Context: an optimization exercise on an open-source flow, tuned for small area. The choices shown serve that exercise and are no tape-out recipe. RTL that was checked went through simulation tests only; none was proved equivalent to the original. Some runs may be left out. An edit can pass the tests and still lose a function that they never use. No functional check of the RTL was part of runs 2 to 6.

==> design.v <==
module mult(input [3:0] a, input [3:0] b, output reg [8:0] c
    );
always@(*)
c= a*b;
endmodule
module ad(input [8:0] a1, input [8:0] b1, output reg [9:0] c1
    );
always@(*)
c1= a1+b1;
endmodule
module ad2(input [8:0] a2, input [9:0] b2, output reg [10:0] c2
    );
always@(*)
c2= a2+b2;
endmodule
module ad3(input [8:0] a3, input [10:0] b3, output reg [11:0] c3
    );
always@(*)
c3= a3+b3;
endmodule
`timescale 1ns / 1ps
module mem_ram (input clk, wren, 
                input [3:0] d11,input [3:0] d12,input [3:0] d13,input [3:0] d14,input [3:0] d15,input [3:0] d16,input [3:0] d17,input [3:0]d18,
					 input [3:0] d21,input [3:0] d22,input [3:0] d23,input [3:0] d24,input [3:0] d25,input [3:0] d26,input [3:0] d27,input [3:0]d28,
					 input [3:0] d31,input [3:0] d32,input [3:0] d33,input [3:0] d34,input [3:0] d35,input [3:0] d36,input [3:0] d37,input [3:0]d38,
					 input [3:0] d41,input [3:0] d42,input [3:0] d43,input [3:0] d44,input [3:0] d45,input [3:0] d46,input [3:0] d47,input [3:0]d48,
					 input [3:0] r1,input [3:0] r2,
					 input [3:0] r3,input [3:0] r4,
					 output [11:0] w_sum11,
					 output [11:0] w_sum12,
					 output [11:0] w_sum13,
					 output [11:0] w_sum14,
					 output [11:0] w_sum15,
					 output [11:0] w_sum16,
					 output [11:0] w_sum17,
					 output [11:0] w_sum18
					 );
  reg [31:0] mem [3:0];  
  wire [8:0] p11, p21,p31,p41;
  wire [8:0] p12, p22,p32,p42;
  wire [8:0] p13, p23,p33,p43;
  wire [8:0] p14, p24,p34,p44;
  wire [8:0] p15, p25,p35,p45;
  wire [8:0] p16, p26,p36,p46;
  wire [8:0] p17, p27,p37,p47;
  wire [8:0] p18, p28,p38,p48;
wire [9:0] s11,s12,s13,s14,s15,s16,s17,s18;
wire [10:0] s21,s22,s23,s24,s25,s26,s27,s28;
wire [11:0] s31,s32,s33,s34,s35,s36,s37,s38;
  always @(posedge clk) 
      begin
            if (wren) begin
                mem[0][31-:4]<=d11;
					 mem[0][27-:4] <=d12;
					 mem[0][23-:4]<=d13;
					 mem[0][19-:4]<=d14;
					 mem[0][15-:4]<=d15;
					 mem[0][11-:4]<=d16;
					 mem[0][7-:4]<=d17;
					 mem[0][3-:4]<=d18;
					 mem[1][31-:4]<=d21;
					 mem[1][27-:4] <=d22;
					 mem[1][23-:4]<=d23;
					 mem[1][19-:4]<=d24;
					 mem[1][15-:4]<=d25;
					 mem[1][11-:4]<=d26;
					 mem[1][7-:4]<=d27;
					 mem[1][3-:4]<=d28;
					 mem[2][31-:4]<=d31;
					 mem[2][27-:4] <=d32;
					 mem[2][23-:4]<=d33;
					 mem[2][19-:4]<=d34;
					 mem[2][15-:4]<=d35;
					 mem[2][11-:4]<=d36;
					 mem[2][7-:4]<=d37;
					 mem[2][3-:4]<=d38;
					 mem[3][31-:4]<=d41;
					 mem[3][27-:4] <=d42;
					 mem[3][23-:4]<=d43;
					 mem[3][19-:4]<=d44;
					 mem[3][15-:4]<=d45;
					 mem[3][11-:4]<=d46;
					 mem[3][7-:4]<=d47;
					 mem[3][3-:4]<=d48;
            end
		end		 
generate
   mult m11(.a(r1),
				.b(mem[0][31-:4]),
				.c(p11) 
				);
	mult m21(
	         .a(r2),
				.b(mem[1][31-:4]),
				.c(p21)
	         );		
   mult m31(
	         .a(r3),
				.b(mem[2][31-:4]),
				.c(p31)
	         );		
   mult m41(
	         .a(r4),
				.b(mem[3][31-:4]), 
				.c(p41)
	         );	
  ad add11 ( 
            .a1(p11),
				.b1(p21),
				.c1(s11)
           );  
  ad2 add21 (
            .b2(s11),
				.a2(p31),
				.c2(s21)
          );
  ad3 add31 (
             .b3(s21),
				 .a3(p41),
				 .c3(s31)
				 );
    mult m12(.a(r1),
				.b(mem[0][27-:4]),
				.c(p12)
				);
	mult m22(
	         .a(r2),
				.b(mem[1][27-:4]),
				.c(p22)
	         );		
   mult m32(
	         .a(r3),
				.b(mem[2][27-:4]),
				.c(p32)
	         );		
   mult m42(
	         .a(r4),
				.b(mem[3][27-:4]), 
				.c(p42)
	         );	
  ad add12 ( 
            .a1(p12),
				.b1(p22),
				.c1(s12)
           );  
  ad2 add22 (
            .b2(s12),
				.a2(p32),
				.c2(s22)
          );
  ad3 add32 (
             .b3(s22),
				 .a3(p42),
				 .c3(s32)
				 );
   mult m13(.a(r1),
				.b(mem[0][23-:4]),
				.c(p13)
				);
	mult m23(
	         .a(r2),
				.b(mem[1][23-:4]),
				.c(p23)
	         );		
   mult m33(
	         .a(r3),
				.b(mem[2][23-:4]),
				.c(p33)
	         );		
   mult m43(
	         .a(r4),
				.b(mem[3][23-:4]), 
				.c(p43)
	         );	
  ad add13 ( 
            .a1(p13),
				.b1(p23),
				.c1(s13)
           );  
  ad2 add23 (
            .b2(s13),
				.a2(p33),
				.c2(s23)
          );
  ad3 add33 (
             .b3(s23),
				 .a3(p43),
				 .c3(s33)
				 );
  mult m14(.a(r1),
				.b(mem[0][19-:4]),
				.c(p14)
				);
	mult m24(
	         .a(r2),
				.b(mem[1][19-:4]),
				.c(p24)
	         );		
   mult m34(
	         .a(r3),
				.b(mem[2][19-:4]),
				.c(p34)
	         );		
   mult m44(
	         .a(r4),
				.b(mem[3][19-:4]), 
				.c(p44)
	         );	
  ad add14 ( 
            .a1(p14),
				.b1(p24),
				.c1(s14)
           );  
  ad2 add24 (
            .b2(s14),
				.a2(p34),
				.c2(s24)
          );
  ad3 add34 (
             .b3(s24),
				 .a3(p44),
				 .c3(s34)
				 );
  mult m15(.a(r1),
				.b(mem[0][15-:4]),
				.c(p15)
				);
	mult m25(
	         .a(r2),
				.b(mem[1][15-:4]),
				.c(p25)
	         );		
   mult m35(
	         .a(r3),
				.b(mem[2][15-:4]),
				.c(p35)
	         );		
   mult m45(
	         .a(r4),
				.b(mem[3][15-:4]), 
				.c(p45)
	         );	
  ad add15 ( 
            .a1(p15),
				.b1(p25),
				.c1(s15)
           );  
  ad2 add25 (
            .b2(s15),
				.a2(p35),
				.c2(s25)
          );
  ad3 add35 (
             .b3(s25),
				 .a3(p45),
				 .c3(s35)
				 );
   mult m16(.a(r1),
				.b(mem[0][11-:4]),
				.c(p16)
				);
	mult m26(
	         .a(r2),
				.b(mem[1][11-:4]),
				.c(p26)
	         );		
   mult m36(
	         .a(r3),
				.b(mem[2][11-:4]),
				.c(p36)
	         );		
   mult m46(
	         .a(r4),
				.b(mem[3][11-:4]), 
				.c(p46)
	         );	
  ad add16 ( 
            .a1(p16),
				.b1(p26),
				.c1(s16)
           );  
  ad2 add26 (
            .b2(s16),
				.a2(p36),
				.c2(s26)
          );
  ad3 add36 (
             .b3(s26),
				 .a3(p46),
				 .c3(s36)
				 );
   mult m17(.a(r1),
				.b(mem[0][7-:4]),
				.c(p17)
				);
	mult m27(
	         .a(r2),
				.b(mem[1][7-:4]),
				.c(p27)
	         );		
   mult m37(
	         .a(r3),
				.b(mem[2][7-:4]),
				.c(p37)
	         );		
   mult m47(
	         .a(r4),
				.b(mem[3][7-:4]), 
				.c(p47)
	         );	
  ad add17 ( 
            .a1(p17),
				.b1(p27),
				.c1(s17)
           );  
  ad2 add27 (
            .b2(s17),
				.a2(p37),
				.c2(s27)
          );
  ad3 add37 (
             .b3(s27),
				 .a3(p47),
				 .c3(s37)
				 );
  mult m18(.a(r1),
				.b(mem[0][3-:4]),
				.c(p18)
				);
	mult m28(
	         .a(r2),
				.b(mem[1][3-:4]),
				.c(p28)
	         );		
   mult m38(
	         .a(r3),
				.b(mem[2][3-:4]),
				.c(p38)
	         );		
   mult m48(
	         .a(r4),
				.b(mem[3][3-:4]), 
				.c(p48)
	         );	
  ad add18 ( 
            .a1(p18),
				.b1(p28),
				.c1(s18)
           );  
  ad2 add28 (
            .b2(s18),
				.a2(p38),
				.c2(s28)
          );
  ad3 add38 (
             .b3(s28),
				 .a3(p48),
				 .c3(s38)
				 );
assign w_sum11 =s31;
assign w_sum12 =s32;
assign w_sum13 =s33;
assign w_sum14 =s34;
assign w_sum15 =s35;
assign w_sum16 =s36;
assign w_sum17 =s37;
assign w_sum18 =s38;
endgenerate
endmodule
==> run.sh <==
#!/bin/bash
# synth_recipe.tcl (not shown) runs the flow's synth.tcl, then flattens the netlist and writes it again
# the make line also repeats each setting of config.mk as NAME=value (left out here)
make -C /OpenROAD-flow-scripts/flow DESIGN_CONFIG=/design/flow/config.mk WORK_HOME=/design/flow/orfs CLKGATE_MAP_FILE= SYNTH_SCRIPT=/design/flow/synth_recipe.tcl finish
==> config.mk <==
export PLATFORM = sky130hd
export DESIGN_NAME = mem_ram
export DESIGN_NICKNAME = mem_ram
export VERILOG_FILES = /design/flow/design.v
export SDC_FILE = /design/flow/constraint.sdc
export NUM_CORES = 4
export LEC_CHECK = 0
export CAP_MARGIN = 20
export CORE_MARGIN = 2
export CORE_UTILIZATION = 40
export SLEW_MARGIN = 20
==> constraint.sdc <==
create_clock -name core_clock -period 10.0 [get_ports {clk}]
set_input_delay 2.0000 -clock core_clock [delete_from_list [all_inputs] [get_ports {clk}]]
set_output_delay 2.0000 -clock core_clock [all_outputs]
set_load 0.01 [all_outputs]
==> results.sh, run 1 <==
export IMPL_outcome="timing/DRC/antenna clean"
export IMPL_layout_top_registers="mem: 128 flops"
export IMPL_max_flop_register="mem"
export IMPL_cts_sinks=128
export IMPL_ys_flop_type="sky130_fd_sc_hd__edfxtp_1"
export IMPL_ioPinCount=242
export IMPL_drive_above_1_share=0.0299
export IMPL_async_reset_ff_frac=0
export IMPL_multi_input_area_share=0.607
export IMPL_inv_count=575
export IMPL_fp_row_count=85
export IMPL_endpoint_class_of_the_critical_path="output port"
export IMPL_grt_setup_unrepaired="no"
export IMPL_max_slew_margin_rel=0.421
export IMPL_global_route_usage_met2=0.334
export IMPL_arrival_ns=7.65
export IMPL_synth_seq_cells=128
export IMPL_final_min_period_ns=9.65
export IMPL_largest_reg_flops=128
export IMPL_seq_cell_count=128
export IMPL_tns_ns=0
export IMPL_grt_overflow_total=0
export IMPL_cts_resized_gates=0
export IMPL_drt_iter0_drc=604
export IMPL_grt_first_pass_wirelength_mm=85.6
export IMPL_holdCritPathClass="input pin to register"
export IMPL_core_area_mm2=0.0539
export IMPL_multi_input_area_mm2=0.0156
export IMPL_cp_start_kind="input pin"
export IMPL_die_w_um=238
export IMPL_gr_usage_met3=0.0305
export IMPL_area_growth_synth_to_final_pct=17.8
export IMPL_layout_non_clock_buffers=252
export IMPL_sequential_cell_area_mm2=0.00384
export IMPL_timing_final_crit_share=0.965
export IMPL_buffer_ports_inserted=233
export IMPL_grt_busiest_layer="met2"
export IMPL_synth_area_per_cell_um2=10.0
export IMPL_fmaxAchievable_mhz=104
export IMPL_drc=0
export IMPL_nNetsFinal=3214
export IMPL_post_cts_setup_buffers=0
export IMPL_placed_instance_area_mm2=0.0251
export IMPL_biggestCellCategory="multi-input gates"
export IMPL_crit_path_cell_trace="clkdlybuf4s50_1, buf_12, and2_1, fa_1, inv_1, fa_1, fa_1, inv_1, fa_1, inv_1, fa_1, fa_1, inv_1, ha_1, a211oi_1, o21ai_0, a22oi_1, clkdlybuf4s50_1"
export IMPL_clk_root_buffer_cell="sky130_fd_sc_hd__clkbuf_16"
export IMPL_total_number_of_multi_input_combinational_cells=1422
export IMPL_report_final_setup_viol=0
export IMPL_timing_hold_violations_final=0
export IMPL_non_clock_buffer_area_share=0.100
export IMPL_syn_area_mm2=0.0218
export IMPL_timing_final_max_slew_violations=0
export IMPL_worstMarginPinSlew_ns=0.868
export IMPL_count_of_antenna_violating_nets_left_after_detailed_routing=0
export IMPL_yosys_warnings=7
export IMPL_gpl_final_weighted_congestion=0.804
export IMPL_synth_edf_count=128
export IMPL_worstPathRequired_ns=8.00
export IMPL_yosysUniqueCellTypes=41
export IMPL_clkSlewWorstSetupHoldPaths_ns=0.07
export IMPL_critPathSlowestCell="sky130_fd_sc_hd__clkdlybuf4s50_1"
export IMPL_final_fill_count=5068
export IMPL_synth_yosys_seq_area_share=0.176
export IMPL_first_global_vias=16597
export IMPL_path_common_cell="sky130_fd_sc_hd__fa_1"
export IMPL_seqAreaFraction=0.149
export IMPL_clock_tree_htree_level_count=4
export IMPL_post_drt_via_cell_ratio=4.82
export IMPL_fp_dieH_um=238
export IMPL_diodes=0
export IMPL_critical_path_s_largest_stage_delay_ns=0.57
export IMPL_cap_violations=0
export IMPL_clk_share=0.0258
export IMPL_worst_slack_on_hold_paths_ns=2.05
export IMPL_tritoncts_clock_tree="built"
export IMPL_grt_antenna_before_repair=3
export IMPL_post_route_cell_area_mm2=0.0257
export IMPL_synth_area_leader_cell="sky130_fd_sc_hd__fa_1"
export IMPL_top_cells_by_area_synth="sky130_fd_sc_hd__fa_1 (35%), sky130_fd_sc_hd__edfxtp_1 (18%), sky130_fd_sc_hd__ha_1 (16%), sky130_fd_sc_hd__and2_1 (10%), sky130_fd_sc_hd__inv_1 (9.9%)"
export IMPL_clockBufferDepth=2
-- run 1: worst paths after layout --
path              slack, ns  depth (start not counted)         end    from
setup / recovery       0.35                         18  w_sum15[8]   r3[3]
hold / removal         2.05                          1  mem[1][17]  d24[1]
-- run 1: critical path, delay by kind of cell --
family          cells  cell delay [ns]
fa+ha+maj           7             3.26
buf+inv             7             1.42
compound gates      3             0.75
simple gates        1             0.18
-- run 1: synthesized netlist by cell type, types with 2 or more instances --
library cell	n
sky130_fd_sc_hd__inv_1	575
sky130_fd_sc_hd__a211o_1	3
sky130_fd_sc_hd__o21ai_0	16
sky130_fd_sc_hd__and2_1	348
sky130_fd_sc_hd__a21oi_2	5
sky130_fd_sc_hd__nand2b_1	2
sky130_fd_sc_hd__mux2i_1	6
sky130_fd_sc_hd__o21a_1	12
sky130_fd_sc_hd__o211ai_1	3
sky130_fd_sc_hd__fa_1	384
sky130_fd_sc_hd__a31oi_1	2
sky130_fd_sc_hd__buf_4	8
sky130_fd_sc_hd__and4b_1	4
sky130_fd_sc_hd__o211a_1	2
sky130_fd_sc_hd__a21oi_1	35
sky130_fd_sc_hd__a211oi_2	6
sky130_fd_sc_hd__a21o_1	13
sky130_fd_sc_hd__clkbuf_1	48
sky130_fd_sc_hd__o21bai_1	6
sky130_fd_sc_hd__nor2_1	16
sky130_fd_sc_hd__nand3_1	8
sky130_fd_sc_hd__nand2_1	183
sky130_fd_sc_hd__nor3_1	7
sky130_fd_sc_hd__xnor2_1	20
sky130_fd_sc_hd__ha_1	288
sky130_fd_sc_hd__o21ai_1	6
sky130_fd_sc_hd__a211oi_1	7
sky130_fd_sc_hd__xor2_1	14
sky130_fd_sc_hd__a221oi_1	2
sky130_fd_sc_hd__nor2b_1	7
sky130_fd_sc_hd__edfxtp_1	128
-- run 1: through the flow --
step | std cells | utilization | worst slack (ns)
final | 3104 | 0.477 | 0.352
after global placement | 3073 | 0.465 | 0.433
after global routing | 3104 | 0.477 | 0.0911
after floorplan | 2181 | - | 1.53
after detailed placement | 3073 | 0.465 | 0.380
after CTS | 3104 | 0.477 | 0.361
-- run 1: placed cells by master (no fill, tap or decap), types with 5 or more instances in the layout --
master                            instances
sky130_fd_sc_hd__o21ai_0                 16
sky130_fd_sc_hd__a21oi_1                 35
sky130_fd_sc_hd__buf_12                  11
sky130_fd_sc_hd__conb_1                   8
sky130_fd_sc_hd__edfxtp_1               128
sky130_fd_sc_hd__nor3_1                   7
sky130_fd_sc_hd__nand2_1                183
sky130_fd_sc_hd__buf_2                    8
sky130_fd_sc_hd__clkdlybuf4s50_1        224
sky130_fd_sc_hd__nand3_1                  8
sky130_fd_sc_hd__a21o_1                  13
sky130_fd_sc_hd__nor2_1                  16
sky130_fd_sc_hd__a211oi_2                 6
sky130_fd_sc_hd__o21ai_1                  6
sky130_fd_sc_hd__fa_1                   384
sky130_fd_sc_hd__nor2b_1                  7
sky130_fd_sc_hd__mux2i_1                  6
sky130_fd_sc_hd__a211oi_1                 7
sky130_fd_sc_hd__o21a_1                  12
sky130_fd_sc_hd__buf_4                    8
sky130_fd_sc_hd__o21bai_1                 6
sky130_fd_sc_hd__xnor2_1                 20
sky130_fd_sc_hd__bufinv_16                6
sky130_fd_sc_hd__clkbuf_16               17
sky130_fd_sc_hd__xor2_1                  14
sky130_fd_sc_hd__a21oi_2                  5
sky130_fd_sc_hd__inv_1                  575
sky130_fd_sc_hd__and2_1                 348
sky130_fd_sc_hd__ha_1                   288
-- run 1: logic make-up after synthesis --
| kind of cell | synth area share |
|---|---|
| XOR/XNOR | 0.0136 |
| AND/OR/NAND/NOR | 0.143 |
| AO/OA/AOI/OAI | 0.0384 |
| multiplexers | 0.00275 |
| other | 0.000172 |
| buffers and inverters | 0.110 |
| flip-flops | 0.176 |
| adder cells (fa/ha/maj) | 0.517 |
Figure 1. Routed metal per tile (run 1).
The bar under the picture is 50 µm long. The die is cut into 24 by 24 equal tiles; black is low, pale yellow is high, scaled to the fullest tile. Values are wire area over tile area, all layers added.
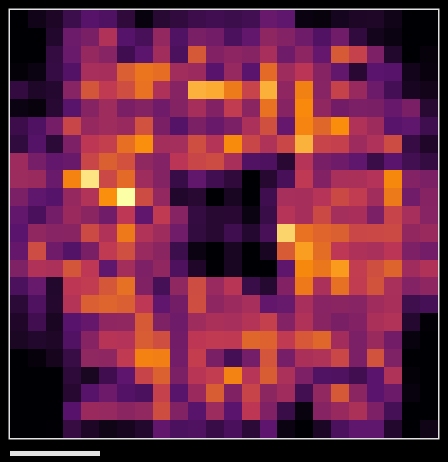
fullest tile = 0.43
densest ninth of the die = middle right
mean over tiles = 0.14
tiles over half the peak = 21%
nearly empty tiles = 7.8%
all-layer global routing usage: 0.197
vias after detailed routing: 14954
Post-Route WL: 52.0 mm
routed length per placed instance: 16.8 µm

Figure 2. The routed nets (run 1).
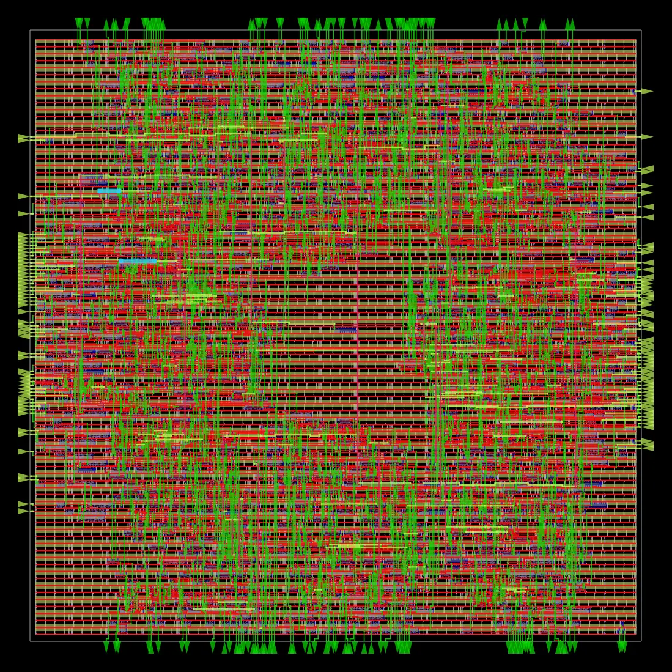
met1 layer wirelength in the final routing: 23.1 mm
top routing layer used: met5
routed wl met2: 25.6 mm
sum of met3 wire segment lengths after detailed routing: 2.11 mm

Figure 3. Routing congestion map (run 1).
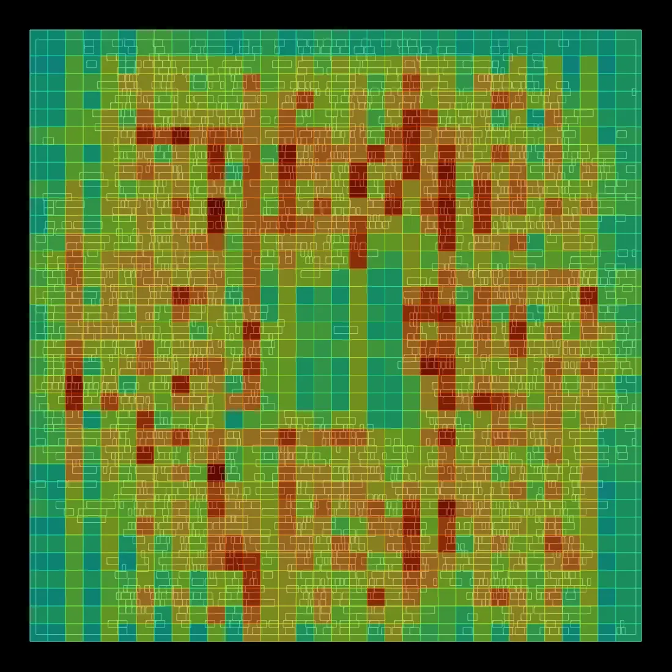
met1 global-route usage: 0.259
post-layout util: 0.477

Figure 4. Placement by cell class (run 1).
The bar under the picture is 50 µm long. Fill, decap, tap and diode cells in grey.
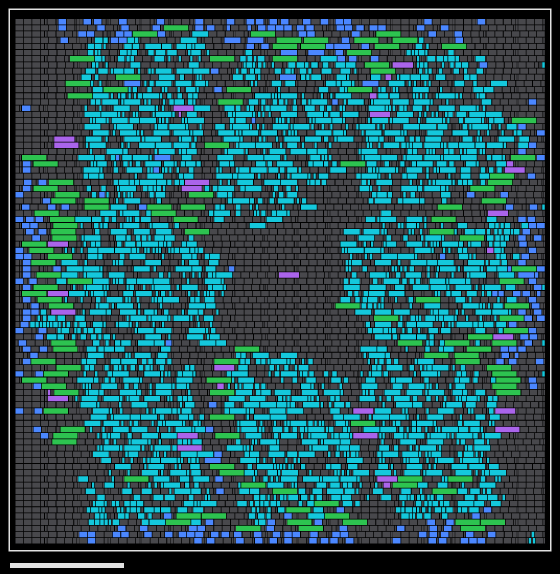

==> run 2: a larger rewrite; changed files in full <==
==> design.v <==
module mem_ram (input clk, wren,
  input [3:0] d11, d12, d13, d14, d15, d16, d17, d18,
  input [3:0] d21, d22, d23, d24, d25, d26, d27, d28,
  input [3:0] d31, d32, d33, d34, d35, d36, d37, d38,
  input [3:0] d41, d42, d43, d44, d45, d46, d47, d48,
  input [3:0] r1, r2, r3, r4,
  output [11:0] w_sum11, w_sum12, w_sum13, w_sum14,
  output [11:0] w_sum15, w_sum16, w_sum17, w_sum18);
  reg [31:0] mem [3:0];  
  always @(posedge clk)
    if (wren) begin
      mem[0] <= {d11, d12, d13, d14, d15, d16, d17, d18};
      mem[1] <= {d21, d22, d23, d24, d25, d26, d27, d28};
      mem[2] <= {d31, d32, d33, d34, d35, d36, d37, d38};
      mem[3] <= {d41, d42, d43, d44, d45, d46, d47, d48};
    end
  wire [3:0] e1_a = r1 & ~r2;
  wire [3:0] e2_a = ~r1 & r2;
  wire [3:0] e3_a = r1 & r2;
  wire [3:0] e1_b = r3 & ~r4;
  wire [3:0] e2_b = ~r3 & r4;
  wire [3:0] e3_b = r3 & r4;
  wire [11:0] y [0:7];
  genvar c;
  generate
    for (c = 0; c < 8; c = c + 1) begin : g_col
      mem_col u_col (.w1(mem[0][31-4*c -: 4]), .w2(mem[1][31-4*c -: 4]),
                     .w3(mem[2][31-4*c -: 4]), .w4(mem[3][31-4*c -: 4]),
                     .e1_a(e1_a), .e2_a(e2_a), .e3_a(e3_a),
                     .e1_b(e1_b), .e2_b(e2_b), .e3_b(e3_b), .y(y[c]));
    end
  endgenerate
  assign w_sum11 = y[0];
  assign w_sum12 = y[1];
  assign w_sum13 = y[2];
  assign w_sum14 = y[3];
  assign w_sum15 = y[4];
  assign w_sum16 = y[5];
  assign w_sum17 = y[6];
  assign w_sum18 = y[7];
endmodule
module mem_col (input [3:0] w1, w2, w3, w4,
                input [3:0] e1_a, e2_a, e3_a, e1_b, e2_b, e3_b,
                output [11:0] y);
  wire s1, c2;
  mem_ha u3 (.a(w1[0]), .b(w2[0]), .s(s1), .co(c2));
  wire s4, c5;
  mem_fa u6 (.a(w1[1]), .b(w2[1]), .c(c2), .s(s4), .co(c5));
  wire s7, c8;
  mem_fa u9 (.a(w1[2]), .b(w2[2]), .c(c5), .s(s7), .co(c8));
  wire s10, c11;
  mem_fa u12 (.a(w1[3]), .b(w2[3]), .c(c8), .s(s10), .co(c11));
  wire s13, c14;
  mem_ha u15 (.a(w3[0]), .b(w4[0]), .s(s13), .co(c14));
  wire s16, c17;
  mem_fa u18 (.a(w3[1]), .b(w4[1]), .c(c14), .s(s16), .co(c17));
  wire s19, c20;
  mem_fa u21 (.a(w3[2]), .b(w4[2]), .c(c17), .s(s19), .co(c20));
  wire s22, c23;
  mem_fa u24 (.a(w3[3]), .b(w4[3]), .c(c20), .s(s22), .co(c23));
  wire p25;
  mem_selinv u26 (.e1(e1_a[0]), .e2(e2_a[0]), .e3(e3_a[0]), .w1(w1[0]), .w2(w2[0]), .s(s1), .x(p25));
  wire p27;
  mem_selinv u28 (.e1(e1_a[0]), .e2(e2_a[0]), .e3(e3_a[0]), .w1(w1[1]), .w2(w2[1]), .s(s4), .x(p27));
  wire p29;
  mem_selinv u30 (.e1(e1_a[0]), .e2(e2_a[0]), .e3(e3_a[0]), .w1(w1[2]), .w2(w2[2]), .s(s7), .x(p29));
  wire p31;
  mem_selinv u32 (.e1(e1_a[0]), .e2(e2_a[0]), .e3(e3_a[0]), .w1(w1[3]), .w2(w2[3]), .s(s10), .x(p31));
  wire p33;
  assign p33 = ~(e3_a[0] & c11);
  wire p34;
  mem_selinv u35 (.e1(e1_b[0]), .e2(e2_b[0]), .e3(e3_b[0]), .w1(w3[0]), .w2(w4[0]), .s(s13), .x(p34));
  wire p36;
  mem_selinv u37 (.e1(e1_b[0]), .e2(e2_b[0]), .e3(e3_b[0]), .w1(w3[1]), .w2(w4[1]), .s(s16), .x(p36));
  wire p38;
  mem_selinv u39 (.e1(e1_b[0]), .e2(e2_b[0]), .e3(e3_b[0]), .w1(w3[2]), .w2(w4[2]), .s(s19), .x(p38));
  wire p40;
  mem_selinv u41 (.e1(e1_b[0]), .e2(e2_b[0]), .e3(e3_b[0]), .w1(w3[3]), .w2(w4[3]), .s(s22), .x(p40));
  wire p42;
  assign p42 = ~(e3_b[0] & c23);
  wire p43;
  mem_selinv u44 (.e1(e1_a[1]), .e2(e2_a[1]), .e3(e3_a[1]), .w1(w1[0]), .w2(w2[0]), .s(s1), .x(p43));
  wire p45;
  mem_selinv u46 (.e1(e1_a[1]), .e2(e2_a[1]), .e3(e3_a[1]), .w1(w1[1]), .w2(w2[1]), .s(s4), .x(p45));
  wire p47;
  mem_selinv u48 (.e1(e1_a[1]), .e2(e2_a[1]), .e3(e3_a[1]), .w1(w1[2]), .w2(w2[2]), .s(s7), .x(p47));
  wire p49;
  mem_selinv u50 (.e1(e1_a[1]), .e2(e2_a[1]), .e3(e3_a[1]), .w1(w1[3]), .w2(w2[3]), .s(s10), .x(p49));
  wire p51;
  assign p51 = ~(e3_a[1] & c11);
  wire p52;
  mem_selinv u53 (.e1(e1_b[1]), .e2(e2_b[1]), .e3(e3_b[1]), .w1(w3[0]), .w2(w4[0]), .s(s13), .x(p52));
  wire p54;
  mem_selinv u55 (.e1(e1_b[1]), .e2(e2_b[1]), .e3(e3_b[1]), .w1(w3[1]), .w2(w4[1]), .s(s16), .x(p54));
  wire p56;
  mem_selinv u57 (.e1(e1_b[1]), .e2(e2_b[1]), .e3(e3_b[1]), .w1(w3[2]), .w2(w4[2]), .s(s19), .x(p56));
  wire p58;
  mem_selinv u59 (.e1(e1_b[1]), .e2(e2_b[1]), .e3(e3_b[1]), .w1(w3[3]), .w2(w4[3]), .s(s22), .x(p58));
  wire p60;
  assign p60 = ~(e3_b[1] & c23);
  wire p61;
  mem_selinv u62 (.e1(e1_a[2]), .e2(e2_a[2]), .e3(e3_a[2]), .w1(w1[0]), .w2(w2[0]), .s(s1), .x(p61));
  wire p63;
  mem_selinv u64 (.e1(e1_a[2]), .e2(e2_a[2]), .e3(e3_a[2]), .w1(w1[1]), .w2(w2[1]), .s(s4), .x(p63));
  wire p65;
  mem_selinv u66 (.e1(e1_a[2]), .e2(e2_a[2]), .e3(e3_a[2]), .w1(w1[2]), .w2(w2[2]), .s(s7), .x(p65));
  wire p67;
  mem_selinv u68 (.e1(e1_a[2]), .e2(e2_a[2]), .e3(e3_a[2]), .w1(w1[3]), .w2(w2[3]), .s(s10), .x(p67));
  wire p69;
  assign p69 = ~(e3_a[2] & c11);
  wire p70;
  mem_selinv u71 (.e1(e1_b[2]), .e2(e2_b[2]), .e3(e3_b[2]), .w1(w3[0]), .w2(w4[0]), .s(s13), .x(p70));
  wire p72;
  mem_selinv u73 (.e1(e1_b[2]), .e2(e2_b[2]), .e3(e3_b[2]), .w1(w3[1]), .w2(w4[1]), .s(s16), .x(p72));
  wire p74;
  mem_selinv u75 (.e1(e1_b[2]), .e2(e2_b[2]), .e3(e3_b[2]), .w1(w3[2]), .w2(w4[2]), .s(s19), .x(p74));
  wire p76;
  mem_selinv u77 (.e1(e1_b[2]), .e2(e2_b[2]), .e3(e3_b[2]), .w1(w3[3]), .w2(w4[3]), .s(s22), .x(p76));
  wire p78;
  assign p78 = ~(e3_b[2] & c23);
  wire p79;
  mem_selinv u80 (.e1(e1_a[3]), .e2(e2_a[3]), .e3(e3_a[3]), .w1(w1[0]), .w2(w2[0]), .s(s1), .x(p79));
  wire p81;
  mem_selinv u82 (.e1(e1_a[3]), .e2(e2_a[3]), .e3(e3_a[3]), .w1(w1[1]), .w2(w2[1]), .s(s4), .x(p81));
  wire p83;
  mem_selinv u84 (.e1(e1_a[3]), .e2(e2_a[3]), .e3(e3_a[3]), .w1(w1[2]), .w2(w2[2]), .s(s7), .x(p83));
  wire p85;
  mem_selinv u86 (.e1(e1_a[3]), .e2(e2_a[3]), .e3(e3_a[3]), .w1(w1[3]), .w2(w2[3]), .s(s10), .x(p85));
  wire p87;
  assign p87 = ~(e3_a[3] & c11);
  wire p88;
  mem_selinv u89 (.e1(e1_b[3]), .e2(e2_b[3]), .e3(e3_b[3]), .w1(w3[0]), .w2(w4[0]), .s(s13), .x(p88));
  wire p90;
  mem_selinv u91 (.e1(e1_b[3]), .e2(e2_b[3]), .e3(e3_b[3]), .w1(w3[1]), .w2(w4[1]), .s(s16), .x(p90));
  wire p92;
  mem_selinv u93 (.e1(e1_b[3]), .e2(e2_b[3]), .e3(e3_b[3]), .w1(w3[2]), .w2(w4[2]), .s(s19), .x(p92));
  wire p94;
  mem_selinv u95 (.e1(e1_b[3]), .e2(e2_b[3]), .e3(e3_b[3]), .w1(w3[3]), .w2(w4[3]), .s(s22), .x(p94));
  wire p96;
  assign p96 = ~(e3_b[3] & c23);
  wire s97, c98;
  mem_fa u99 (.a(p25), .b(p34), .c(1'b1), .s(s97), .co(c98));
  wire s100, c101;
  mem_fa u102 (.a(p27), .b(p36), .c(p43), .s(s100), .co(c101));
  wire s103, c104;
  mem_fa u105 (.a(p52), .b(c98), .c(s100), .s(s103), .co(c104));
  wire s106, c107;
  mem_fa u108 (.a(p29), .b(p38), .c(1'b1), .s(s106), .co(c107));
  wire s109, c110;
  mem_fa u111 (.a(p45), .b(p54), .c(p61), .s(s109), .co(c110));
  wire s112, c113;
  mem_fa u114 (.a(p70), .b(c101), .c(s106), .s(s112), .co(c113));
  wire s115, c116;
  mem_fa u117 (.a(s109), .b(c104), .c(s112), .s(s115), .co(c116));
  wire s118, c119;
  mem_fa u120 (.a(p31), .b(p40), .c(1'b1), .s(s118), .co(c119));
  wire s121, c122;
  mem_fa u123 (.a(p47), .b(p56), .c(p63), .s(s121), .co(c122));
  wire s124, c125;
  mem_fa u126 (.a(p72), .b(p79), .c(p88), .s(s124), .co(c125));
  wire s127, c128;
  mem_fa u129 (.a(c107), .b(c110), .c(s118), .s(s127), .co(c128));
  wire s130, c131;
  mem_fa u132 (.a(s121), .b(s124), .c(c113), .s(s130), .co(c131));
  wire s133, c134;
  mem_fa u135 (.a(s127), .b(c116), .c(s130), .s(s133), .co(c134));
  wire s136, c137;
  mem_fa u138 (.a(p33), .b(p42), .c(1'b1), .s(s136), .co(c137));
  wire s139, c140;
  mem_fa u141 (.a(p49), .b(p58), .c(p65), .s(s139), .co(c140));
  wire s142, c143;
  mem_fa u144 (.a(p74), .b(p81), .c(p90), .s(s142), .co(c143));
  wire s145, c146;
  mem_fa u147 (.a(c119), .b(c122), .c(c125), .s(s145), .co(c146));
  wire s148, c149;
  mem_fa u150 (.a(s136), .b(s139), .c(s142), .s(s148), .co(c149));
  wire s151, c152;
  mem_fa u153 (.a(c128), .b(s145), .c(s148), .s(s151), .co(c152));
  wire s154, c155;
  mem_fa u156 (.a(c131), .b(s151), .c(c134), .s(s154), .co(c155));
  wire s157, c158;
  mem_fa u159 (.a(p51), .b(p60), .c(p67), .s(s157), .co(c158));
  wire s160, c161;
  mem_fa u162 (.a(p76), .b(p83), .c(p92), .s(s160), .co(c161));
  wire s163, c164;
  mem_fa u165 (.a(c137), .b(c140), .c(c143), .s(s163), .co(c164));
  wire s166, c167;
  mem_fa u168 (.a(s157), .b(s160), .c(c146), .s(s166), .co(c167));
  wire s169, c170;
  mem_fa u171 (.a(c149), .b(s163), .c(c152), .s(s169), .co(c170));
  wire s172, c173;
  mem_fa u174 (.a(s166), .b(s169), .c(c155), .s(s172), .co(c173));
  wire s175, c176;
  mem_fa u177 (.a(p69), .b(p78), .c(1'b1), .s(s175), .co(c176));
  wire s178, c179;
  mem_fa u180 (.a(p85), .b(p94), .c(c158), .s(s178), .co(c179));
  wire s181, c182;
  mem_fa u183 (.a(c161), .b(s175), .c(c164), .s(s181), .co(c182));
  wire s184, c185;
  mem_fa u186 (.a(s178), .b(c167), .c(s181), .s(s184), .co(c185));
  wire s187, c188;
  mem_fa u189 (.a(c170), .b(s184), .c(c173), .s(s187), .co(c188));
  wire s190, c191;
  mem_fa u192 (.a(p87), .b(p96), .c(c176), .s(s190), .co(c191));
  wire s193, c194;
  mem_fa u195 (.a(c179), .b(s190), .c(c182), .s(s193), .co(c194));
  wire s196, c197;
  mem_fa u198 (.a(c185), .b(s193), .c(c188), .s(s196), .co(c197));
  wire s199, c200;
  mem_fa u201 (.a(c191), .b(c194), .c(c197), .s(s199), .co(c200));
  assign y[0] = ~s97;
  assign y[1] = ~s103;
  assign y[2] = ~s115;
  assign y[3] = ~s133;
  assign y[4] = ~s154;
  assign y[5] = ~s172;
  assign y[6] = ~s187;
  assign y[7] = ~s196;
  assign y[8] = ~s199;
  assign y[9] = ~c200;
  assign y[11:10] = 2'b00;
endmodule
module mem_fa (input a, b, c, output s, co);
  assign s = a ^ b ^ c;
  assign co = (a & b) | (a & c) | (b & c);
endmodule
module mem_ha (input a, b, output s, co);
  assign s = a ^ b;
  assign co = a & b;
endmodule
module mem_fa1 (input a, b, output s, co);
  assign s = ~(a ^ b);
  assign co = a | b;
endmodule
module mem_selinv (input e1, e2, e3, w1, w2, s, output x);
  assign x = ~((e1 & w1) | (e2 & w2) | (e3 & s));
endmodule
module mem_seltrue (input e1, e2, e3, w1, w2, s, output x);
  assign x = (e1 & w1) | (e2 & w2) | (e3 & s);
endmodule
==> config.mk <==
export PLATFORM = sky130hd
export DESIGN_NAME = mem_ram
export DESIGN_NICKNAME = mem_ram
export VERILOG_FILES = /design/flow/design.v
export SDC_FILE = /design/flow/constraint.sdc
export NUM_CORES = 4
export LEC_CHECK = 0
export CAP_MARGIN = 20
export CORE_MARGIN = 2
export CORE_UTILIZATION = 40
export SLEW_MARGIN = 20
export SYNTH_HIERARCHICAL = 1
export SYNTH_MINIMUM_KEEP_SIZE = 0
Figure 5. Placement by cell class (run 2).
The bar under the picture is 50 µm long. Fill, decap, tap and diode cells in grey.
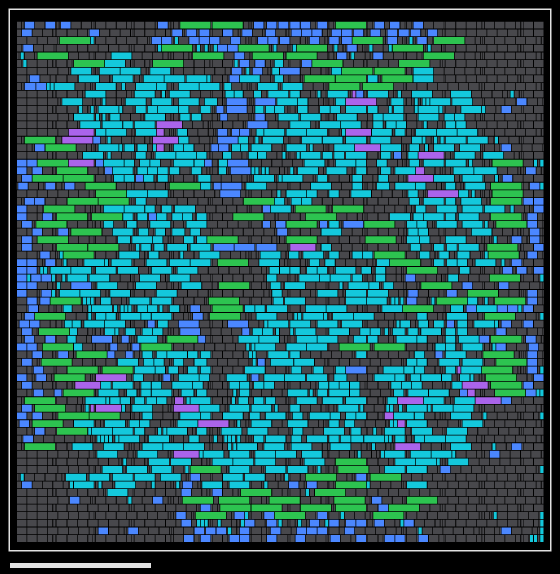
green -> registers  # cells 128
blue -> remaining buffers and delay cells  # cells 276
purple -> clock drivers and dummy loads  # cells 32
cyan -> remaining logic cells  # cells 824

==> results.sh, run 2 <==
export IMPL_ys_flop_type="sky130_fd_sc_hd__edfxtp_1"
export IMPL_post_cts_setup_buffers=0
export IMPL_count_of_antenna_violating_nets_left_after_detailed_routing=0
export IMPL_design_die_area_mm2=0.0368
export IMPL_setup_slack_ns=0.173
export IMPL_fmaxAchievable_mhz=102
export IMPL_post_layout_nonfiller_instances=1719
export IMPL_endpoint_class_of_the_critical_path="output port"
export IMPL_placed_instance_area_mm2=0.0176
export IMPL_clkSlewWorstSetupHoldPaths_ns=0.06
export IMPL_drc=0
export IMPL_die_w_um=192
export IMPL_final_fill_count=2916
export IMPL_dp_slack_ns=0.125
export IMPL_drive_above_1_share=0.0849
export IMPL_cap_violations=0
export IMPL_outcome="timing/DRC/antenna clean"
export IMPL_layout_top_registers="mem: 128 flops"
export IMPL_max_flop_register="mem"
export IMPL_largest_reg_flops=128
export IMPL_syn_area_mm2=0.0141
export IMPL_cp_start_kind="input pin"
export IMPL_gpl_final_weighted_congestion=0.890
export IMPL_mostFrequentLayoutCells="sky130_fd_sc_hd__fa_1 (326), sky130_fd_sc_hd__a222oi_1 (256), sky130_fd_sc_hd__clkdlybuf4s50_1 (224)"
export IMPL_initial_utilization=0.407
export IMPL_grt_overflow_total=0
export IMPL_fp_dieH_um=192
export IMPL_layout_commonest_cell="sky130_fd_sc_hd__fa_1"
export IMPL_most_frequent_cell_after_synthesis="sky130_fd_sc_hd__fa_1"
export IMPL_worstMarginPinSlew_ns=0.806
export IMPL_timing_final_crit_share=0.983
export IMPL_area_growth_synth_to_final_pct=29.4
export IMPL_worstPathRequired_ns=8.00
export IMPL_detail_route_wirelength_mm=46.1
export IMPL_cts_sinks=128
export IMPL_core_area_mm2=0.0346
export IMPL_clock_tree_htree_level_count=4
export IMPL_route_vias_total=11226
export IMPL_synth_yosys_seq_area_share=0.273
export IMPL_yosysUniqueCellTypes=10
export IMPL_tns_ns=0
export IMPL_first_global_vias=12181
export IMPL_drt_wirelength_per_cell_um=26.8
export IMPL_tritoncts_clock_tree="built"
export IMPL_timing_final_max_slew_violations=0
export IMPL_top_cells_by_area_synth="sky130_fd_sc_hd__fa_1 (47%), sky130_fd_sc_hd__edfxtp_1 (27%), sky130_fd_sc_hd__a222oi_1 (18%), sky130_fd_sc_hd__inv_1 (2.1%), sky130_fd_sc_hd__nand2_1 (1.7%)"
export IMPL_nNetsFinal=1737
export IMPL_grt_setup_unrepaired="no"
export IMPL_holdCritPathClass="input pin to register"
export IMPL_clockBufferDepth=2
export IMPL_ioPinCount=242
export IMPL_max_slew_margin_rel=0.463
export IMPL_multi_input_area_mm2=0.00999
export IMPL_drt_iter0_drc=2941
export IMPL_synth_area_per_cell_um2=15.2
export IMPL_timing_hold_violations_final=0
export IMPL_async_reset_ff_frac=0
export IMPL_report_final_setup_viol=0
export IMPL_buffer_ports_inserted=225
export IMPL_yosys_warnings=9
export IMPL_arrival_ns=7.83
export IMPL_sequential_cell_area_mm2=0.00384
export IMPL_clk_root_buffer_cell="sky130_fd_sc_hd__clkbuf_16"
export IMPL_final_min_period_ns=9.83
export IMPL_cts_resized_gates=0
export IMPL_synth_top_cells_by_count="sky130_fd_sc_hd__fa_1 (328), sky130_fd_sc_hd__a222oi_1 (256), sky130_fd_sc_hd__edfxtp_1 (128)"
export IMPL_synth_seq_cells=128
export IMPL_grt_antenna_before_repair=5
export IMPL_post_place_cells=1683
Figure 6. Cell density map (run 2).
The die is cut into 19 by 19 equal tiles; black is low, pale yellow is high, 0 to 100% covered.
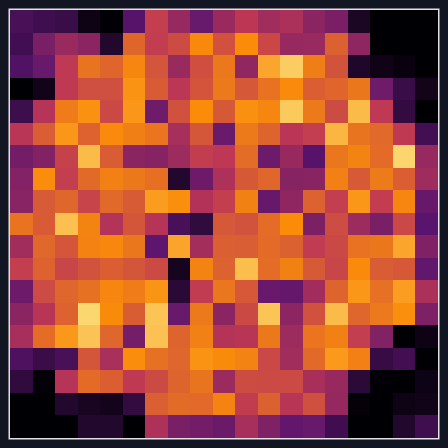
fullest tile = 91%
nearly empty tiles = 6.9%
mean over tiles = 48%
tiles over 75% full = 9.7%

==> run 2: path summary, 6_finish.rpt <==
kind,slack [ns],endpoint,startpoint,cells after the start
worst max-delay path,0.17,w_sum16[8],r4[0],15
worst min-delay path,2.10,mem[2][27],wren,1
==> run 2: per-module statistics from Yosys (local to each module, per instance) <==
module      copies in the design  cells  area [µm²]
mem_ram                        1    152        4040
mem_col                        8     22        90.1
mem_selinv                   256      1        10.0
mem_fa                       328      1        20.0
mem_ha                        16      1        12.5
==> run 2: cells by family after synthesis <==
| logic type | Yosys count | synth area share |
|---|---|---|
| AO/OA/AOI/OAI | 256 | 0.182 |
| adder cells (fa/ha/maj) | 344 | 0.480 |
| other | 16 | 0.00426 |
| buffers and inverters | 96 | 0.0298 |
| flip-flops | 128 | 0.273 |
| AND/OR/NAND/NOR | 88 | 0.0312 |
==> run 2: final cells by class <==
type,instances,share of cell area
multi-input cells,744,0.548
flip-flops and latches,128,0.211
repair buffers,276,0.158
well taps,455,0.0312
clock buffers,18,0.0235
inverters,80,0.0165
clock inverters,14,0.0117
diodes,4,0.000549
==> run 2: layer usage <==
metal | track usage | vias up | routed length [µm]
li1 | - | 4463 | -
met1 | 0.313 | 5640 | 15300
met2 | 0.425 | 977 | 22800
met3 | 0.0667 | 144 | 6070
met4 | 0.123 | 2 | 1910
met5 | 0 | - | 13
==> run 2: metrics by stage <==
step	hold slack [ns]	utilization
final	2.10	0.527
after global routing	2.09	0.527
after CTS	2.08	0.526
after detailed placement	2.56	0.508
after global placement	2.56	0.508
after floorplan	2.10	-
==> run 2: critical path, cell delays in order <==
cell	delay, ns
sky130_fd_sc_hd__clkdlybuf4s50_1	0.48
sky130_fd_sc_hd__and2b_2	0.25
sky130_fd_sc_hd__buf_12	0.18
sky130_fd_sc_hd__a222oi_1	0.49
sky130_fd_sc_hd__fa_1	0.52
sky130_fd_sc_hd__fa_1	0.48
sky130_fd_sc_hd__fa_1	0.41
sky130_fd_sc_hd__fa_1	0.41
sky130_fd_sc_hd__fa_1	0.38
sky130_fd_sc_hd__fa_1	0.40
sky130_fd_sc_hd__fa_1	0.39
sky130_fd_sc_hd__fa_1	0.39
sky130_fd_sc_hd__fa_1	0.44
sky130_fd_sc_hd__inv_1	0.07
sky130_fd_sc_hd__clkdlybuf4s50_1	0.53
Figure 7. Routed metal per tile (run 2).
The bar under the picture is 50 µm long. The die is cut into 38 by 38 equal tiles; black is low, pale yellow is high, scaled to the fullest tile. Values are wire area over tile area, all layers added.
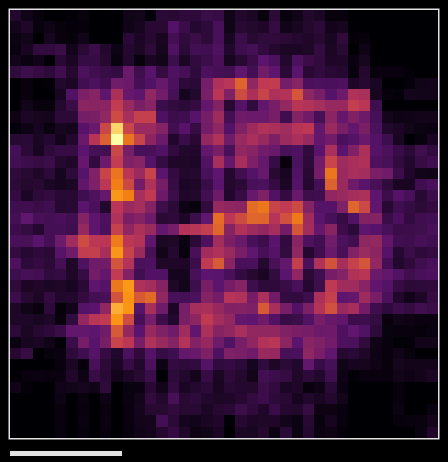

==> run 3: changes to the inputs <==
==> flow/run.sh (new file) <==
#!/bin/bash
# Standard ORFS layout; only the port buffers are the smallest buffer instead of ORFS's pick.
set -euo pipefail
bash standard.sh BUFFER_PORTS_ARGS="-buffer_cell sky130_fd_sc_hd__buf_1" finish > standard.log 2>&1
==> standard.sh (new file) <==
#!/bin/bash
# synth_recipe.tcl (not shown) runs the flow's synth.tcl, then flattens the netlist and writes it again
# the make line also repeats each setting of config.mk as NAME=value (left out here)
make -C /OpenROAD-flow-scripts/flow DESIGN_CONFIG=/design/flow/config.mk WORK_HOME=/design/flow/orfs CLKGATE_MAP_FILE= SYNTH_SCRIPT=/design/flow/synth_recipe.tcl "${@:-finish}"
--- a/config.mk
+++ b/config.mk
@@ -8,6 +8,7 @@
 export CAP_MARGIN = 20
 export CORE_MARGIN = 2
 export CORE_UTILIZATION = 40
+export CTS_BUF_LIST = sky130_fd_sc_hd__clkbuf_4 sky130_fd_sc_hd__clkbuf_8
 export SLEW_MARGIN = 20
 export SYNTH_HIERARCHICAL = 1
 export SYNTH_MINIMUM_KEEP_SIZE = 0
removed: run.sh
Figure 8. Routed metal per tile (run 3).
The bar under the picture is 50 µm long. The die is cut into 38 by 38 equal tiles; black is low, pale yellow is high, scaled to the fullest tile. Values are wire area over tile area, all layers added.
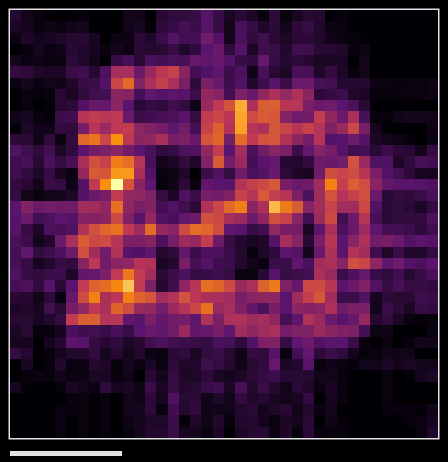
densest ninth of the die = middle left
tiles over half the peak = 9.1%
nearly empty tiles = 12%
fullest tile = 1.0
routed length per placed instance: 26.7 µm
vias after detailed routing: 11168

==> results.sh, run 3 <==
export IMPL_post_drt_via_cell_ratio=6.62
export IMPL_worstPathRequired_ns=8.00
export IMPL_utilization=0.465
export IMPL_timing_hold_violations_final=0
export IMPL_detail_route_wirelength_mm=45.1
export IMPL_top_cells_by_area_synth="sky130_fd_sc_hd__fa_1 (47%), sky130_fd_sc_hd__edfxtp_1 (27%), sky130_fd_sc_hd__a222oi_1 (18%), sky130_fd_sc_hd__inv_1 (2.1%), sky130_fd_sc_hd__nand2_1 (1.7%)"
export IMPL_layout_commonest_cell="sky130_fd_sc_hd__fa_1"
export IMPL_async_reset_ff_frac=0
export IMPL_worst_slack_on_hold_paths_ns=1.65
export IMPL_tns_ns=0
export IMPL_layout_top_registers="mem: 128 flops"
export IMPL_arrival_ns=7.33
export IMPL_globalRouteTotalUtil=0.250
export IMPL_clkSlewWorstSetupHoldPaths_ns=0.10
export IMPL_max_flop_register="mem"
export IMPL_path_common_cell="sky130_fd_sc_hd__fa_1"
export IMPL_grt_overflow_total=0
export IMPL_clockBufferDepth=2
export IMPL_fp_dieH_um=192
export IMPL_dp_slack_ns=0.667
export IMPL_drive_above_1_share=0.0649
export IMPL_core_area_mm2=0.0346
export IMPL_drt_iter0_drc=3028
export IMPL_cts_resized_gates=0
export IMPL_die_w_um=192
export IMPL_post_route_cell_area_mm2=0.0161
export IMPL_critPathSlowestCell="sky130_fd_sc_hd__a222oi_1"
export IMPL_synth_seq_cells=128
export IMPL_synth_area_per_cell_um2=15.2
export IMPL_grt_setup_unrepaired="no"
export IMPL_yosys_warnings=9
export IMPL_yosysUniqueCellTypes=10
export IMPL_cp_start_kind="input pin"
export IMPL_first_global_vias=11592
export IMPL_clk_root_buffer_cell="sky130_fd_sc_hd__clkbuf_8"
export IMPL_nNetsFinal=1709
export IMPL_endpoint_class_of_the_critical_path="output port"
export IMPL_clock_tree_htree_level_count=4
export IMPL_outcome="timing/DRC/antenna clean"
export IMPL_placed_instance_area_mm2=0.0157
export IMPL_gr_usage_met3=0.0709
export IMPL_design_die_area_mm2=0.0368
export IMPL_largest_reg_flops=128
Figure 9. Placement by cell class (run 3).
The bar under the picture is 50 µm long. Fill, decap, tap and diode cells in grey.
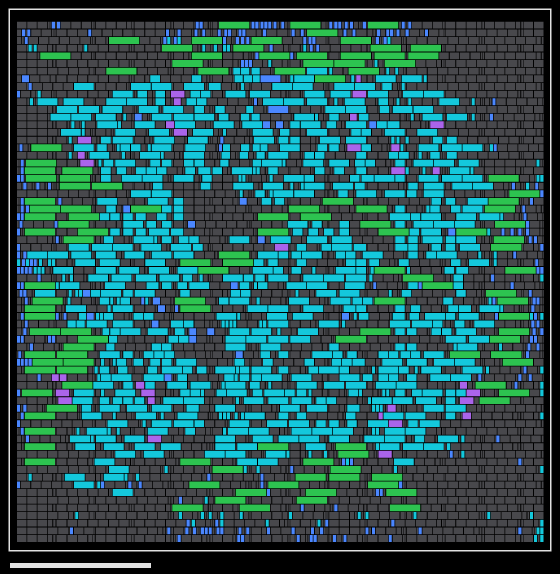
cyan -> remaining logic cells  # cells 824
blue -> remaining buffers and delay cells  # cells 248
green -> registers  # cells 128
purple -> clock drivers and dummy loads  # cells 32

-- run 3: cell count changes in the layout (fill, tap and decap cells not counted), moves of 3 or more --
cell and delta:
sky130_fd_sc_hd__clkinvlp_4 +3, sky130_fd_sc_hd__buf_4 -10, sky130_fd_sc_hd__diode_2 -3, sky130_fd_sc_hd__clkdlybuf4s50_1 -224
sky130_fd_sc_hd__buf_12 -18, sky130_fd_sc_hd__inv_6 +4, sky130_fd_sc_hd__bufinv_16 -5, sky130_fd_sc_hd__buf_1 +224
sky130_fd_sc_hd__clkbuf_8 +17, sky130_fd_sc_hd__clkbuf_16 -17
-- run 3: worst paths after layout --
kind  slack (ns)  depth (start not counted)   start         end
min         1.65                          1  d27[3]   mem[1][7]
max         0.67                         15   r2[0]  w_sum11[8]
-- run 3: area by class of cell --
class | instances | area [µm²] | area share
Inverter | 80 | 300 | 0.0187
Clock buffer | 18 | 241 | 0.0150
Multi-Input combinational cell | 744 | 9980 | 0.620
Tap cell | 455 | 569 | 0.0354
Sequential cell | 128 | 3840 | 0.239
Antenna cell | 1 | 2.50 | 0.000156
Timing Repair Buffer | 248 | 1050 | 0.0650
Clock inverter | 14 | 106 | 0.00661
-- run 3: Yosys stat by module, one instance, submodules excluded --
module      cells  cell area, µm²  times used  flip-flops and latches
mem_col        22            90.1           8                       0
mem_ram       152            4040           1                     128
mem_selinv      1            10.0         256                       0
mem_fa          1            20.0         328                       0
mem_ha          1            12.5          16                       0
-- run 3: logic make-up (layout without fill, tap and decap cells) --
family | Yosys count | count (layout) | synth area share
compound gates | 256 | 256 | 0.182
buf+inv | 96 | 360 | 0.0298
simple gates | 88 | 88 | 0.0312
fa+ha+maj | 344 | 344 | 0.480
flops | 128 | 128 | 0.273
other cells | 16 | 57 | 0.00426
-- run 3: routing by layer --
layer	share of wire	routed length, µm	up-vias
li1	-	-	4399
met1	0.34	15300	5634
met2	0.49	22000	992
met3	0.14	6170	143
met4	0.037	1670	0
met5	0	0	-
-- run 3: critical path: cells and delay by family --
kind / cells / cell delay (ns)
buffers and inverters: 4 / 0.57
AOI/OAI and AO/OA: 1 / 0.53
adders and majority gates: 9 / 3.78
and+or+nand+nor: 1 / 0.42
Figure 10. Routing congestion map (run 3).
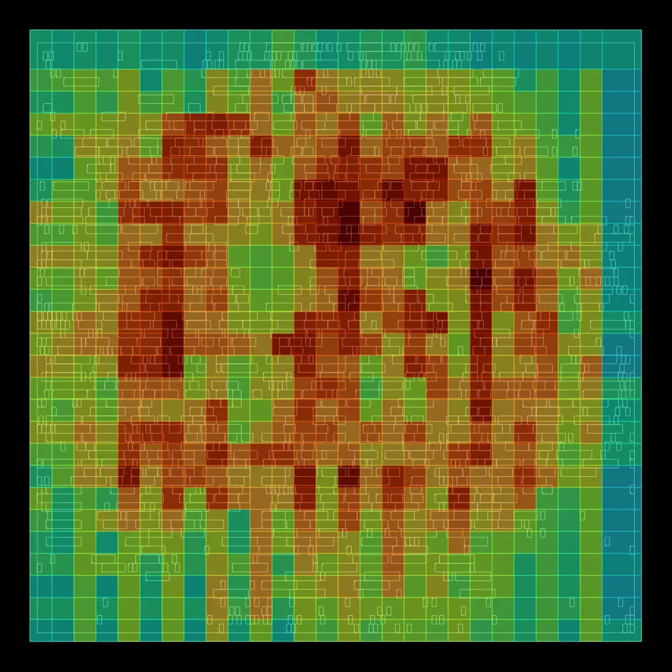

==> run 4: changes to the inputs <==
--- a/config.mk
+++ b/config.mk
@@ -9,6 +9,7 @@
 export CORE_MARGIN = 2
 export CORE_UTILIZATION = 40
 export CTS_BUF_LIST = sky130_fd_sc_hd__clkbuf_4 sky130_fd_sc_hd__clkbuf_8
+export GPL_TIMING_DRIVEN = 0
 export SLEW_MARGIN = 20
 export SYNTH_HIERARCHICAL = 1
 export SYNTH_MINIMUM_KEEP_SIZE = 0
Figure 11. Routing congestion map (run 4).
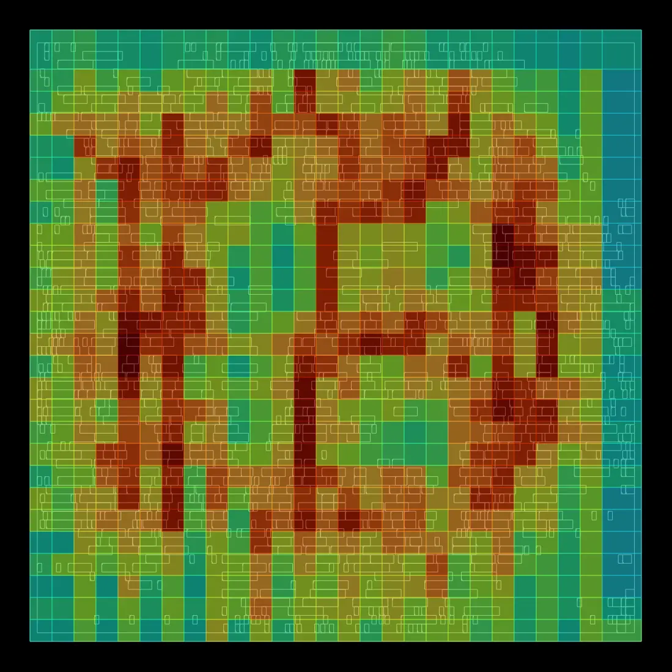
GR met2 Demand/Resource: 0.406
post-layout util: 0.467
GRT Max-Usage Layer: met2
routed length per placed instance: 26.5 µm
all-layer global routing usage: 0.249

Figure 12. Close-up of the layout (run 4).
Window x 76 to 116, y 38 to 78 µm. Cells in grey, sequential cells in the stronger grey; small squares are vias.
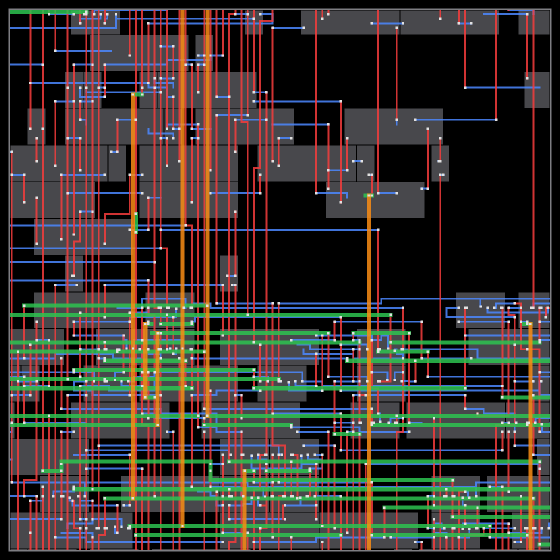
orange -> M4
green -> M3
blue -> M1
red -> M2
cells with their middle in the window = 63
most frequent = fa_1 (28), a222oi_1 (21), nand2_1 (8)
sequential cells in the window = 0

==> results.sh, run 4 <==
export IMPL_outcome="timing/DRC/antenna clean"
export IMPL_critical_path_buf_inv_count=3
export IMPL_drive_above_1_share=0.0618
export IMPL_syn_area_mm2=0.0141
export IMPL_critPathSlowestCell="sky130_fd_sc_hd__and2_2"
export IMPL_synth_area_per_cell_um2=15.2
export IMPL_cap_violations=0
export IMPL_final_fill_count=3193
export IMPL_final_min_period_ns=9.55
export IMPL_critical_path_s_largest_stage_delay_ns=0.96
export IMPL_yosys_warnings=9
export IMPL_drt_iter0_drc=3267
export IMPL_path_common_cell="sky130_fd_sc_hd__fa_1"
export IMPL_grt_setup_unrepaired="no"
export IMPL_synth_top_cell_area_share=0.466
export IMPL_die_w_um=192
export IMPL_grt_overflow_total=0
export IMPL_max_slew_margin_rel=0.190
export IMPL_core_area_mm2=0.0346
export IMPL_clkSlewWorstSetupHoldPaths_ns=0.09
export IMPL_cp_start_kind="input pin"
export IMPL_tritoncts_clock_tree="built"
export IMPL_ys_flop_type="sky130_fd_sc_hd__edfxtp_1"
export IMPL_area_growth_synth_to_final_pct=14.7
export IMPL_report_final_setup_viol=0
export IMPL_crit_path_cell_trace="buf_1, and2_2, a222oi_1, fa_1, fa_1, fa_1, fa_1, fa_1, fa_1, fa_1, fa_1, fa_1, inv_1, buf_1"
export IMPL_timing_final_crit_share=0.955
export IMPL_synth_area_leader_cell="sky130_fd_sc_hd__fa_1"
export IMPL_hold_path_end="mem[0][8]"
export IMPL_min_delay_path_depth=1
export IMPL_detailedRoute_firstPassIterationCount=15
export IMPL_post_layout_nonfiller_instances=1684
export IMPL_mostFrequentLayoutCells="sky130_fd_sc_hd__fa_1 (328), sky130_fd_sc_hd__a222oi_1 (256), sky130_fd_sc_hd__buf_1 (224)"
export IMPL_async_reset_ff_frac=0
export IMPL_arrival_ns=7.55
export IMPL_diodes=0
export IMPL_cts_sinks=128
export IMPL_worstMarginPinSlew_ns=1.21
export IMPL_fp_dieH_um=192
export IMPL_synth_top_cells_by_count="sky130_fd_sc_hd__fa_1 (328), sky130_fd_sc_hd__a222oi_1 (256), sky130_fd_sc_hd__edfxtp_1 (128)"
export IMPL_layout_top_registers="mem: 128 flops"
export IMPL_place_hpwl_mm=29.2
export IMPL_setup_worst_path_class="input pin to output port"
export IMPL_hold_path_startpoint="d16[0]"
export IMPL_count_of_antenna_violating_nets_left_after_detailed_routing=0
export IMPL_post_cts_setup_buffers=0
export IMPL_tns_ns=0
export IMPL_initial_utilization=0.407
export IMPL_cts_resized_gates=0
export IMPL_grt_max_degree=41
export IMPL_ioPinCount=242
export IMPL_fp_row_count=68
export IMPL_worstPathRequired_ns=8.00
export IMPL_timing_final_max_slew_violations=0
export IMPL_synth_edf_count=128
export IMPL_layout_commonest_cell="sky130_fd_sc_hd__fa_1"
export IMPL_synth_seq_cells=128
export IMPL_synth_yosys_seq_area_share=0.273
export IMPL_grt_first_pass_wirelength_mm=66.9
export IMPL_critPathMaxFanout=40
export IMPL_endpoint_class_of_the_critical_path="output port"
export IMPL_drc=0
export IMPL_clk_root_buffer_cell="sky130_fd_sc_hd__clkbuf_8"
export IMPL_detail_route_wirelength_mm=44.7
export IMPL_first_global_vias=11734
export IMPL_clockBufferDepth=2
export IMPL_clock_tree_htree_level_count=4
export IMPL_fmaxAchievable_mhz=105
export IMPL_post_drt_via_cell_ratio=6.59
export IMPL_timing_hold_violations_final=0
export IMPL_post_synthesis_instance_total=928
export IMPL_grt_antenna_before_repair=0
export IMPL_cts_buffers_inserted=17
export IMPL_buffer_ports_inserted=225
export IMPL_route_vias_total=11090
export IMPL_design_die_area_mm2=0.0368
export IMPL_holdCritPathClass="input pin to register"
export IMPL_max_flop_register="mem"
export IMPL_nNetsFinal=1706
export IMPL_top_cells_by_area_synth="sky130_fd_sc_hd__fa_1 (47%), sky130_fd_sc_hd__edfxtp_1 (27%), sky130_fd_sc_hd__a222oi_1 (18%), sky130_fd_sc_hd__inv_1 (2.1%), sky130_fd_sc_hd__nand2_1 (1.7%)"
export IMPL_post_place_cells=1652
export IMPL_cp_top_family="adder cells"
export IMPL_most_frequent_cell_after_synthesis="sky130_fd_sc_hd__fa_1"
export IMPL_cts_hold_repair_buffers=0
export IMPL_yosysUniqueCellTypes=10
export IMPL_gpl_final_weighted_congestion=0.862
export IMPL_largest_reg_flops=128
run 4: cell type report:
type,instances,area (µm²),area share
Buffer,16,120,0.00743
Clock buffer,18,241,0.0149
Clock inverter,14,190,0.0118
Inverter,80,300,0.0186
Multi-Input combinational cell,744,9980,0.617
Sequential cell,128,3840,0.238
Tap cell,455,569,0.0352
Timing Repair Buffer,229,926,0.0573
run 4: logic make-up (layout without fill, tap and decap cells):
| kind of cell | after synthesis | in the layout | share of synthesized area |
|---|---|---|---|
| adder cells (fa/ha/maj) | 344 | 344 | 0.480 |
| AO/OA/AOI/OAI | 256 | 256 | 0.182 |
| flip-flops | 128 | 128 | 0.273 |
| buffers and inverters | 96 | 357 | 0.0298 |
| AND/OR/NAND/NOR | 88 | 88 | 0.0312 |
| other | 16 | 56 | 0.00426 |
run 4: metal layers:
layer | routed length [µm] | GRT usage
met5 | 0 | 0
met4 | 1660 | 0.119
met3 | 6190 | 0.0601
met2 | 21700 | 0.406
met1 | 15200 | 0.314
run 4: how the worst max path moves through the flow:
stage / startpoint / end / slack [ns] / depth (start not counted)
after floorplan: r4[0] / w_sum11[8] / 1.43 / 12
after global placement: r3[0] / w_sum13[8] / 0.57 / 14
after detailed placement: r3[0] / w_sum13[8] / 0.46 / 14
after CTS: r4[0] / w_sum13[8] / 0.48 / 14
after global routing: r4[0] / w_sum13[8] / 0.35 / 14
final: r4[0] / w_sum13[8] / 0.45 / 14
run 4: per-module statistics from Yosys, one instance, submodules excluded:
module / copies in the design / flops+latches / cell area, µm² / cells
mem_col: 8 / 0 / 90.1 / 22
mem_fa: 328 / 0 / 20.0 / 1
mem_ha: 16 / 0 / 12.5 / 1
mem_ram: 1 / 128 / 4040 / 152
mem_selinv: 256 / 0 / 10.0 / 1
run 4: stage by stage:
step	setup slack [ns]	instance area [µm²]	hold slack [ns]
final	0.451	16200	1.65
after CTS	0.484	16200	1.61
after detailed placement	0.462	15700	2.17
after floorplan	1.43	14200	2.10
after global routing	0.350	16200	1.62
after global placement	0.569	15700	2.17
Figure 13. Routed metal per tile (run 4).
The bar under the picture is 50 µm long. The die is cut into 38 by 38 equal tiles; black is low, pale yellow is high, scaled to the fullest tile. Values are wire area over tile area, all layers added.
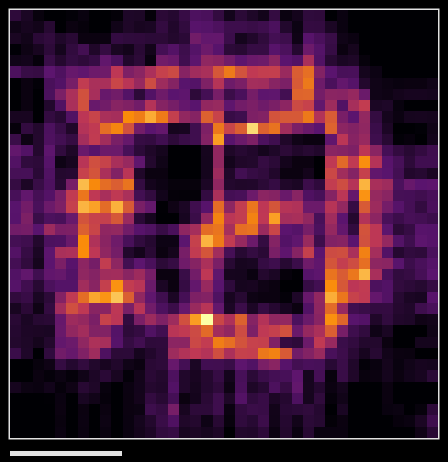

==> run 5: changes to the inputs <==
--- a/design.v
+++ b/design.v
@@ -139,85 +139,90 @@
   wire p96;
   assign p96 = ~(e3_b[3] & c23);
   wire s97, c98;
-  mem_fa u99 (.a(p25), .b(p34), .c(1'b1), .s(s97), .co(c98));
-  wire s100, c101;
-  mem_fa u102 (.a(p27), .b(p36), .c(p43), .s(s100), .co(c101));
-  wire s103, c104;
-  mem_fa u105 (.a(p52), .b(c98), .c(s100), .s(s103), .co(c104));
-  wire s106, c107;
-  mem_fa u108 (.a(p29), .b(p38), .c(1'b1), .s(s106), .co(c107));
-  wire s109, c110;
-  mem_fa u111 (.a(p45), .b(p54), .c(p61), .s(s109), .co(c110));
-  wire s112, c113;
-  mem_fa u114 (.a(p70), .b(c101), .c(s106), .s(s112), .co(c113));
-  wire s115, c116;
-  mem_fa u117 (.a(s109), .b(c104), .c(s112), .s(s115), .co(c116));
-  wire s118, c119;
-  mem_fa u120 (.a(p31), .b(p40), .c(1'b1), .s(s118), .co(c119));
-  wire s121, c122;
-  mem_fa u123 (.a(p47), .b(p56), .c(p63), .s(s121), .co(c122));
-  wire s124, c125;
-  mem_fa u126 (.a(p72), .b(p79), .c(p88), .s(s124), .co(c125));
-  wire s127, c128;
-  mem_fa u129 (.a(c107), .b(c110), .c(s118), .s(s127), .co(c128));
-  wire s130, c131;
-  mem_fa u132 (.a(s121), .b(s124), .c(c113), .s(s130), .co(c131));
-  wire s133, c134;
-  mem_fa u135 (.a(s127), .b(c116), .c(s130), .s(s133), .co(c134));
-  wire s136, c137;
-  mem_fa u138 (.a(p33), .b(p42), .c(1'b1), .s(s136), .co(c137));
+  mem_xor u99 (.a(p25), .b(p34), .y(s97));
+  mem_or u100 (.a(p25), .b(p34), .y(c98));
+  wire s101, c102;
+  mem_fa u103 (.a(p27), .b(p36), .c(p43), .s(s101), .co(c102));
+  wire s104, c105;
+  mem_fa u106 (.a(p52), .b(c98), .c(s101), .s(s104), .co(c105));
+  wire s107, c108;
+  mem_fa u109 (.a(p29), .b(p38), .c(p45), .s(s107), .co(c108));
+  wire s110, c111;
+  mem_fa u112 (.a(p54), .b(p61), .c(p70), .s(s110), .co(c111));
+  wire s113, c114;
+  mem_fa u115 (.a(c102), .b(s107), .c(s110), .s(s113), .co(c114));
+  wire s116, c117;
+  mem_xor u118 (.a(c105), .b(s113), .y(s116));
+  mem_or u119 (.a(c105), .b(s113), .y(c117));
+  wire s120, c121;
+  mem_fa u122 (.a(p31), .b(p40), .c(p47), .s(s120), .co(c121));
+  wire s123, c124;
+  mem_fa u125 (.a(p56), .b(p63), .c(p72), .s(s123), .co(c124));
+  wire s126, c127;
+  mem_fa u128 (.a(p79), .b(p88), .c(c108), .s(s126), .co(c127));
+  wire s129, c130;
+  mem_fa u131 (.a(c111), .b(s120), .c(s123), .s(s129), .co(c130));
+  wire s132, c133;
+  mem_fa u134 (.a(c114), .b(s126), .c(s129), .s(s132), .co(c133));
+  wire s135, c136;
+  mem_xor u137 (.a(c117), .b(s132), .y(s135));
+  mem_or u138 (.a(c117), .b(s132), .y(c136));
   wire s139, c140;
-  mem_fa u141 (.a(p49), .b(p58), .c(p65), .s(s139), .co(c140));
+  mem_fa u141 (.a(p33), .b(p42), .c(p49), .s(s139), .co(c140));
   wire s142, c143;
-  mem_fa u144 (.a(p74), .b(p81), .c(p90), .s(s142), .co(c143));
+  mem_fa u144 (.a(p58), .b(p65), .c(p74), .s(s142), .co(c143));
   wire s145, c146;
-  mem_fa u147 (.a(c119), .b(c122), .c(c125), .s(s145), .co(c146));
+  mem_fa u147 (.a(p81), .b(p90), .c(c121), .s(s145), .co(c146));
   wire s148, c149;
-  mem_fa u150 (.a(s136), .b(s139), .c(s142), .s(s148), .co(c149));
+  mem_fa u150 (.a(c124), .b(s139), .c(s142), .s(s148), .co(c149));
   wire s151, c152;
-  mem_fa u153 (.a(c128), .b(s145), .c(s148), .s(s151), .co(c152));
+  mem_fa u153 (.a(c127), .b(c130), .c(s145), .s(s151), .co(c152));
   wire s154, c155;
-  mem_fa u156 (.a(c131), .b(s151), .c(c134), .s(s154), .co(c155));
+  mem_fa u156 (.a(s148), .b(c133), .c(s151), .s(s154), .co(c155));
   wire s157, c158;
-  mem_fa u159 (.a(p51), .b(p60), .c(p67), .s(s157), .co(c158));
-  wire s160, c161;
-  mem_fa u162 (.a(p76), .b(p83), .c(p92), .s(s160), .co(c161));
-  wire s163, c164;
-  mem_fa u165 (.a(c137), .b(c140), .c(c143), .s(s163), .co(c164));
-  wire s166, c167;
-  mem_fa u168 (.a(s157), .b(s160), .c(c146), .s(s166), .co(c167));
-  wire s169, c170;
-  mem_fa u171 (.a(c149), .b(s163), .c(c152), .s(s169), .co(c170));
-  wire s172, c173;
-  mem_fa u174 (.a(s166), .b(s169), .c(c155), .s(s172), .co(c173));
-  wire s175, c176;
-  mem_fa u177 (.a(p69), .b(p78), .c(1'b1), .s(s175), .co(c176));
-  wire s178, c179;
-  mem_fa u180 (.a(p85), .b(p94), .c(c158), .s(s178), .co(c179));
-  wire s181, c182;
-  mem_fa u183 (.a(c161), .b(s175), .c(c164), .s(s181), .co(c182));
-  wire s184, c185;
-  mem_fa u186 (.a(s178), .b(c167), .c(s181), .s(s184), .co(c185));
-  wire s187, c188;
-  mem_fa u189 (.a(c170), .b(s184), .c(c173), .s(s187), .co(c188));
-  wire s190, c191;
-  mem_fa u192 (.a(p87), .b(p96), .c(c176), .s(s190), .co(c191));
-  wire s193, c194;
-  mem_fa u195 (.a(c179), .b(s190), .c(c182), .s(s193), .co(c194));
-  wire s196, c197;
-  mem_fa u198 (.a(c185), .b(s193), .c(c188), .s(s196), .co(c197));
-  wire s199, c200;
-  mem_fa u201 (.a(c191), .b(c194), .c(c197), .s(s199), .co(c200));
-  assign y[0] = ~s97;
-  assign y[1] = ~s103;
-  assign y[2] = ~s115;
-  assign y[3] = ~s133;
-  assign y[4] = ~s154;
-  assign y[5] = ~s172;
-  assign y[6] = ~s187;
-  assign y[7] = ~s196;
-  assign y[8] = ~s199;
-  assign y[9] = ~c200;
+  mem_xor u159 (.a(c136), .b(s154), .y(s157));
+  mem_or u160 (.a(c136), .b(s154), .y(c158));
+  wire s161, c162;
+  mem_fa u163 (.a(p51), .b(p60), .c(p67), .s(s161), .co(c162));
+  wire s164, c165;
+  mem_fa u166 (.a(p76), .b(p83), .c(p92), .s(s164), .co(c165));
+  wire s167, c168;
+  mem_fa u169 (.a(c140), .b(c143), .c(s161), .s(s167), .co(c168));
+  wire s170, c171;
+  mem_fa u172 (.a(s164), .b(c146), .c(c149), .s(s170), .co(c171));
+  wire s173, c174;
+  mem_fa u175 (.a(s167), .b(c152), .c(s170), .s(s173), .co(c174));
+  wire s176, c177;
+  mem_fa u178 (.a(c155), .b(s173), .c(c158), .s(s176), .co(c177));
+  wire s179, c180;
+  mem_fa u181 (.a(p69), .b(p78), .c(p85), .s(s179), .co(c180));
+  wire s182, c183;
+  mem_fa u184 (.a(p94), .b(c162), .c(c165), .s(s182), .co(c183));
+  wire s185, c186;
+  mem_fa u187 (.a(s179), .b(c168), .c(s182), .s(s185), .co(c186));
+  wire s188, c189;
+  mem_fa u190 (.a(c171), .b(s185), .c(c174), .s(s188), .co(c189));
+  wire s191, c192;
+  mem_xor u193 (.a(s188), .b(c177), .y(s191));
+  mem_or u194 (.a(s188), .b(c177), .y(c192));
+  wire s195, c196;
+  mem_fa u197 (.a(p87), .b(p96), .c(c180), .s(s195), .co(c196));
+  wire s198, c199;
+  mem_fa u200 (.a(c183), .b(s195), .c(c186), .s(s198), .co(c199));
+  wire s201, c202;
+  mem_fa u203 (.a(s198), .b(c189), .c(c192), .s(s201), .co(c202));
+  wire s204, c205;
+  mem_fa u206 (.a(c196), .b(c199), .c(c202), .s(s204), .co(c205));
+  assign y[0] = s97;
+  assign y[1] = ~s104;
+  assign y[2] = s116;
+  assign y[3] = s135;
+  assign y[4] = s157;
+  assign y[5] = ~s176;
+  assign y[6] = s191;
+  assign y[7] = ~s201;
+  assign y[8] = ~s204;
+  assign y[9] = ~c205;
   assign y[11:10] = 2'b00;
 endmodule
 module mem_fa (input a, b, c, output s, co);
@@ -228,9 +233,14 @@
   assign s = a ^ b;
   assign co = a & b;
 endmodule
-module mem_fa1 (input a, b, output s, co);
-  assign s = ~(a ^ b);
-  assign co = a | b;
+module mem_xnor (input a, b, output y);
+  assign y = ~(a ^ b);
+endmodule
+module mem_xor (input a, b, output y);
+  assign y = a ^ b;
+endmodule
+module mem_or (input a, b, output y);
+  assign y = a | b;
 endmodule
 module mem_selinv (input e1, e2, e3, w1, w2, s, output x);
   assign x = ~((e1 & w1) | (e2 & w2) | (e3 & s));
--- a/config.mk
+++ b/config.mk
@@ -5,11 +5,13 @@
 export SDC_FILE = /design/flow/constraint.sdc
 export NUM_CORES = 4
 export LEC_CHECK = 0
-export CAP_MARGIN = 20
+export CAP_MARGIN = 0
 export CORE_MARGIN = 2
 export CORE_UTILIZATION = 40
 export CTS_BUF_LIST = sky130_fd_sc_hd__clkbuf_4 sky130_fd_sc_hd__clkbuf_8
+export CTS_CLUSTER_DIAMETER = 100
+export CTS_CLUSTER_SIZE = 30
 export GPL_TIMING_DRIVEN = 0
-export SLEW_MARGIN = 20
+export SLEW_MARGIN = 0
 export SYNTH_HIERARCHICAL = 1
 export SYNTH_MINIMUM_KEEP_SIZE = 0
Figure 14. Routed metal per tile (run 5).
The bar under the picture is 50 µm long. The die is cut into 38 by 38 equal tiles; black is low, pale yellow is high, scaled to the fullest tile. Values are wire area over tile area, all layers added.
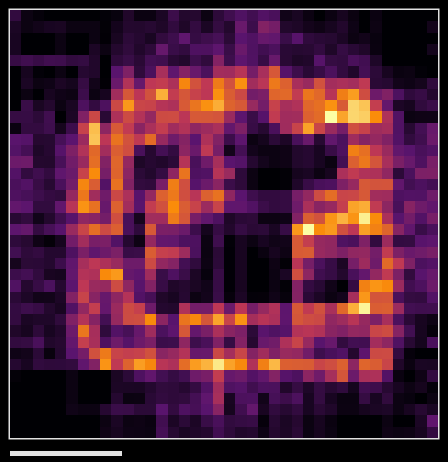
mean over tiles = 0.21
nearly empty tiles = 10%
tiles over half the peak = 16%
fullest tile = 0.83

==> results.sh, run 5 <==
export IMPL_outcome="timing/DRC/antenna clean"
export IMPL_synth_area_per_cell_um2=14.6
export IMPL_final_min_period_ns=9.44
export IMPL_top_cells_by_area_synth="sky130_fd_sc_hd__fa_1 (41%), sky130_fd_sc_hd__edfxtp_1 (27%), sky130_fd_sc_hd__a222oi_1 (18%), sky130_fd_sc_hd__buf_4 (3.0%), sky130_fd_sc_hd__xor2_1 (2.5%)"
export IMPL_drt_iter0_drc=3112
export IMPL_synth_yosys_seq_area_share=0.274
export IMPL_largest_reg_flops=128
export IMPL_buffer_ports_inserted=225
export IMPL_fmaxAchievable_mhz=106
export IMPL_layout_top_registers="mem: 128 flops"
export IMPL_drive_above_1_share=0.0936
export IMPL_largest_family_of_logic_cells_by_synthesized_area="adder cells"
export IMPL_synth_top_cells_by_count="sky130_fd_sc_hd__fa_1 (288), sky130_fd_sc_hd__a222oi_1 (256), sky130_fd_sc_hd__edfxtp_1 (128)"
export IMPL_hold_path_startpoint="d18[1]"
export IMPL_cap_violations=0
export IMPL_post_synthesis_instance_total=960
export IMPL_critPathSlowestCell="sky130_fd_sc_hd__and2_2"
export IMPL_clk_root_buffer_cell="sky130_fd_sc_hd__clkbuf_8"
export IMPL_grt_antenna_before_repair=0
export IMPL_die_w_um=191
export IMPL_synth_seq_cells=128
export IMPL_placed_instance_area_mm2=0.0155
export IMPL_area_growth_synth_to_final_pct=13.1
export IMPL_yosys_warnings=9
export IMPL_synth_area_leader_cell="sky130_fd_sc_hd__fa_1"
export IMPL_clockBufferDepth=2
export IMPL_worstPathRequired_ns=8.00
export IMPL_detail_route_wirelength_mm=44.4
export IMPL_timing_final_crit_share=0.944
export IMPL_clkSlewWorstSetupHoldPaths_ns=0.09
export IMPL_crit_path_start="r4[0]"
export IMPL_max_flop_register="mem"
export IMPL_grt_overflow_total=0
export IMPL_fp_dieH_um=191
export IMPL_grt_first_pass_wirelength_mm=66.2
export IMPL_tritoncts_clock_tree="built"
export IMPL_layout_commonest_cell="sky130_fd_sc_hd__fa_1"
export IMPL_crit_path_cell_trace="buf_1, and2_2, a222oi_1, fa_1, fa_1, fa_1, fa_1, or2_1, fa_1, or2_1, fa_1, fa_1, inv_1, buf_1"
export IMPL_gpl_final_weighted_congestion=0.816
export IMPL_setup_worst_path_class="input pin to output port"
export IMPL_cp_start_kind="input pin"
export IMPL_post_cts_setup_buffers=0
export IMPL_route_vias_total=10995
export IMPL_holdCritPathClass="input pin to register"
export IMPL_most_frequent_cell_after_synthesis="sky130_fd_sc_hd__fa_1"
export IMPL_grt_setup_unrepaired="no"
export IMPL_core_area_mm2=0.0345
export IMPL_wl_met1_mm=15.4
export IMPL_cts_resized_gates=0
export IMPL_post_route_cell_area_mm2=0.0159
export IMPL_syn_area_mm2=0.0140
export IMPL_ioPinCount=242
export IMPL_diodes=0
export IMPL_drc=0
export IMPL_globalRouteTotalUtil=0.246
export IMPL_wl_met3_mm=5.93
export IMPL_post_place_cells=1651
export IMPL_post_layout_nonfiller_instances=1683
export IMPL_design_die_area_mm2=0.0365
export IMPL_dp_slack_ns=0.627
Figure 15. Routing congestion map (run 5).
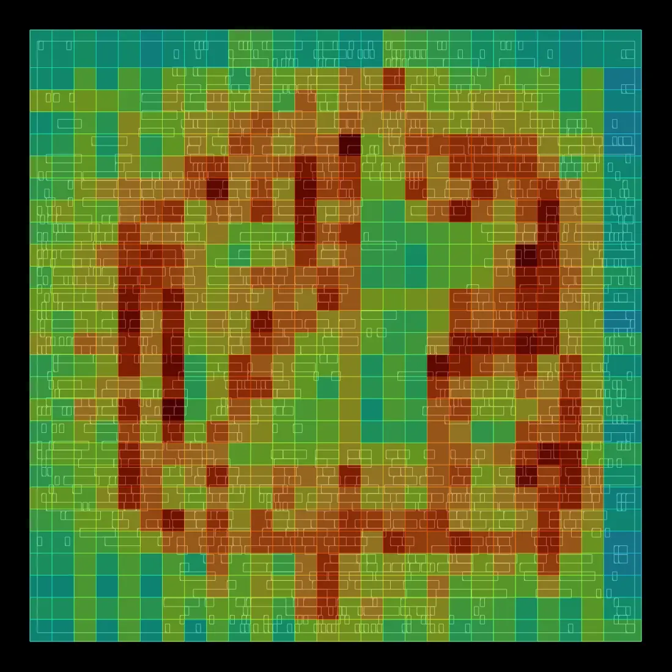
post-layout util: 0.459
routed length per placed instance: 26.4 µm
GR met2 Demand/Resource: 0.401

[run 5: logic make-up after synthesis]
group	Yosys count
adders and majority gates	304
AOI/OAI and AO/OA	256
and+or+nand+nor	128
DFF	128
other	8
buffers and inverters	96
xor gates and xnor gates	40
[run 5: Yosys stat by module (local to each module, per instance)]
module | copies in the design | cells | flops+latches
mem_xor | 40 | 1 | 0
mem_ha | 16 | 1 | 0
mem_col | 8 | 21 | 0
mem_or | 40 | 1 | 0
mem_ram | 1 | 152 | 128
mem_selinv | 256 | 1 | 0
mem_fa | 288 | 1 | 0
[run 5: worst max-delay path: cells and delay by family]
kind,cells,cell delay [ns]
fa+ha+maj,7,3.20
simple gates,3,1.53
buf+inv,3,0.36
compound gates,1,0.33
[run 5: final cells by class]
type	instances	area, µm²	area share
clock inverter	14	95.1	0.00600
tap	455	569	0.0359
clock buffer	18	241	0.0152
inverter	40	150	0.00947
sequential	128	3840	0.242
multi-input combinational	744	9630	0.607
timing repair buffer	228	906	0.0571
buffer	56	420	0.0265
[run 5: path summary, 6_finish.rpt]
| check | endpoint | slack, ns | cells after the start |
|---|---|---|---|
| worst max-delay path | w_sum15[8] | 0.56 | 14 |
| worst min-delay path | mem[0][1] | 1.66 | 1 |
[run 5: metrics by stage]
step	hold WS (ns)
detailed placement	2.17
global placement	2.17
floorplan	2.10
global route	1.62
finish	1.66
CTS	1.62
[run 5: per-layer routing]
metal	up-vias	track usage
li1	4467	-
met1	5466	0.312
met2	955	0.401
met3	107	0.0562
met4	0	0.113
met5	-	0
Figure 16. The routed nets (run 5).
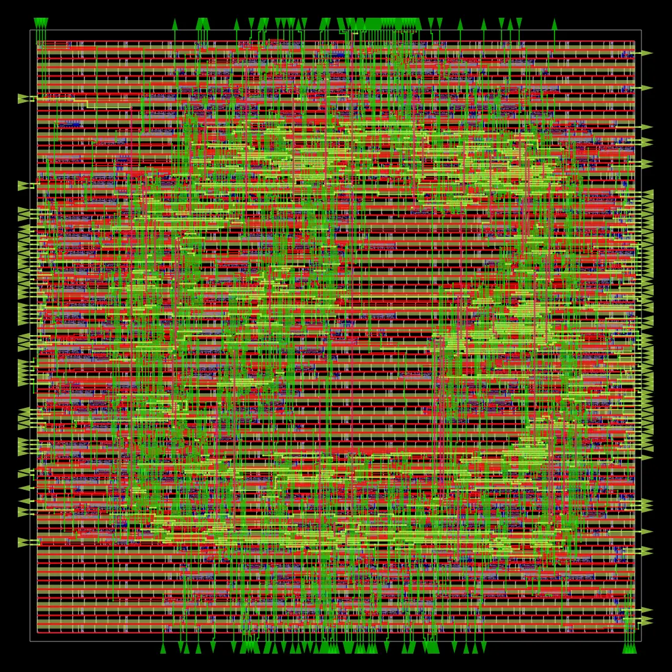

==> run 6: changes to the inputs <==
--- a/config.mk
+++ b/config.mk
@@ -5,13 +5,13 @@
 export SDC_FILE = /design/flow/constraint.sdc
 export NUM_CORES = 4
 export LEC_CHECK = 0
-export CAP_MARGIN = 0
+export CAP_MARGIN = 20
 export CORE_MARGIN = 2
 export CORE_UTILIZATION = 40
 export CTS_BUF_LIST = sky130_fd_sc_hd__clkbuf_4 sky130_fd_sc_hd__clkbuf_8
 export CTS_CLUSTER_DIAMETER = 100
 export CTS_CLUSTER_SIZE = 30
 export GPL_TIMING_DRIVEN = 0
-export SLEW_MARGIN = 0
+export SLEW_MARGIN = 20
 export SYNTH_HIERARCHICAL = 1
 export SYNTH_MINIMUM_KEEP_SIZE = 0
Figure 17. The routed nets (run 6).
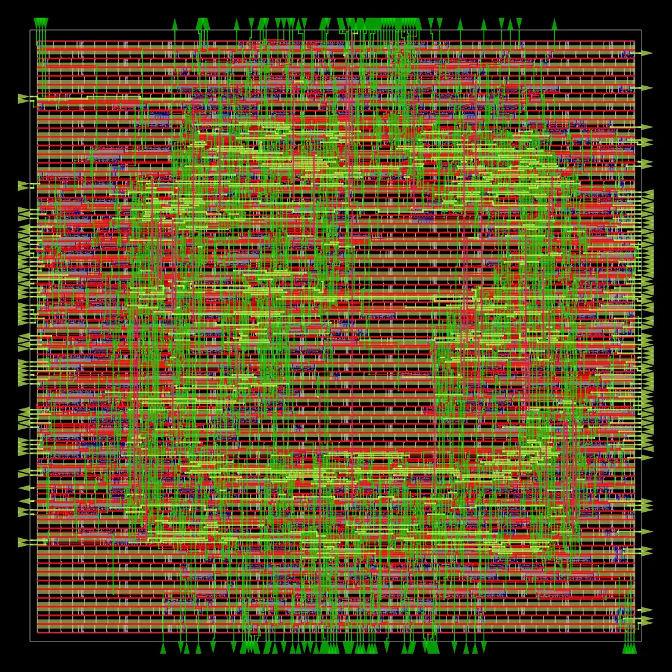
routed wl met2: 21.4 mm
routed length per placed instance: 26.3 µm
Post-Route WL: 44.4 mm

==> results.sh, run 6 <==
export IMPL_outcome="timing/DRC/antenna clean"
export IMPL_ioPinCount=242
export IMPL_drc=0
export IMPL_cap_violations=0
export IMPL_cp_start_kind="input pin"
export IMPL_core_area_mm2=0.0345
export IMPL_cts_hold_repair_buffers=0
export IMPL_nNetsFinal=1666
export IMPL_arrival_ns=7.38
export IMPL_initial_utilization=0.406
export IMPL_cts_buffers_inserted=17
export IMPL_grt_max_degree=41
export IMPL_count_of_antenna_violating_nets_left_after_detailed_routing=0
export IMPL_worst_slack_on_hold_paths_ns=1.66
export IMPL_most_frequent_cell_after_synthesis="sky130_fd_sc_hd__fa_1"
export IMPL_place_hpwl_mm=28.3
export IMPL_first_global_vias=11541
export IMPL_top_cells_by_area_synth="sky130_fd_sc_hd__fa_1 (41%), sky130_fd_sc_hd__edfxtp_1 (27%), sky130_fd_sc_hd__a222oi_1 (18%), sky130_fd_sc_hd__buf_4 (3.0%), sky130_fd_sc_hd__xor2_1 (2.5%)"
export IMPL_worstPathRequired_ns=8.00
export IMPL_cts_sinks=128
export IMPL_clockBufferDepth=2
export IMPL_holdCritPathClass="input pin to register"
export IMPL_grt_antenna_before_repair=0
export IMPL_worstMarginPinSlew_ns=1.19
export IMPL_final_min_period_ns=9.38
export IMPL_report_final_setup_viol=0
export IMPL_drt_iter0_drc=3070
export IMPL_grt_setup_unrepaired="no"
export IMPL_grt_first_pass_wirelength_mm=66.0
export IMPL_sequential_cell_area_mm2=0.00384
export IMPL_post_layout_nonfiller_instances=1684
export IMPL_fmaxAchievable_mhz=107
export IMPL_timing_final_max_slew_violations=0
export IMPL_diodes=0
export IMPL_max_slew_margin_rel=0.204
export IMPL_max_flop_register="mem"
export IMPL_mostFrequentLayoutCells="sky130_fd_sc_hd__fa_1 (288), sky130_fd_sc_hd__a222oi_1 (256), sky130_fd_sc_hd__buf_1 (224)"
export IMPL_die_w_um=191
export IMPL_tns_ns=0
export IMPL_route_vias_total=11075
export IMPL_timing_final_crit_share=0.938
export IMPL_post_drt_via_cell_ratio=6.58
export IMPL_clock_tree_htree_level_count=4
export IMPL_detailedRoute_firstPassIterationCount=15
export IMPL_final_fill_count=3173
export IMPL_synth_area_per_cell_um2=14.6
export IMPL_ys_flop_type="sky130_fd_sc_hd__edfxtp_1"
export IMPL_synth_seq_cells=128
export IMPL_syn_area_mm2=0.0140
export IMPL_drive_above_1_share=0.0944
export IMPL_layout_top_registers="mem: 128 flops"
export IMPL_post_synthesis_instance_total=960
export IMPL_tritoncts_clock_tree="built"
export IMPL_fp_dieH_um=191
export IMPL_post_place_cells=1652
export IMPL_timing_hold_violations_final=0
export IMPL_globalRouteTotalUtil=0.245
export IMPL_cts_resized_gates=0
export IMPL_grt_overflow_total=0
export IMPL_clkSlewWorstSetupHoldPaths_ns=0.09
export IMPL_endpoint_class_of_the_critical_path="output port"
export IMPL_multi_input_area_mm2=0.00963
export IMPL_yosysUniqueCellTypes=12
export IMPL_largest_reg_flops=128
export IMPL_synth_area_leader_cell="sky130_fd_sc_hd__fa_1"
export IMPL_async_reset_ff_frac=0
Figure 18. Cell density map (run 6).
The die is cut into 19 by 19 equal tiles; black is low, pale yellow is high, 0 to 100% covered.
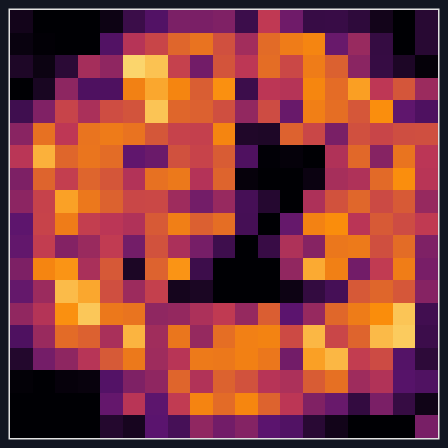
fullest tile = 91%
mean over tiles = 42%
tiles over 75% full = 7.2%

## run 6: cell types whose count changed in the layout (fill, tap and decap cells not counted)
cell,previous run,this run
sky130_fd_sc_hd__bufinv_16,0,2
sky130_fd_sc_hd__buf_12,3,4
sky130_fd_sc_hd__clkinv_4,4,2
sky130_fd_sc_hd__clkinvlp_4,3,4
sky130_fd_sc_hd__clkbuf_4,1,0
## run 6: critical path, stage by stage
cell and delay (ns):
sky130_fd_sc_hd__buf_1 0.13, sky130_fd_sc_hd__and2_2 0.97, sky130_fd_sc_hd__a222oi_1 0.28, sky130_fd_sc_hd__fa_1 0.58
sky130_fd_sc_hd__fa_1 0.45, sky130_fd_sc_hd__fa_1 0.54, sky130_fd_sc_hd__fa_1 0.46, sky130_fd_sc_hd__or2_1 0.26
sky130_fd_sc_hd__fa_1 0.39, sky130_fd_sc_hd__or2_1 0.25, sky130_fd_sc_hd__fa_1 0.39, sky130_fd_sc_hd__fa_1 0.45
sky130_fd_sc_hd__inv_1 0.07, sky130_fd_sc_hd__buf_1 0.14
## run 6: Yosys stat by module, one instance, submodules excluded
module      times used  flops+latches
mem_ram              1            128
mem_col              8              0
mem_fa             288              0
mem_ha              16              0
mem_selinv         256              0
mem_xor             40              0
mem_or              40              0
## run 6: final cells by class
cell class | instances | share of cell area
multi-input combinational | 744 | 0.605
timing repair buffer | 229 | 0.0582
inverter | 40 | 0.00943
sequential | 128 | 0.241
clock inverter | 15 | 0.00912
buffer | 56 | 0.0264
clock buffer | 17 | 0.0147
tap | 455 | 0.0358
## run 6: path summary, 6_finish.rpt
path              slack, ns    endpoint  cells after the start
hold / removal         1.66  mem[1][28]                      1
setup / recovery       0.62  w_sum12[8]                     14
## run 6: routing by layer
layer / up-vias / track usage / share of wire
li1: 4468 / - / -
met1: 5595 / 0.312 / 0.37
met2: 903 / 0.407 / 0.48
met3: 109 / 0.0499 / 0.12
met4: 0 / 0.107 / 0.032
met5: - / 0 / 0
## run 6: cell families (layout without fill, tap and decap cells)
family	after synthesis	after routing	synth area share
adder cells (fa/ha/maj)	304	304	0.426
flip-flops	128	128	0.274
buffers and inverters	96	357	0.0407
XOR/XNOR	40	40	0.0250
other	8	16	0.00214
AO/OA/AOI/OAI	256	256	0.183
AND/OR/NAND/NOR	128	128	0.0493
## run 6: metrics by stage
step | setup slack, ns | instance area, µm²
finish | 0.622 | 15900
global route | 0.451 | 15900
CTS | 0.650 | 15900
detailed placement | 0.644 | 15500
global placement | 0.683 | 15500
floorplan | 1.57 | 14000
Figure 19. Placement by cell class (run 6).
The bar under the picture is 50 µm long. Fill, decap, tap and diode cells in grey.
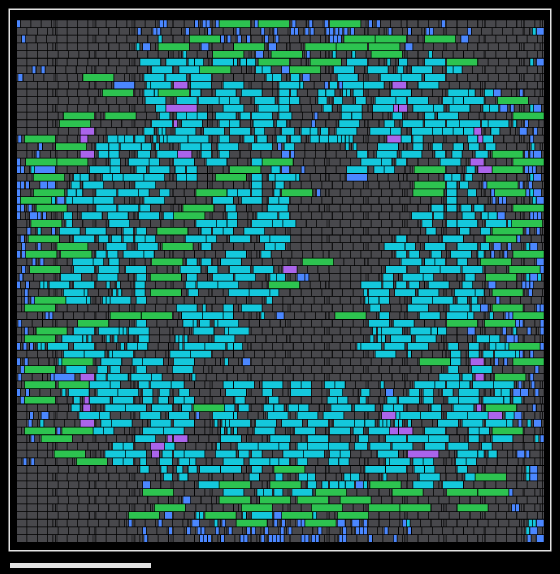

==> run 7: a larger rewrite; changed files in full <==
==> design.v <==
module mem_ram (input clk, wren,
  input [3:0] d11, d12, d13, d14, d15, d16, d17, d18,
  input [3:0] d21, d22, d23, d24, d25, d26, d27, d28,
  input [3:0] d31, d32, d33, d34, d35, d36, d37, d38,
  input [3:0] d41, d42, d43, d44, d45, d46, d47, d48,
  input [3:0] r1, r2, r3, r4,
  output [11:0] w_sum11, w_sum12, w_sum13, w_sum14,
  output [11:0] w_sum15, w_sum16, w_sum17, w_sum18);
  reg [31:0] mem [3:0];  
  always @(posedge clk)
    if (wren) begin
      mem[0] <= {d11, d12, d13, d14, d15, d16, d17, d18};
      mem[1] <= {d21, d22, d23, d24, d25, d26, d27, d28};
      mem[2] <= {d31, d32, d33, d34, d35, d36, d37, d38};
      mem[3] <= {d41, d42, d43, d44, d45, d46, d47, d48};
    end
  wire [3:0] e1_a = r1 & ~r2;
  wire [3:0] e2_a = ~r1 & r2;
  wire [3:0] e3_a = r1 & r2;
  wire [3:0] e1_b = r3 & ~r4;
  wire [3:0] e2_b = ~r3 & r4;
  wire [3:0] e3_b = r3 & r4;
  wire [9:0] y [0:7];
  genvar c;
  generate
    for (c = 0; c < 8; c = c + 1) begin : g_col
      mem_col u_col (.w1(mem[0][31-4*c -: 4]), .w2(mem[1][31-4*c -: 4]),
                     .w3(mem[2][31-4*c -: 4]), .w4(mem[3][31-4*c -: 4]),
                     .e1_a(e1_a), .e2_a(e2_a), .e3_a(e3_a),
                     .e1_b(e1_b), .e2_b(e2_b), .e3_b(e3_b), .y(y[c]));
    end
  endgenerate
  assign w_sum11 = {2'b00, y[0]};
  assign w_sum12 = {2'b00, y[1]};
  assign w_sum13 = {2'b00, y[2]};
  assign w_sum14 = {2'b00, y[3]};
  assign w_sum15 = {2'b00, y[4]};
  assign w_sum16 = {2'b00, y[5]};
  assign w_sum17 = {2'b00, y[6]};
  assign w_sum18 = {2'b00, y[7]};
endmodule
module mem_col (input [3:0] w1, w2, w3, w4,
                input [3:0] e1_a, e2_a, e3_a, e1_b, e2_b, e3_b,
                output [9:0] y);
  wire s1, c2;
  mem_ha u3 (.a(w1[0]), .b(w2[0]), .s(s1), .co(c2));
  wire s4, c5;
  mem_fa u6 (.a(w1[1]), .b(w2[1]), .c(c2), .s(s4), .co(c5));
  wire s7, c8;
  mem_fa u9 (.a(w1[2]), .b(w2[2]), .c(c5), .s(s7), .co(c8));
  wire s10, c11;
  mem_fa u12 (.a(w1[3]), .b(w2[3]), .c(c8), .s(s10), .co(c11));
  wire s13, c14;
  mem_ha u15 (.a(w3[0]), .b(w4[0]), .s(s13), .co(c14));
  wire s16, c17;
  mem_fa u18 (.a(w3[1]), .b(w4[1]), .c(c14), .s(s16), .co(c17));
  wire s19, c20;
  mem_fa u21 (.a(w3[2]), .b(w4[2]), .c(c17), .s(s19), .co(c20));
  wire s22, c23;
  mem_fa u24 (.a(w3[3]), .b(w4[3]), .c(c20), .s(s22), .co(c23));
  wire p25;
  mem_selinv u26 (.e1(e1_a[0]), .e2(e2_a[0]), .e3(e3_a[0]), .w1(w1[0]), .w2(w2[0]), .s(s1), .x(p25));
  wire p27;
  mem_selinv u28 (.e1(e1_a[0]), .e2(e2_a[0]), .e3(e3_a[0]), .w1(w1[1]), .w2(w2[1]), .s(s4), .x(p27));
  wire p29;
  mem_selinv u30 (.e1(e1_a[0]), .e2(e2_a[0]), .e3(e3_a[0]), .w1(w1[2]), .w2(w2[2]), .s(s7), .x(p29));
  wire p31;
  mem_selinv u32 (.e1(e1_a[0]), .e2(e2_a[0]), .e3(e3_a[0]), .w1(w1[3]), .w2(w2[3]), .s(s10), .x(p31));
  wire p33;
  assign p33 = ~(e3_a[0] & c11);
  wire p34;
  mem_selinv u35 (.e1(e1_b[0]), .e2(e2_b[0]), .e3(e3_b[0]), .w1(w3[0]), .w2(w4[0]), .s(s13), .x(p34));
  wire p36;
  mem_selinv u37 (.e1(e1_b[0]), .e2(e2_b[0]), .e3(e3_b[0]), .w1(w3[1]), .w2(w4[1]), .s(s16), .x(p36));
  wire p38;
  mem_selinv u39 (.e1(e1_b[0]), .e2(e2_b[0]), .e3(e3_b[0]), .w1(w3[2]), .w2(w4[2]), .s(s19), .x(p38));
  wire p40;
  mem_selinv u41 (.e1(e1_b[0]), .e2(e2_b[0]), .e3(e3_b[0]), .w1(w3[3]), .w2(w4[3]), .s(s22), .x(p40));
  wire p42;
  assign p42 = ~(e3_b[0] & c23);
  wire p43;
  mem_selinv u44 (.e1(e1_a[1]), .e2(e2_a[1]), .e3(e3_a[1]), .w1(w1[0]), .w2(w2[0]), .s(s1), .x(p43));
  wire p45;
  mem_selinv u46 (.e1(e1_a[1]), .e2(e2_a[1]), .e3(e3_a[1]), .w1(w1[1]), .w2(w2[1]), .s(s4), .x(p45));
  wire p47;
  mem_selinv u48 (.e1(e1_a[1]), .e2(e2_a[1]), .e3(e3_a[1]), .w1(w1[2]), .w2(w2[2]), .s(s7), .x(p47));
  wire p49;
  mem_selinv u50 (.e1(e1_a[1]), .e2(e2_a[1]), .e3(e3_a[1]), .w1(w1[3]), .w2(w2[3]), .s(s10), .x(p49));
  wire p51;
  assign p51 = ~(e3_a[1] & c11);
  wire p52;
  mem_selinv u53 (.e1(e1_b[1]), .e2(e2_b[1]), .e3(e3_b[1]), .w1(w3[0]), .w2(w4[0]), .s(s13), .x(p52));
  wire p54;
  mem_selinv u55 (.e1(e1_b[1]), .e2(e2_b[1]), .e3(e3_b[1]), .w1(w3[1]), .w2(w4[1]), .s(s16), .x(p54));
  wire p56;
  mem_selinv u57 (.e1(e1_b[1]), .e2(e2_b[1]), .e3(e3_b[1]), .w1(w3[2]), .w2(w4[2]), .s(s19), .x(p56));
  wire p58;
  mem_selinv u59 (.e1(e1_b[1]), .e2(e2_b[1]), .e3(e3_b[1]), .w1(w3[3]), .w2(w4[3]), .s(s22), .x(p58));
  wire p60;
  assign p60 = ~(e3_b[1] & c23);
  wire p61;
  mem_selinv u62 (.e1(e1_a[2]), .e2(e2_a[2]), .e3(e3_a[2]), .w1(w1[0]), .w2(w2[0]), .s(s1), .x(p61));
  wire p63;
  mem_selinv u64 (.e1(e1_a[2]), .e2(e2_a[2]), .e3(e3_a[2]), .w1(w1[1]), .w2(w2[1]), .s(s4), .x(p63));
  wire p65;
  mem_selinv u66 (.e1(e1_a[2]), .e2(e2_a[2]), .e3(e3_a[2]), .w1(w1[2]), .w2(w2[2]), .s(s7), .x(p65));
  wire p67;
  mem_selinv u68 (.e1(e1_a[2]), .e2(e2_a[2]), .e3(e3_a[2]), .w1(w1[3]), .w2(w2[3]), .s(s10), .x(p67));
  wire p69;
  assign p69 = ~(e3_a[2] & c11);
  wire p70;
  mem_selinv u71 (.e1(e1_b[2]), .e2(e2_b[2]), .e3(e3_b[2]), .w1(w3[0]), .w2(w4[0]), .s(s13), .x(p70));
  wire p72;
  mem_selinv u73 (.e1(e1_b[2]), .e2(e2_b[2]), .e3(e3_b[2]), .w1(w3[1]), .w2(w4[1]), .s(s16), .x(p72));
  wire p74;
  mem_selinv u75 (.e1(e1_b[2]), .e2(e2_b[2]), .e3(e3_b[2]), .w1(w3[2]), .w2(w4[2]), .s(s19), .x(p74));
  wire p76;
  mem_selinv u77 (.e1(e1_b[2]), .e2(e2_b[2]), .e3(e3_b[2]), .w1(w3[3]), .w2(w4[3]), .s(s22), .x(p76));
  wire p78;
  assign p78 = ~(e3_b[2] & c23);
  wire p79;
  mem_selinv u80 (.e1(e1_a[3]), .e2(e2_a[3]), .e3(e3_a[3]), .w1(w1[0]), .w2(w2[0]), .s(s1), .x(p79));
  wire p81;
  mem_selinv u82 (.e1(e1_a[3]), .e2(e2_a[3]), .e3(e3_a[3]), .w1(w1[1]), .w2(w2[1]), .s(s4), .x(p81));
  wire p83;
  mem_selinv u84 (.e1(e1_a[3]), .e2(e2_a[3]), .e3(e3_a[3]), .w1(w1[2]), .w2(w2[2]), .s(s7), .x(p83));
  wire p85;
  mem_selinv u86 (.e1(e1_a[3]), .e2(e2_a[3]), .e3(e3_a[3]), .w1(w1[3]), .w2(w2[3]), .s(s10), .x(p85));
  wire p87;
  assign p87 = ~(e3_a[3] & c11);
  wire p88;
  mem_selinv u89 (.e1(e1_b[3]), .e2(e2_b[3]), .e3(e3_b[3]), .w1(w3[0]), .w2(w4[0]), .s(s13), .x(p88));
  wire p90;
  mem_selinv u91 (.e1(e1_b[3]), .e2(e2_b[3]), .e3(e3_b[3]), .w1(w3[1]), .w2(w4[1]), .s(s16), .x(p90));
  wire p92;
  mem_selinv u93 (.e1(e1_b[3]), .e2(e2_b[3]), .e3(e3_b[3]), .w1(w3[2]), .w2(w4[2]), .s(s19), .x(p92));
  wire p94;
  mem_selinv u95 (.e1(e1_b[3]), .e2(e2_b[3]), .e3(e3_b[3]), .w1(w3[3]), .w2(w4[3]), .s(s22), .x(p94));
  wire p96;
  assign p96 = ~(e3_b[3] & c23);
  wire s97, c98;
  assign s97 = p25 ^ p34;
  mem_or u99 (.a(p25), .b(p34), .y(c98));
  wire s100, c101;
  mem_fa u102 (.a(p27), .b(p36), .c(p43), .s(s100), .co(c101));
  wire s103, c104;
  mem_fa u105 (.a(p52), .b(c98), .c(s100), .s(s103), .co(c104));
  wire s106, c107;
  mem_fa u108 (.a(p29), .b(p38), .c(p45), .s(s106), .co(c107));
  wire s109, c110;
  mem_fa u111 (.a(p54), .b(p61), .c(p70), .s(s109), .co(c110));
  wire s112, c113;
  mem_fa u114 (.a(c101), .b(s106), .c(s109), .s(s112), .co(c113));
  wire s115, c116;
  assign s115 = c104 ^ s112;
  mem_or u117 (.a(c104), .b(s112), .y(c116));
  wire s118, c119;
  mem_fa u120 (.a(p31), .b(p40), .c(p47), .s(s118), .co(c119));
  wire s121, c122;
  mem_fa u123 (.a(p56), .b(p63), .c(p72), .s(s121), .co(c122));
  wire s124, c125;
  mem_fa u126 (.a(p79), .b(p88), .c(c107), .s(s124), .co(c125));
  wire s127, c128;
  mem_fa u129 (.a(c110), .b(s118), .c(s121), .s(s127), .co(c128));
  wire s130, c131;
  mem_fa u132 (.a(c113), .b(s124), .c(s127), .s(s130), .co(c131));
  wire s133, c134;
  assign s133 = c116 ^ s130;
  mem_or u135 (.a(c116), .b(s130), .y(c134));
  wire s136, c137;
  mem_fa u138 (.a(p33), .b(p42), .c(p49), .s(s136), .co(c137));
  wire s139, c140;
  mem_fa u141 (.a(p58), .b(p65), .c(p74), .s(s139), .co(c140));
  wire s142, c143;
  mem_fa u144 (.a(p81), .b(p90), .c(c119), .s(s142), .co(c143));
  wire s145, c146;
  mem_fa u147 (.a(c122), .b(s136), .c(s139), .s(s145), .co(c146));
  wire s148, c149;
  mem_fa u150 (.a(c125), .b(c128), .c(s142), .s(s148), .co(c149));
  wire s151, c152;
  mem_fa u153 (.a(s145), .b(c131), .c(s148), .s(s151), .co(c152));
  wire s154, c155;
  assign s154 = c134 ^ s151;
  mem_or u156 (.a(c134), .b(s151), .y(c155));
  wire s157, c158;
  mem_fa u159 (.a(p51), .b(p60), .c(p67), .s(s157), .co(c158));
  wire s160, c161;
  mem_fa u162 (.a(p76), .b(p83), .c(p92), .s(s160), .co(c161));
  wire s163, c164;
  mem_fa u165 (.a(c137), .b(c140), .c(s157), .s(s163), .co(c164));
  wire s166, c167;
  mem_fa u168 (.a(s160), .b(c143), .c(c146), .s(s166), .co(c167));
  wire s169, c170;
  mem_fa u171 (.a(s163), .b(c149), .c(s166), .s(s169), .co(c170));
  wire s172, c173;
  mem_fa u174 (.a(c152), .b(s169), .c(c155), .s(s172), .co(c173));
  wire s175, c176;
  mem_fa u177 (.a(p69), .b(p78), .c(p85), .s(s175), .co(c176));
  wire s178, c179;
  mem_fa u180 (.a(p94), .b(c158), .c(c161), .s(s178), .co(c179));
  wire s181, c182;
  mem_fa u183 (.a(s175), .b(c164), .c(s178), .s(s181), .co(c182));
  wire s184, c185;
  mem_fa u186 (.a(c167), .b(s181), .c(c170), .s(s184), .co(c185));
  wire s187, c188;
  assign s187 = s184 ^ c173;
  mem_or u189 (.a(s184), .b(c173), .y(c188));
  wire s190, c191;
  mem_fa u192 (.a(p87), .b(p96), .c(c176), .s(s190), .co(c191));
  wire s193, c194;
  mem_fa u195 (.a(c179), .b(s190), .c(c182), .s(s193), .co(c194));
  wire s196, c197;
  mem_fa u198 (.a(s193), .b(c185), .c(c188), .s(s196), .co(c197));
  wire s199, c200;
  mem_fa u201 (.a(c191), .b(c194), .c(c197), .s(s199), .co(c200));
  assign y[0] = s97;
  assign y[1] = ~s103;
  assign y[2] = s115;
  assign y[3] = s133;
  assign y[4] = s154;
  assign y[5] = ~s172;
  assign y[6] = s187;
  assign y[7] = ~s196;
  assign y[8] = ~s199;
  assign y[9] = ~c200;
endmodule
module mem_fa (input a, b, c, output s, co);
  assign s = a ^ b ^ c;
  assign co = (a & b) | (a & c) | (b & c);
endmodule
module mem_ha (input a, b, output s, co);
  assign s = a ^ b;
  assign co = a & b;
endmodule
module mem_xnor (input a, b, output y);
  assign y = ~(a ^ b);
endmodule
module mem_xor (input a, b, output y);
  assign y = a ^ b;
endmodule
module mem_or (input a, b, output y);
  assign y = a | b;
endmodule
module mem_selinv (input e1, e2, e3, w1, w2, s, output x);
  assign x = ~((e1 & w1) | (e2 & w2) | (e3 & s));
endmodule
module mem_seltrue (input e1, e2, e3, w1, w2, s, output x);
  assign x = (e1 & w1) | (e2 & w2) | (e3 & s);
endmodule
==> flow/run.sh <==
#!/bin/bash
# Standard ORFS layout (standard.sh) with these changes: the port buffers are the
# smallest buffer; the buffers that synthesis left are removed at floorplan; one tie cell
# drives all constant outputs; CTS adds no dummy load cells.
set -euo pipefail
bash standard.sh BUFFER_PORTS_ARGS="-buffer_cell sky130_fd_sc_hd__buf_1" REMOVE_ABC_BUFFERS=1 \
  SKIP_REPAIR_TIE_FANOUT=1 \
  CTS_ARGS="-sink_clustering_enable -repair_clock_nets -dont_use_dummy_load -buf_list sky130_fd_sc_hd__clkbuf_8" \
  finish > standard.log 2>&1
==> config.mk <==
export PLATFORM = sky130hd
export DESIGN_NAME = mem_ram
export DESIGN_NICKNAME = mem_ram
export VERILOG_FILES = /design/flow/design.v
export SDC_FILE = /design/flow/constraint.sdc
export NUM_CORES = 4
export LEC_CHECK = 0
export CAP_MARGIN = 0
export CORE_MARGIN = 2
export CORE_UTILIZATION = 40
export GPL_TIMING_DRIVEN = 0
export SLEW_MARGIN = 0
export SYNTH_HIERARCHICAL = 1
export SYNTH_MINIMUM_KEEP_SIZE = 0
Figure 20. Placement by cell class (run 7).
The bar under the picture is 50 µm long. Fill, decap, tap and diode cells in grey.
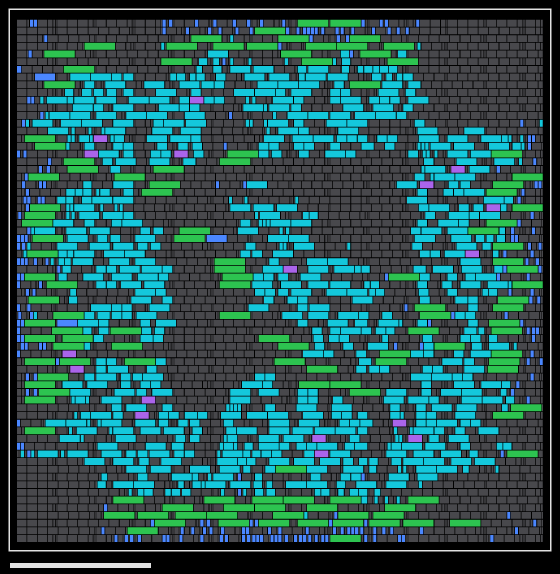
cyan -> remaining logic cells  # cells 769
green -> registers  # cells 128
purple -> clock-net drivers  # cells 17
blue -> remaining buffers and delay cells  # cells 228
core outline area: 0.0345 mm²
sequential cell area share: 0.252
FP Rows: 68

Figure 21. Cell density map (run 7).
The die is cut into 19 by 19 equal tiles; black is low, pale yellow is high, 0 to 100% covered.
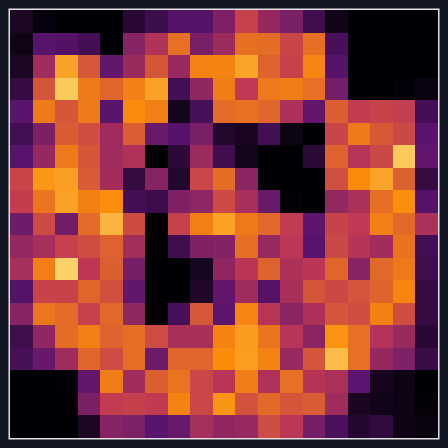
nearly empty tiles = 13%
emptiest ninth of the die = upper right
tiles over 75% full = 5.3%
mean over tiles = 40%
fullest tile = 90%

==> results.sh, run 7 <==
export IMPL_max_slew_margin_rel=0.166
export IMPL_cts_resized_gates=0
export IMPL_drive_above_1_share=0.0394
export IMPL_synth_edf_count=128
export IMPL_yosys_warnings=9
export IMPL_yosys_area_share_adder=0.427
export IMPL_async_reset_ff_frac=0
export IMPL_clk_root_buffer_cell="sky130_fd_sc_hd__clkbuf_8"
export IMPL_worstPathRequired_ns=8.00
export IMPL_worstMarginPinSlew_ns=1.25
export IMPL_cts_hold_repair_buffers=0
export IMPL_gr_usage_met3=0.0547
export IMPL_grt_busiest_layer="met2"
export IMPL_clkSlewWorstSetupHoldPaths_ns=0.08
export IMPL_mostFrequentLayoutCells="sky130_fd_sc_hd__fa_1 (288), sky130_fd_sc_hd__a222oi_1 (256), sky130_fd_sc_hd__buf_1 (224)"
export IMPL_synth_compound_area_frac=0.183
export IMPL_met1_global_route_usage=0.317
export IMPL_place_hpwl_mm=28.0
export IMPL_final_min_period_ns=9.36
export IMPL_diodes=0
export IMPL_design_die_area_mm2=0.0365
export IMPL_die_w_um=191
export IMPL_nNetsFinal=1594
export IMPL_yosys_area_share_simple=0.0494
export IMPL_globalRouteTotalUtil=0.243
export IMPL_area_growth_synth_to_final_pct=9.21
export IMPL_grt_first_pass_wirelength_mm=65.9
export IMPL_post_cts_setup_buffers=0
export IMPL_ioPinCount=242
export IMPL_post_drt_via_cell_ratio=6.82
export IMPL_synth_area_per_cell_um2=14.7
export IMPL_synth_yosys_seq_area_share=0.275
export IMPL_timing_hold_violations_final=0
export IMPL_grt_antenna_before_repair=0
export IMPL_yosysUniqueCellTypes=12
export IMPL_path_common_cell="sky130_fd_sc_hd__fa_1"
export IMPL_tns_ns=0
export IMPL_largest_family_of_logic_cells_by_synthesized_area="adder cells"
export IMPL_synth_seq_cells=128
export IMPL_fmaxAchievable_mhz=107
export IMPL_setup_worst_path_class="input pin to output port"
export IMPL_critical_path_s_largest_stage_delay_ns=0.97
export IMPL_post_layout_nonfiller_instances=1597
export IMPL_drt_iter0_drc=3456
export IMPL_outcome="timing/DRC/antenna clean"
export IMPL_post_place_cells=1580
export IMPL_cap_violations=0
export IMPL_clock_tree_htree_level_count=4
export IMPL_final_fill_count=3183
export IMPL_grt_overflow_total=0
export IMPL_cts_sinks=128
export IMPL_synth_top_cells_by_count="sky130_fd_sc_hd__fa_1 (288), sky130_fd_sc_hd__a222oi_1 (256), sky130_fd_sc_hd__edfxtp_1 (128)"
export IMPL_clockBufferDepth=2
export IMPL_grt_max_degree=42
export IMPL_synth_top_cell_area_share=0.412
export IMPL_gpl_final_weighted_congestion=0.828
export IMPL_layout_commonest_cell="sky130_fd_sc_hd__fa_1"
export IMPL_syn_area_mm2=0.0140
export IMPL_post_route_cell_area_mm2=0.0153
export IMPL_share_of_synthesized_area_spent_on_multiplexers=0
export IMPL_cts_buffers_inserted=17
export IMPL_buffer_ports_inserted=225
export IMPL_timing_final_max_slew_violations=0
export IMPL_post_synthesis_instance_total=953
export IMPL_tritoncts_clock_tree="built"
export IMPL_placed_instance_area_mm2=0.0150
export IMPL_global_route_usage_met2=0.395
export IMPL_route_vias_total=10895
export IMPL_layout_top_registers="mem: 128 flops"
export IMPL_fp_dieH_um=191
export IMPL_drc=0
export IMPL_detailedRoute_firstPassIterationCount=17
export IMPL_critPathSlowestCell="sky130_fd_sc_hd__and2_2"
export IMPL_cp_start_kind="input pin"
export IMPL_timing_final_crit_share=0.936
export IMPL_critical_path_buf_inv_count=3
export IMPL_ys_flop_type="sky130_fd_sc_hd__edfxtp_1"
export IMPL_report_final_setup_viol=0
export IMPL_drt_wirelength_per_cell_um=27.3
export IMPL_first_global_vias=11450
export IMPL_detail_route_wirelength_mm=43.6
export IMPL_top_cells_by_area_synth="sky130_fd_sc_hd__fa_1 (41%), sky130_fd_sc_hd__edfxtp_1 (27%), sky130_fd_sc_hd__a222oi_1 (18%), sky130_fd_sc_hd__buf_4 (3.0%), sky130_fd_sc_hd__xor2_1 (2.5%)"
export IMPL_crit_path_cell_trace="buf_1, and2_2, a222oi_1, fa_1, fa_1, fa_1, fa_1, or2_1, fa_1, or2_1, fa_1, fa_1, inv_1, buf_1"
export IMPL_arrival_ns=7.36
-- run 7: cell count changes after synthesis, sizes merged --
cell  delta
conb     -7
-- run 7: routing by layer --
layer,vias up,part of all wire
met2,928,0.48
met5,-,0
met3,113,0.13
met1,5529,0.36
met4,0,0.033
li1,4325,-
-- run 7: modules after synthesis, one instance, submodules excluded --
module / cell area [µm²] / times used / flip-flops and latches / cells inside
mem_fa: 20.0 / 288 / 0 / 1
mem_ha: 12.5 / 16 / 0 / 1
mem_col: 130 / 8 / 0 / 23
mem_or: 6.26 / 40 / 0 / 1
mem_selinv: 10.0 / 256 / 0 / 1
mem_ram: 4170 / 1 / 128 / 169
-- run 7: final cells by class --
cell class / count / area [µm²] / share of cell area
clock buffers: 17 / 234 / 0.0153
inverters: 40 / 150 / 0.00983
multi-input cells: 729 / 9570 / 0.627
flip-flops and latches: 128 / 3840 / 0.252
well taps: 455 / 569 / 0.0373
repair buffers: 228 / 906 / 0.0593
-- run 7: final timing paths --
kind	cells after the start	start	endpoint	slack, ns
min	1	d21[1]	mem[1][29]	1.68
max	14	r4[1]	w_sum14[8]	0.64
-- run 7: through the flow --
step           hold slack, ns   util  setup slack (ns)
2_1_floorplan            2.10      -              1.57
3_3_place_gp             2.17  0.435             0.702
3_5_place_dp             2.17  0.437             0.679
4_1_cts                  1.63  0.443             0.669
5_1_grt                  1.64  0.443             0.484
6_report                 1.68  0.443             0.642
-- run 7: cell families after synthesis --
logic type,count (synthesis)
adder cells (fa/ha/maj),304
other,1
AO/OA/AOI/OAI,256
AND/OR/NAND/NOR,128
XOR/XNOR,40
buffers and inverters,96
flip-flops,128

==> screenshots <==
Routing congestion map.
(a)
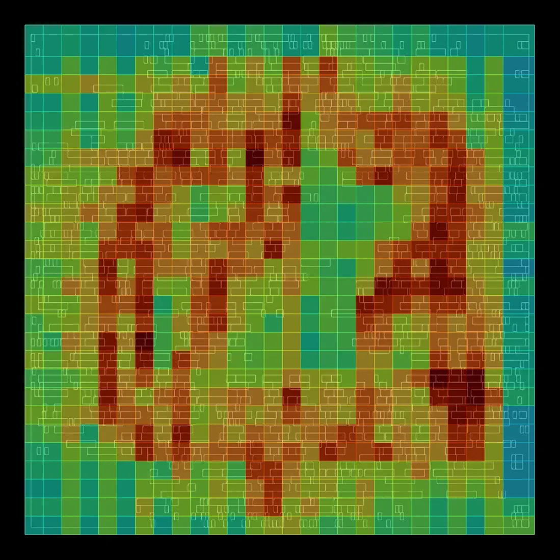
(b)
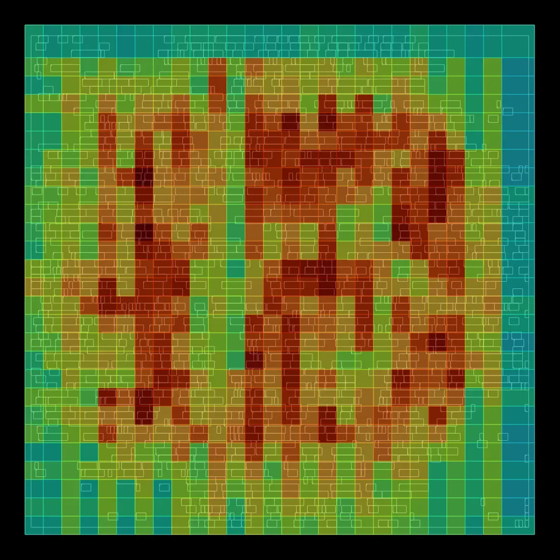
(c)
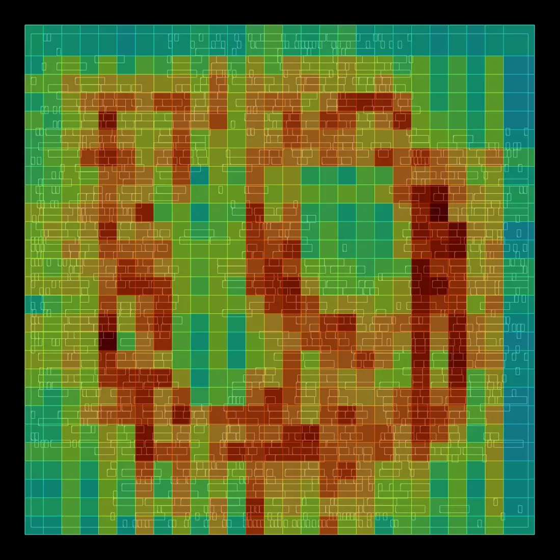
| from | picture |
|---|---|
| run 6 | (a) |
| run 7 | (c) |
| run 2 | (b) |


==> layout pictures side by side <==
The routed nets.
picture 1
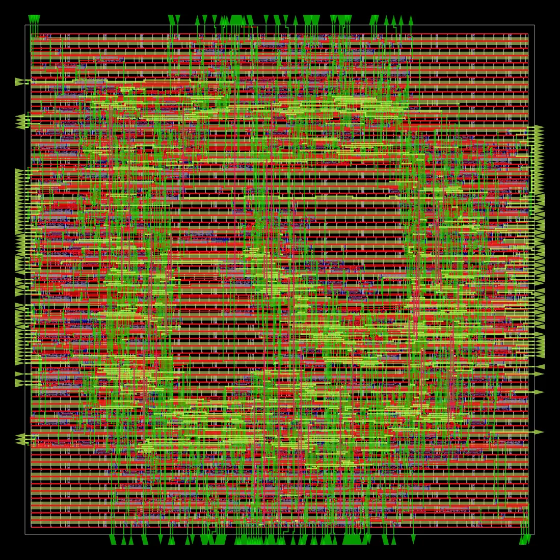
picture 2
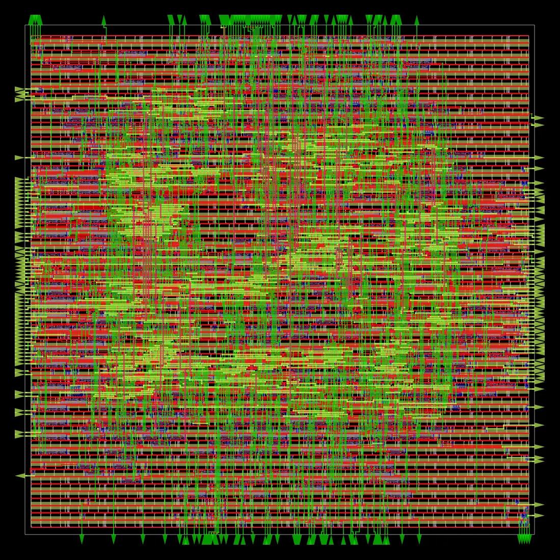
picture 2 -> run 3
picture 1 -> run 7

## port drivers added, routing unchanged
The results above use ideal ports. As a check the final layouts listed here were re-extracted and re-timed, cells and wires unchanged. Step 1 (the two cells are an assumption about what drives the block):
set clk [get_ports {clk}]
set_driving_cell -lib_cell sky130_fd_sc_hd__clkbuf_16 $clk
set_driving_cell -lib_cell sky130_fd_sc_hd__buf_2 [delete_from_list [all_inputs] $clk]
Step 2 times the ports against the registers' clock, not the clock port: input delays grow and output delays shrink by t, the midpoint of the rising clock arrivals with the driver on. Three values: ideal, step 1, step 2; two values: the first two.
run | t, ns | slack for setup (ns) | clock arrival spread, ns | pins driven straight from the clock port
run 1 | 0.543 | 0.352 / 0.330 / 0.330 | 0.019 / 0.020 | 1
run 2 | 0.490 | 0.173 / 0.126 / 0.126 | 0.013 / 0.012 | 1
run 3 | 0.543 | 0.666 / 0.612 / 0.612 | 0.019 / 0.020 | 1
run 4 | 0.555 | 0.451 / 0.415 / 0.415 | 0.018 / 0.018 | 1
run 5 | 0.538 | 0.560 / 0.526 / 0.526 | 0.017 / 0.017 | 1
run 6 | 0.546 | 0.622 / 0.588 / 0.588 | 0.018 / 0.018 | 1
run 7 | 0.520 | 0.642 / 0.608 / 0.608 | 0.016 / 0.017 | 1
After both steps every run listed still meets setup and hold. For run 3, which loses most, drivers alone change the setup slack by -0.054 ns; drivers and shift together by -0.054 ns.
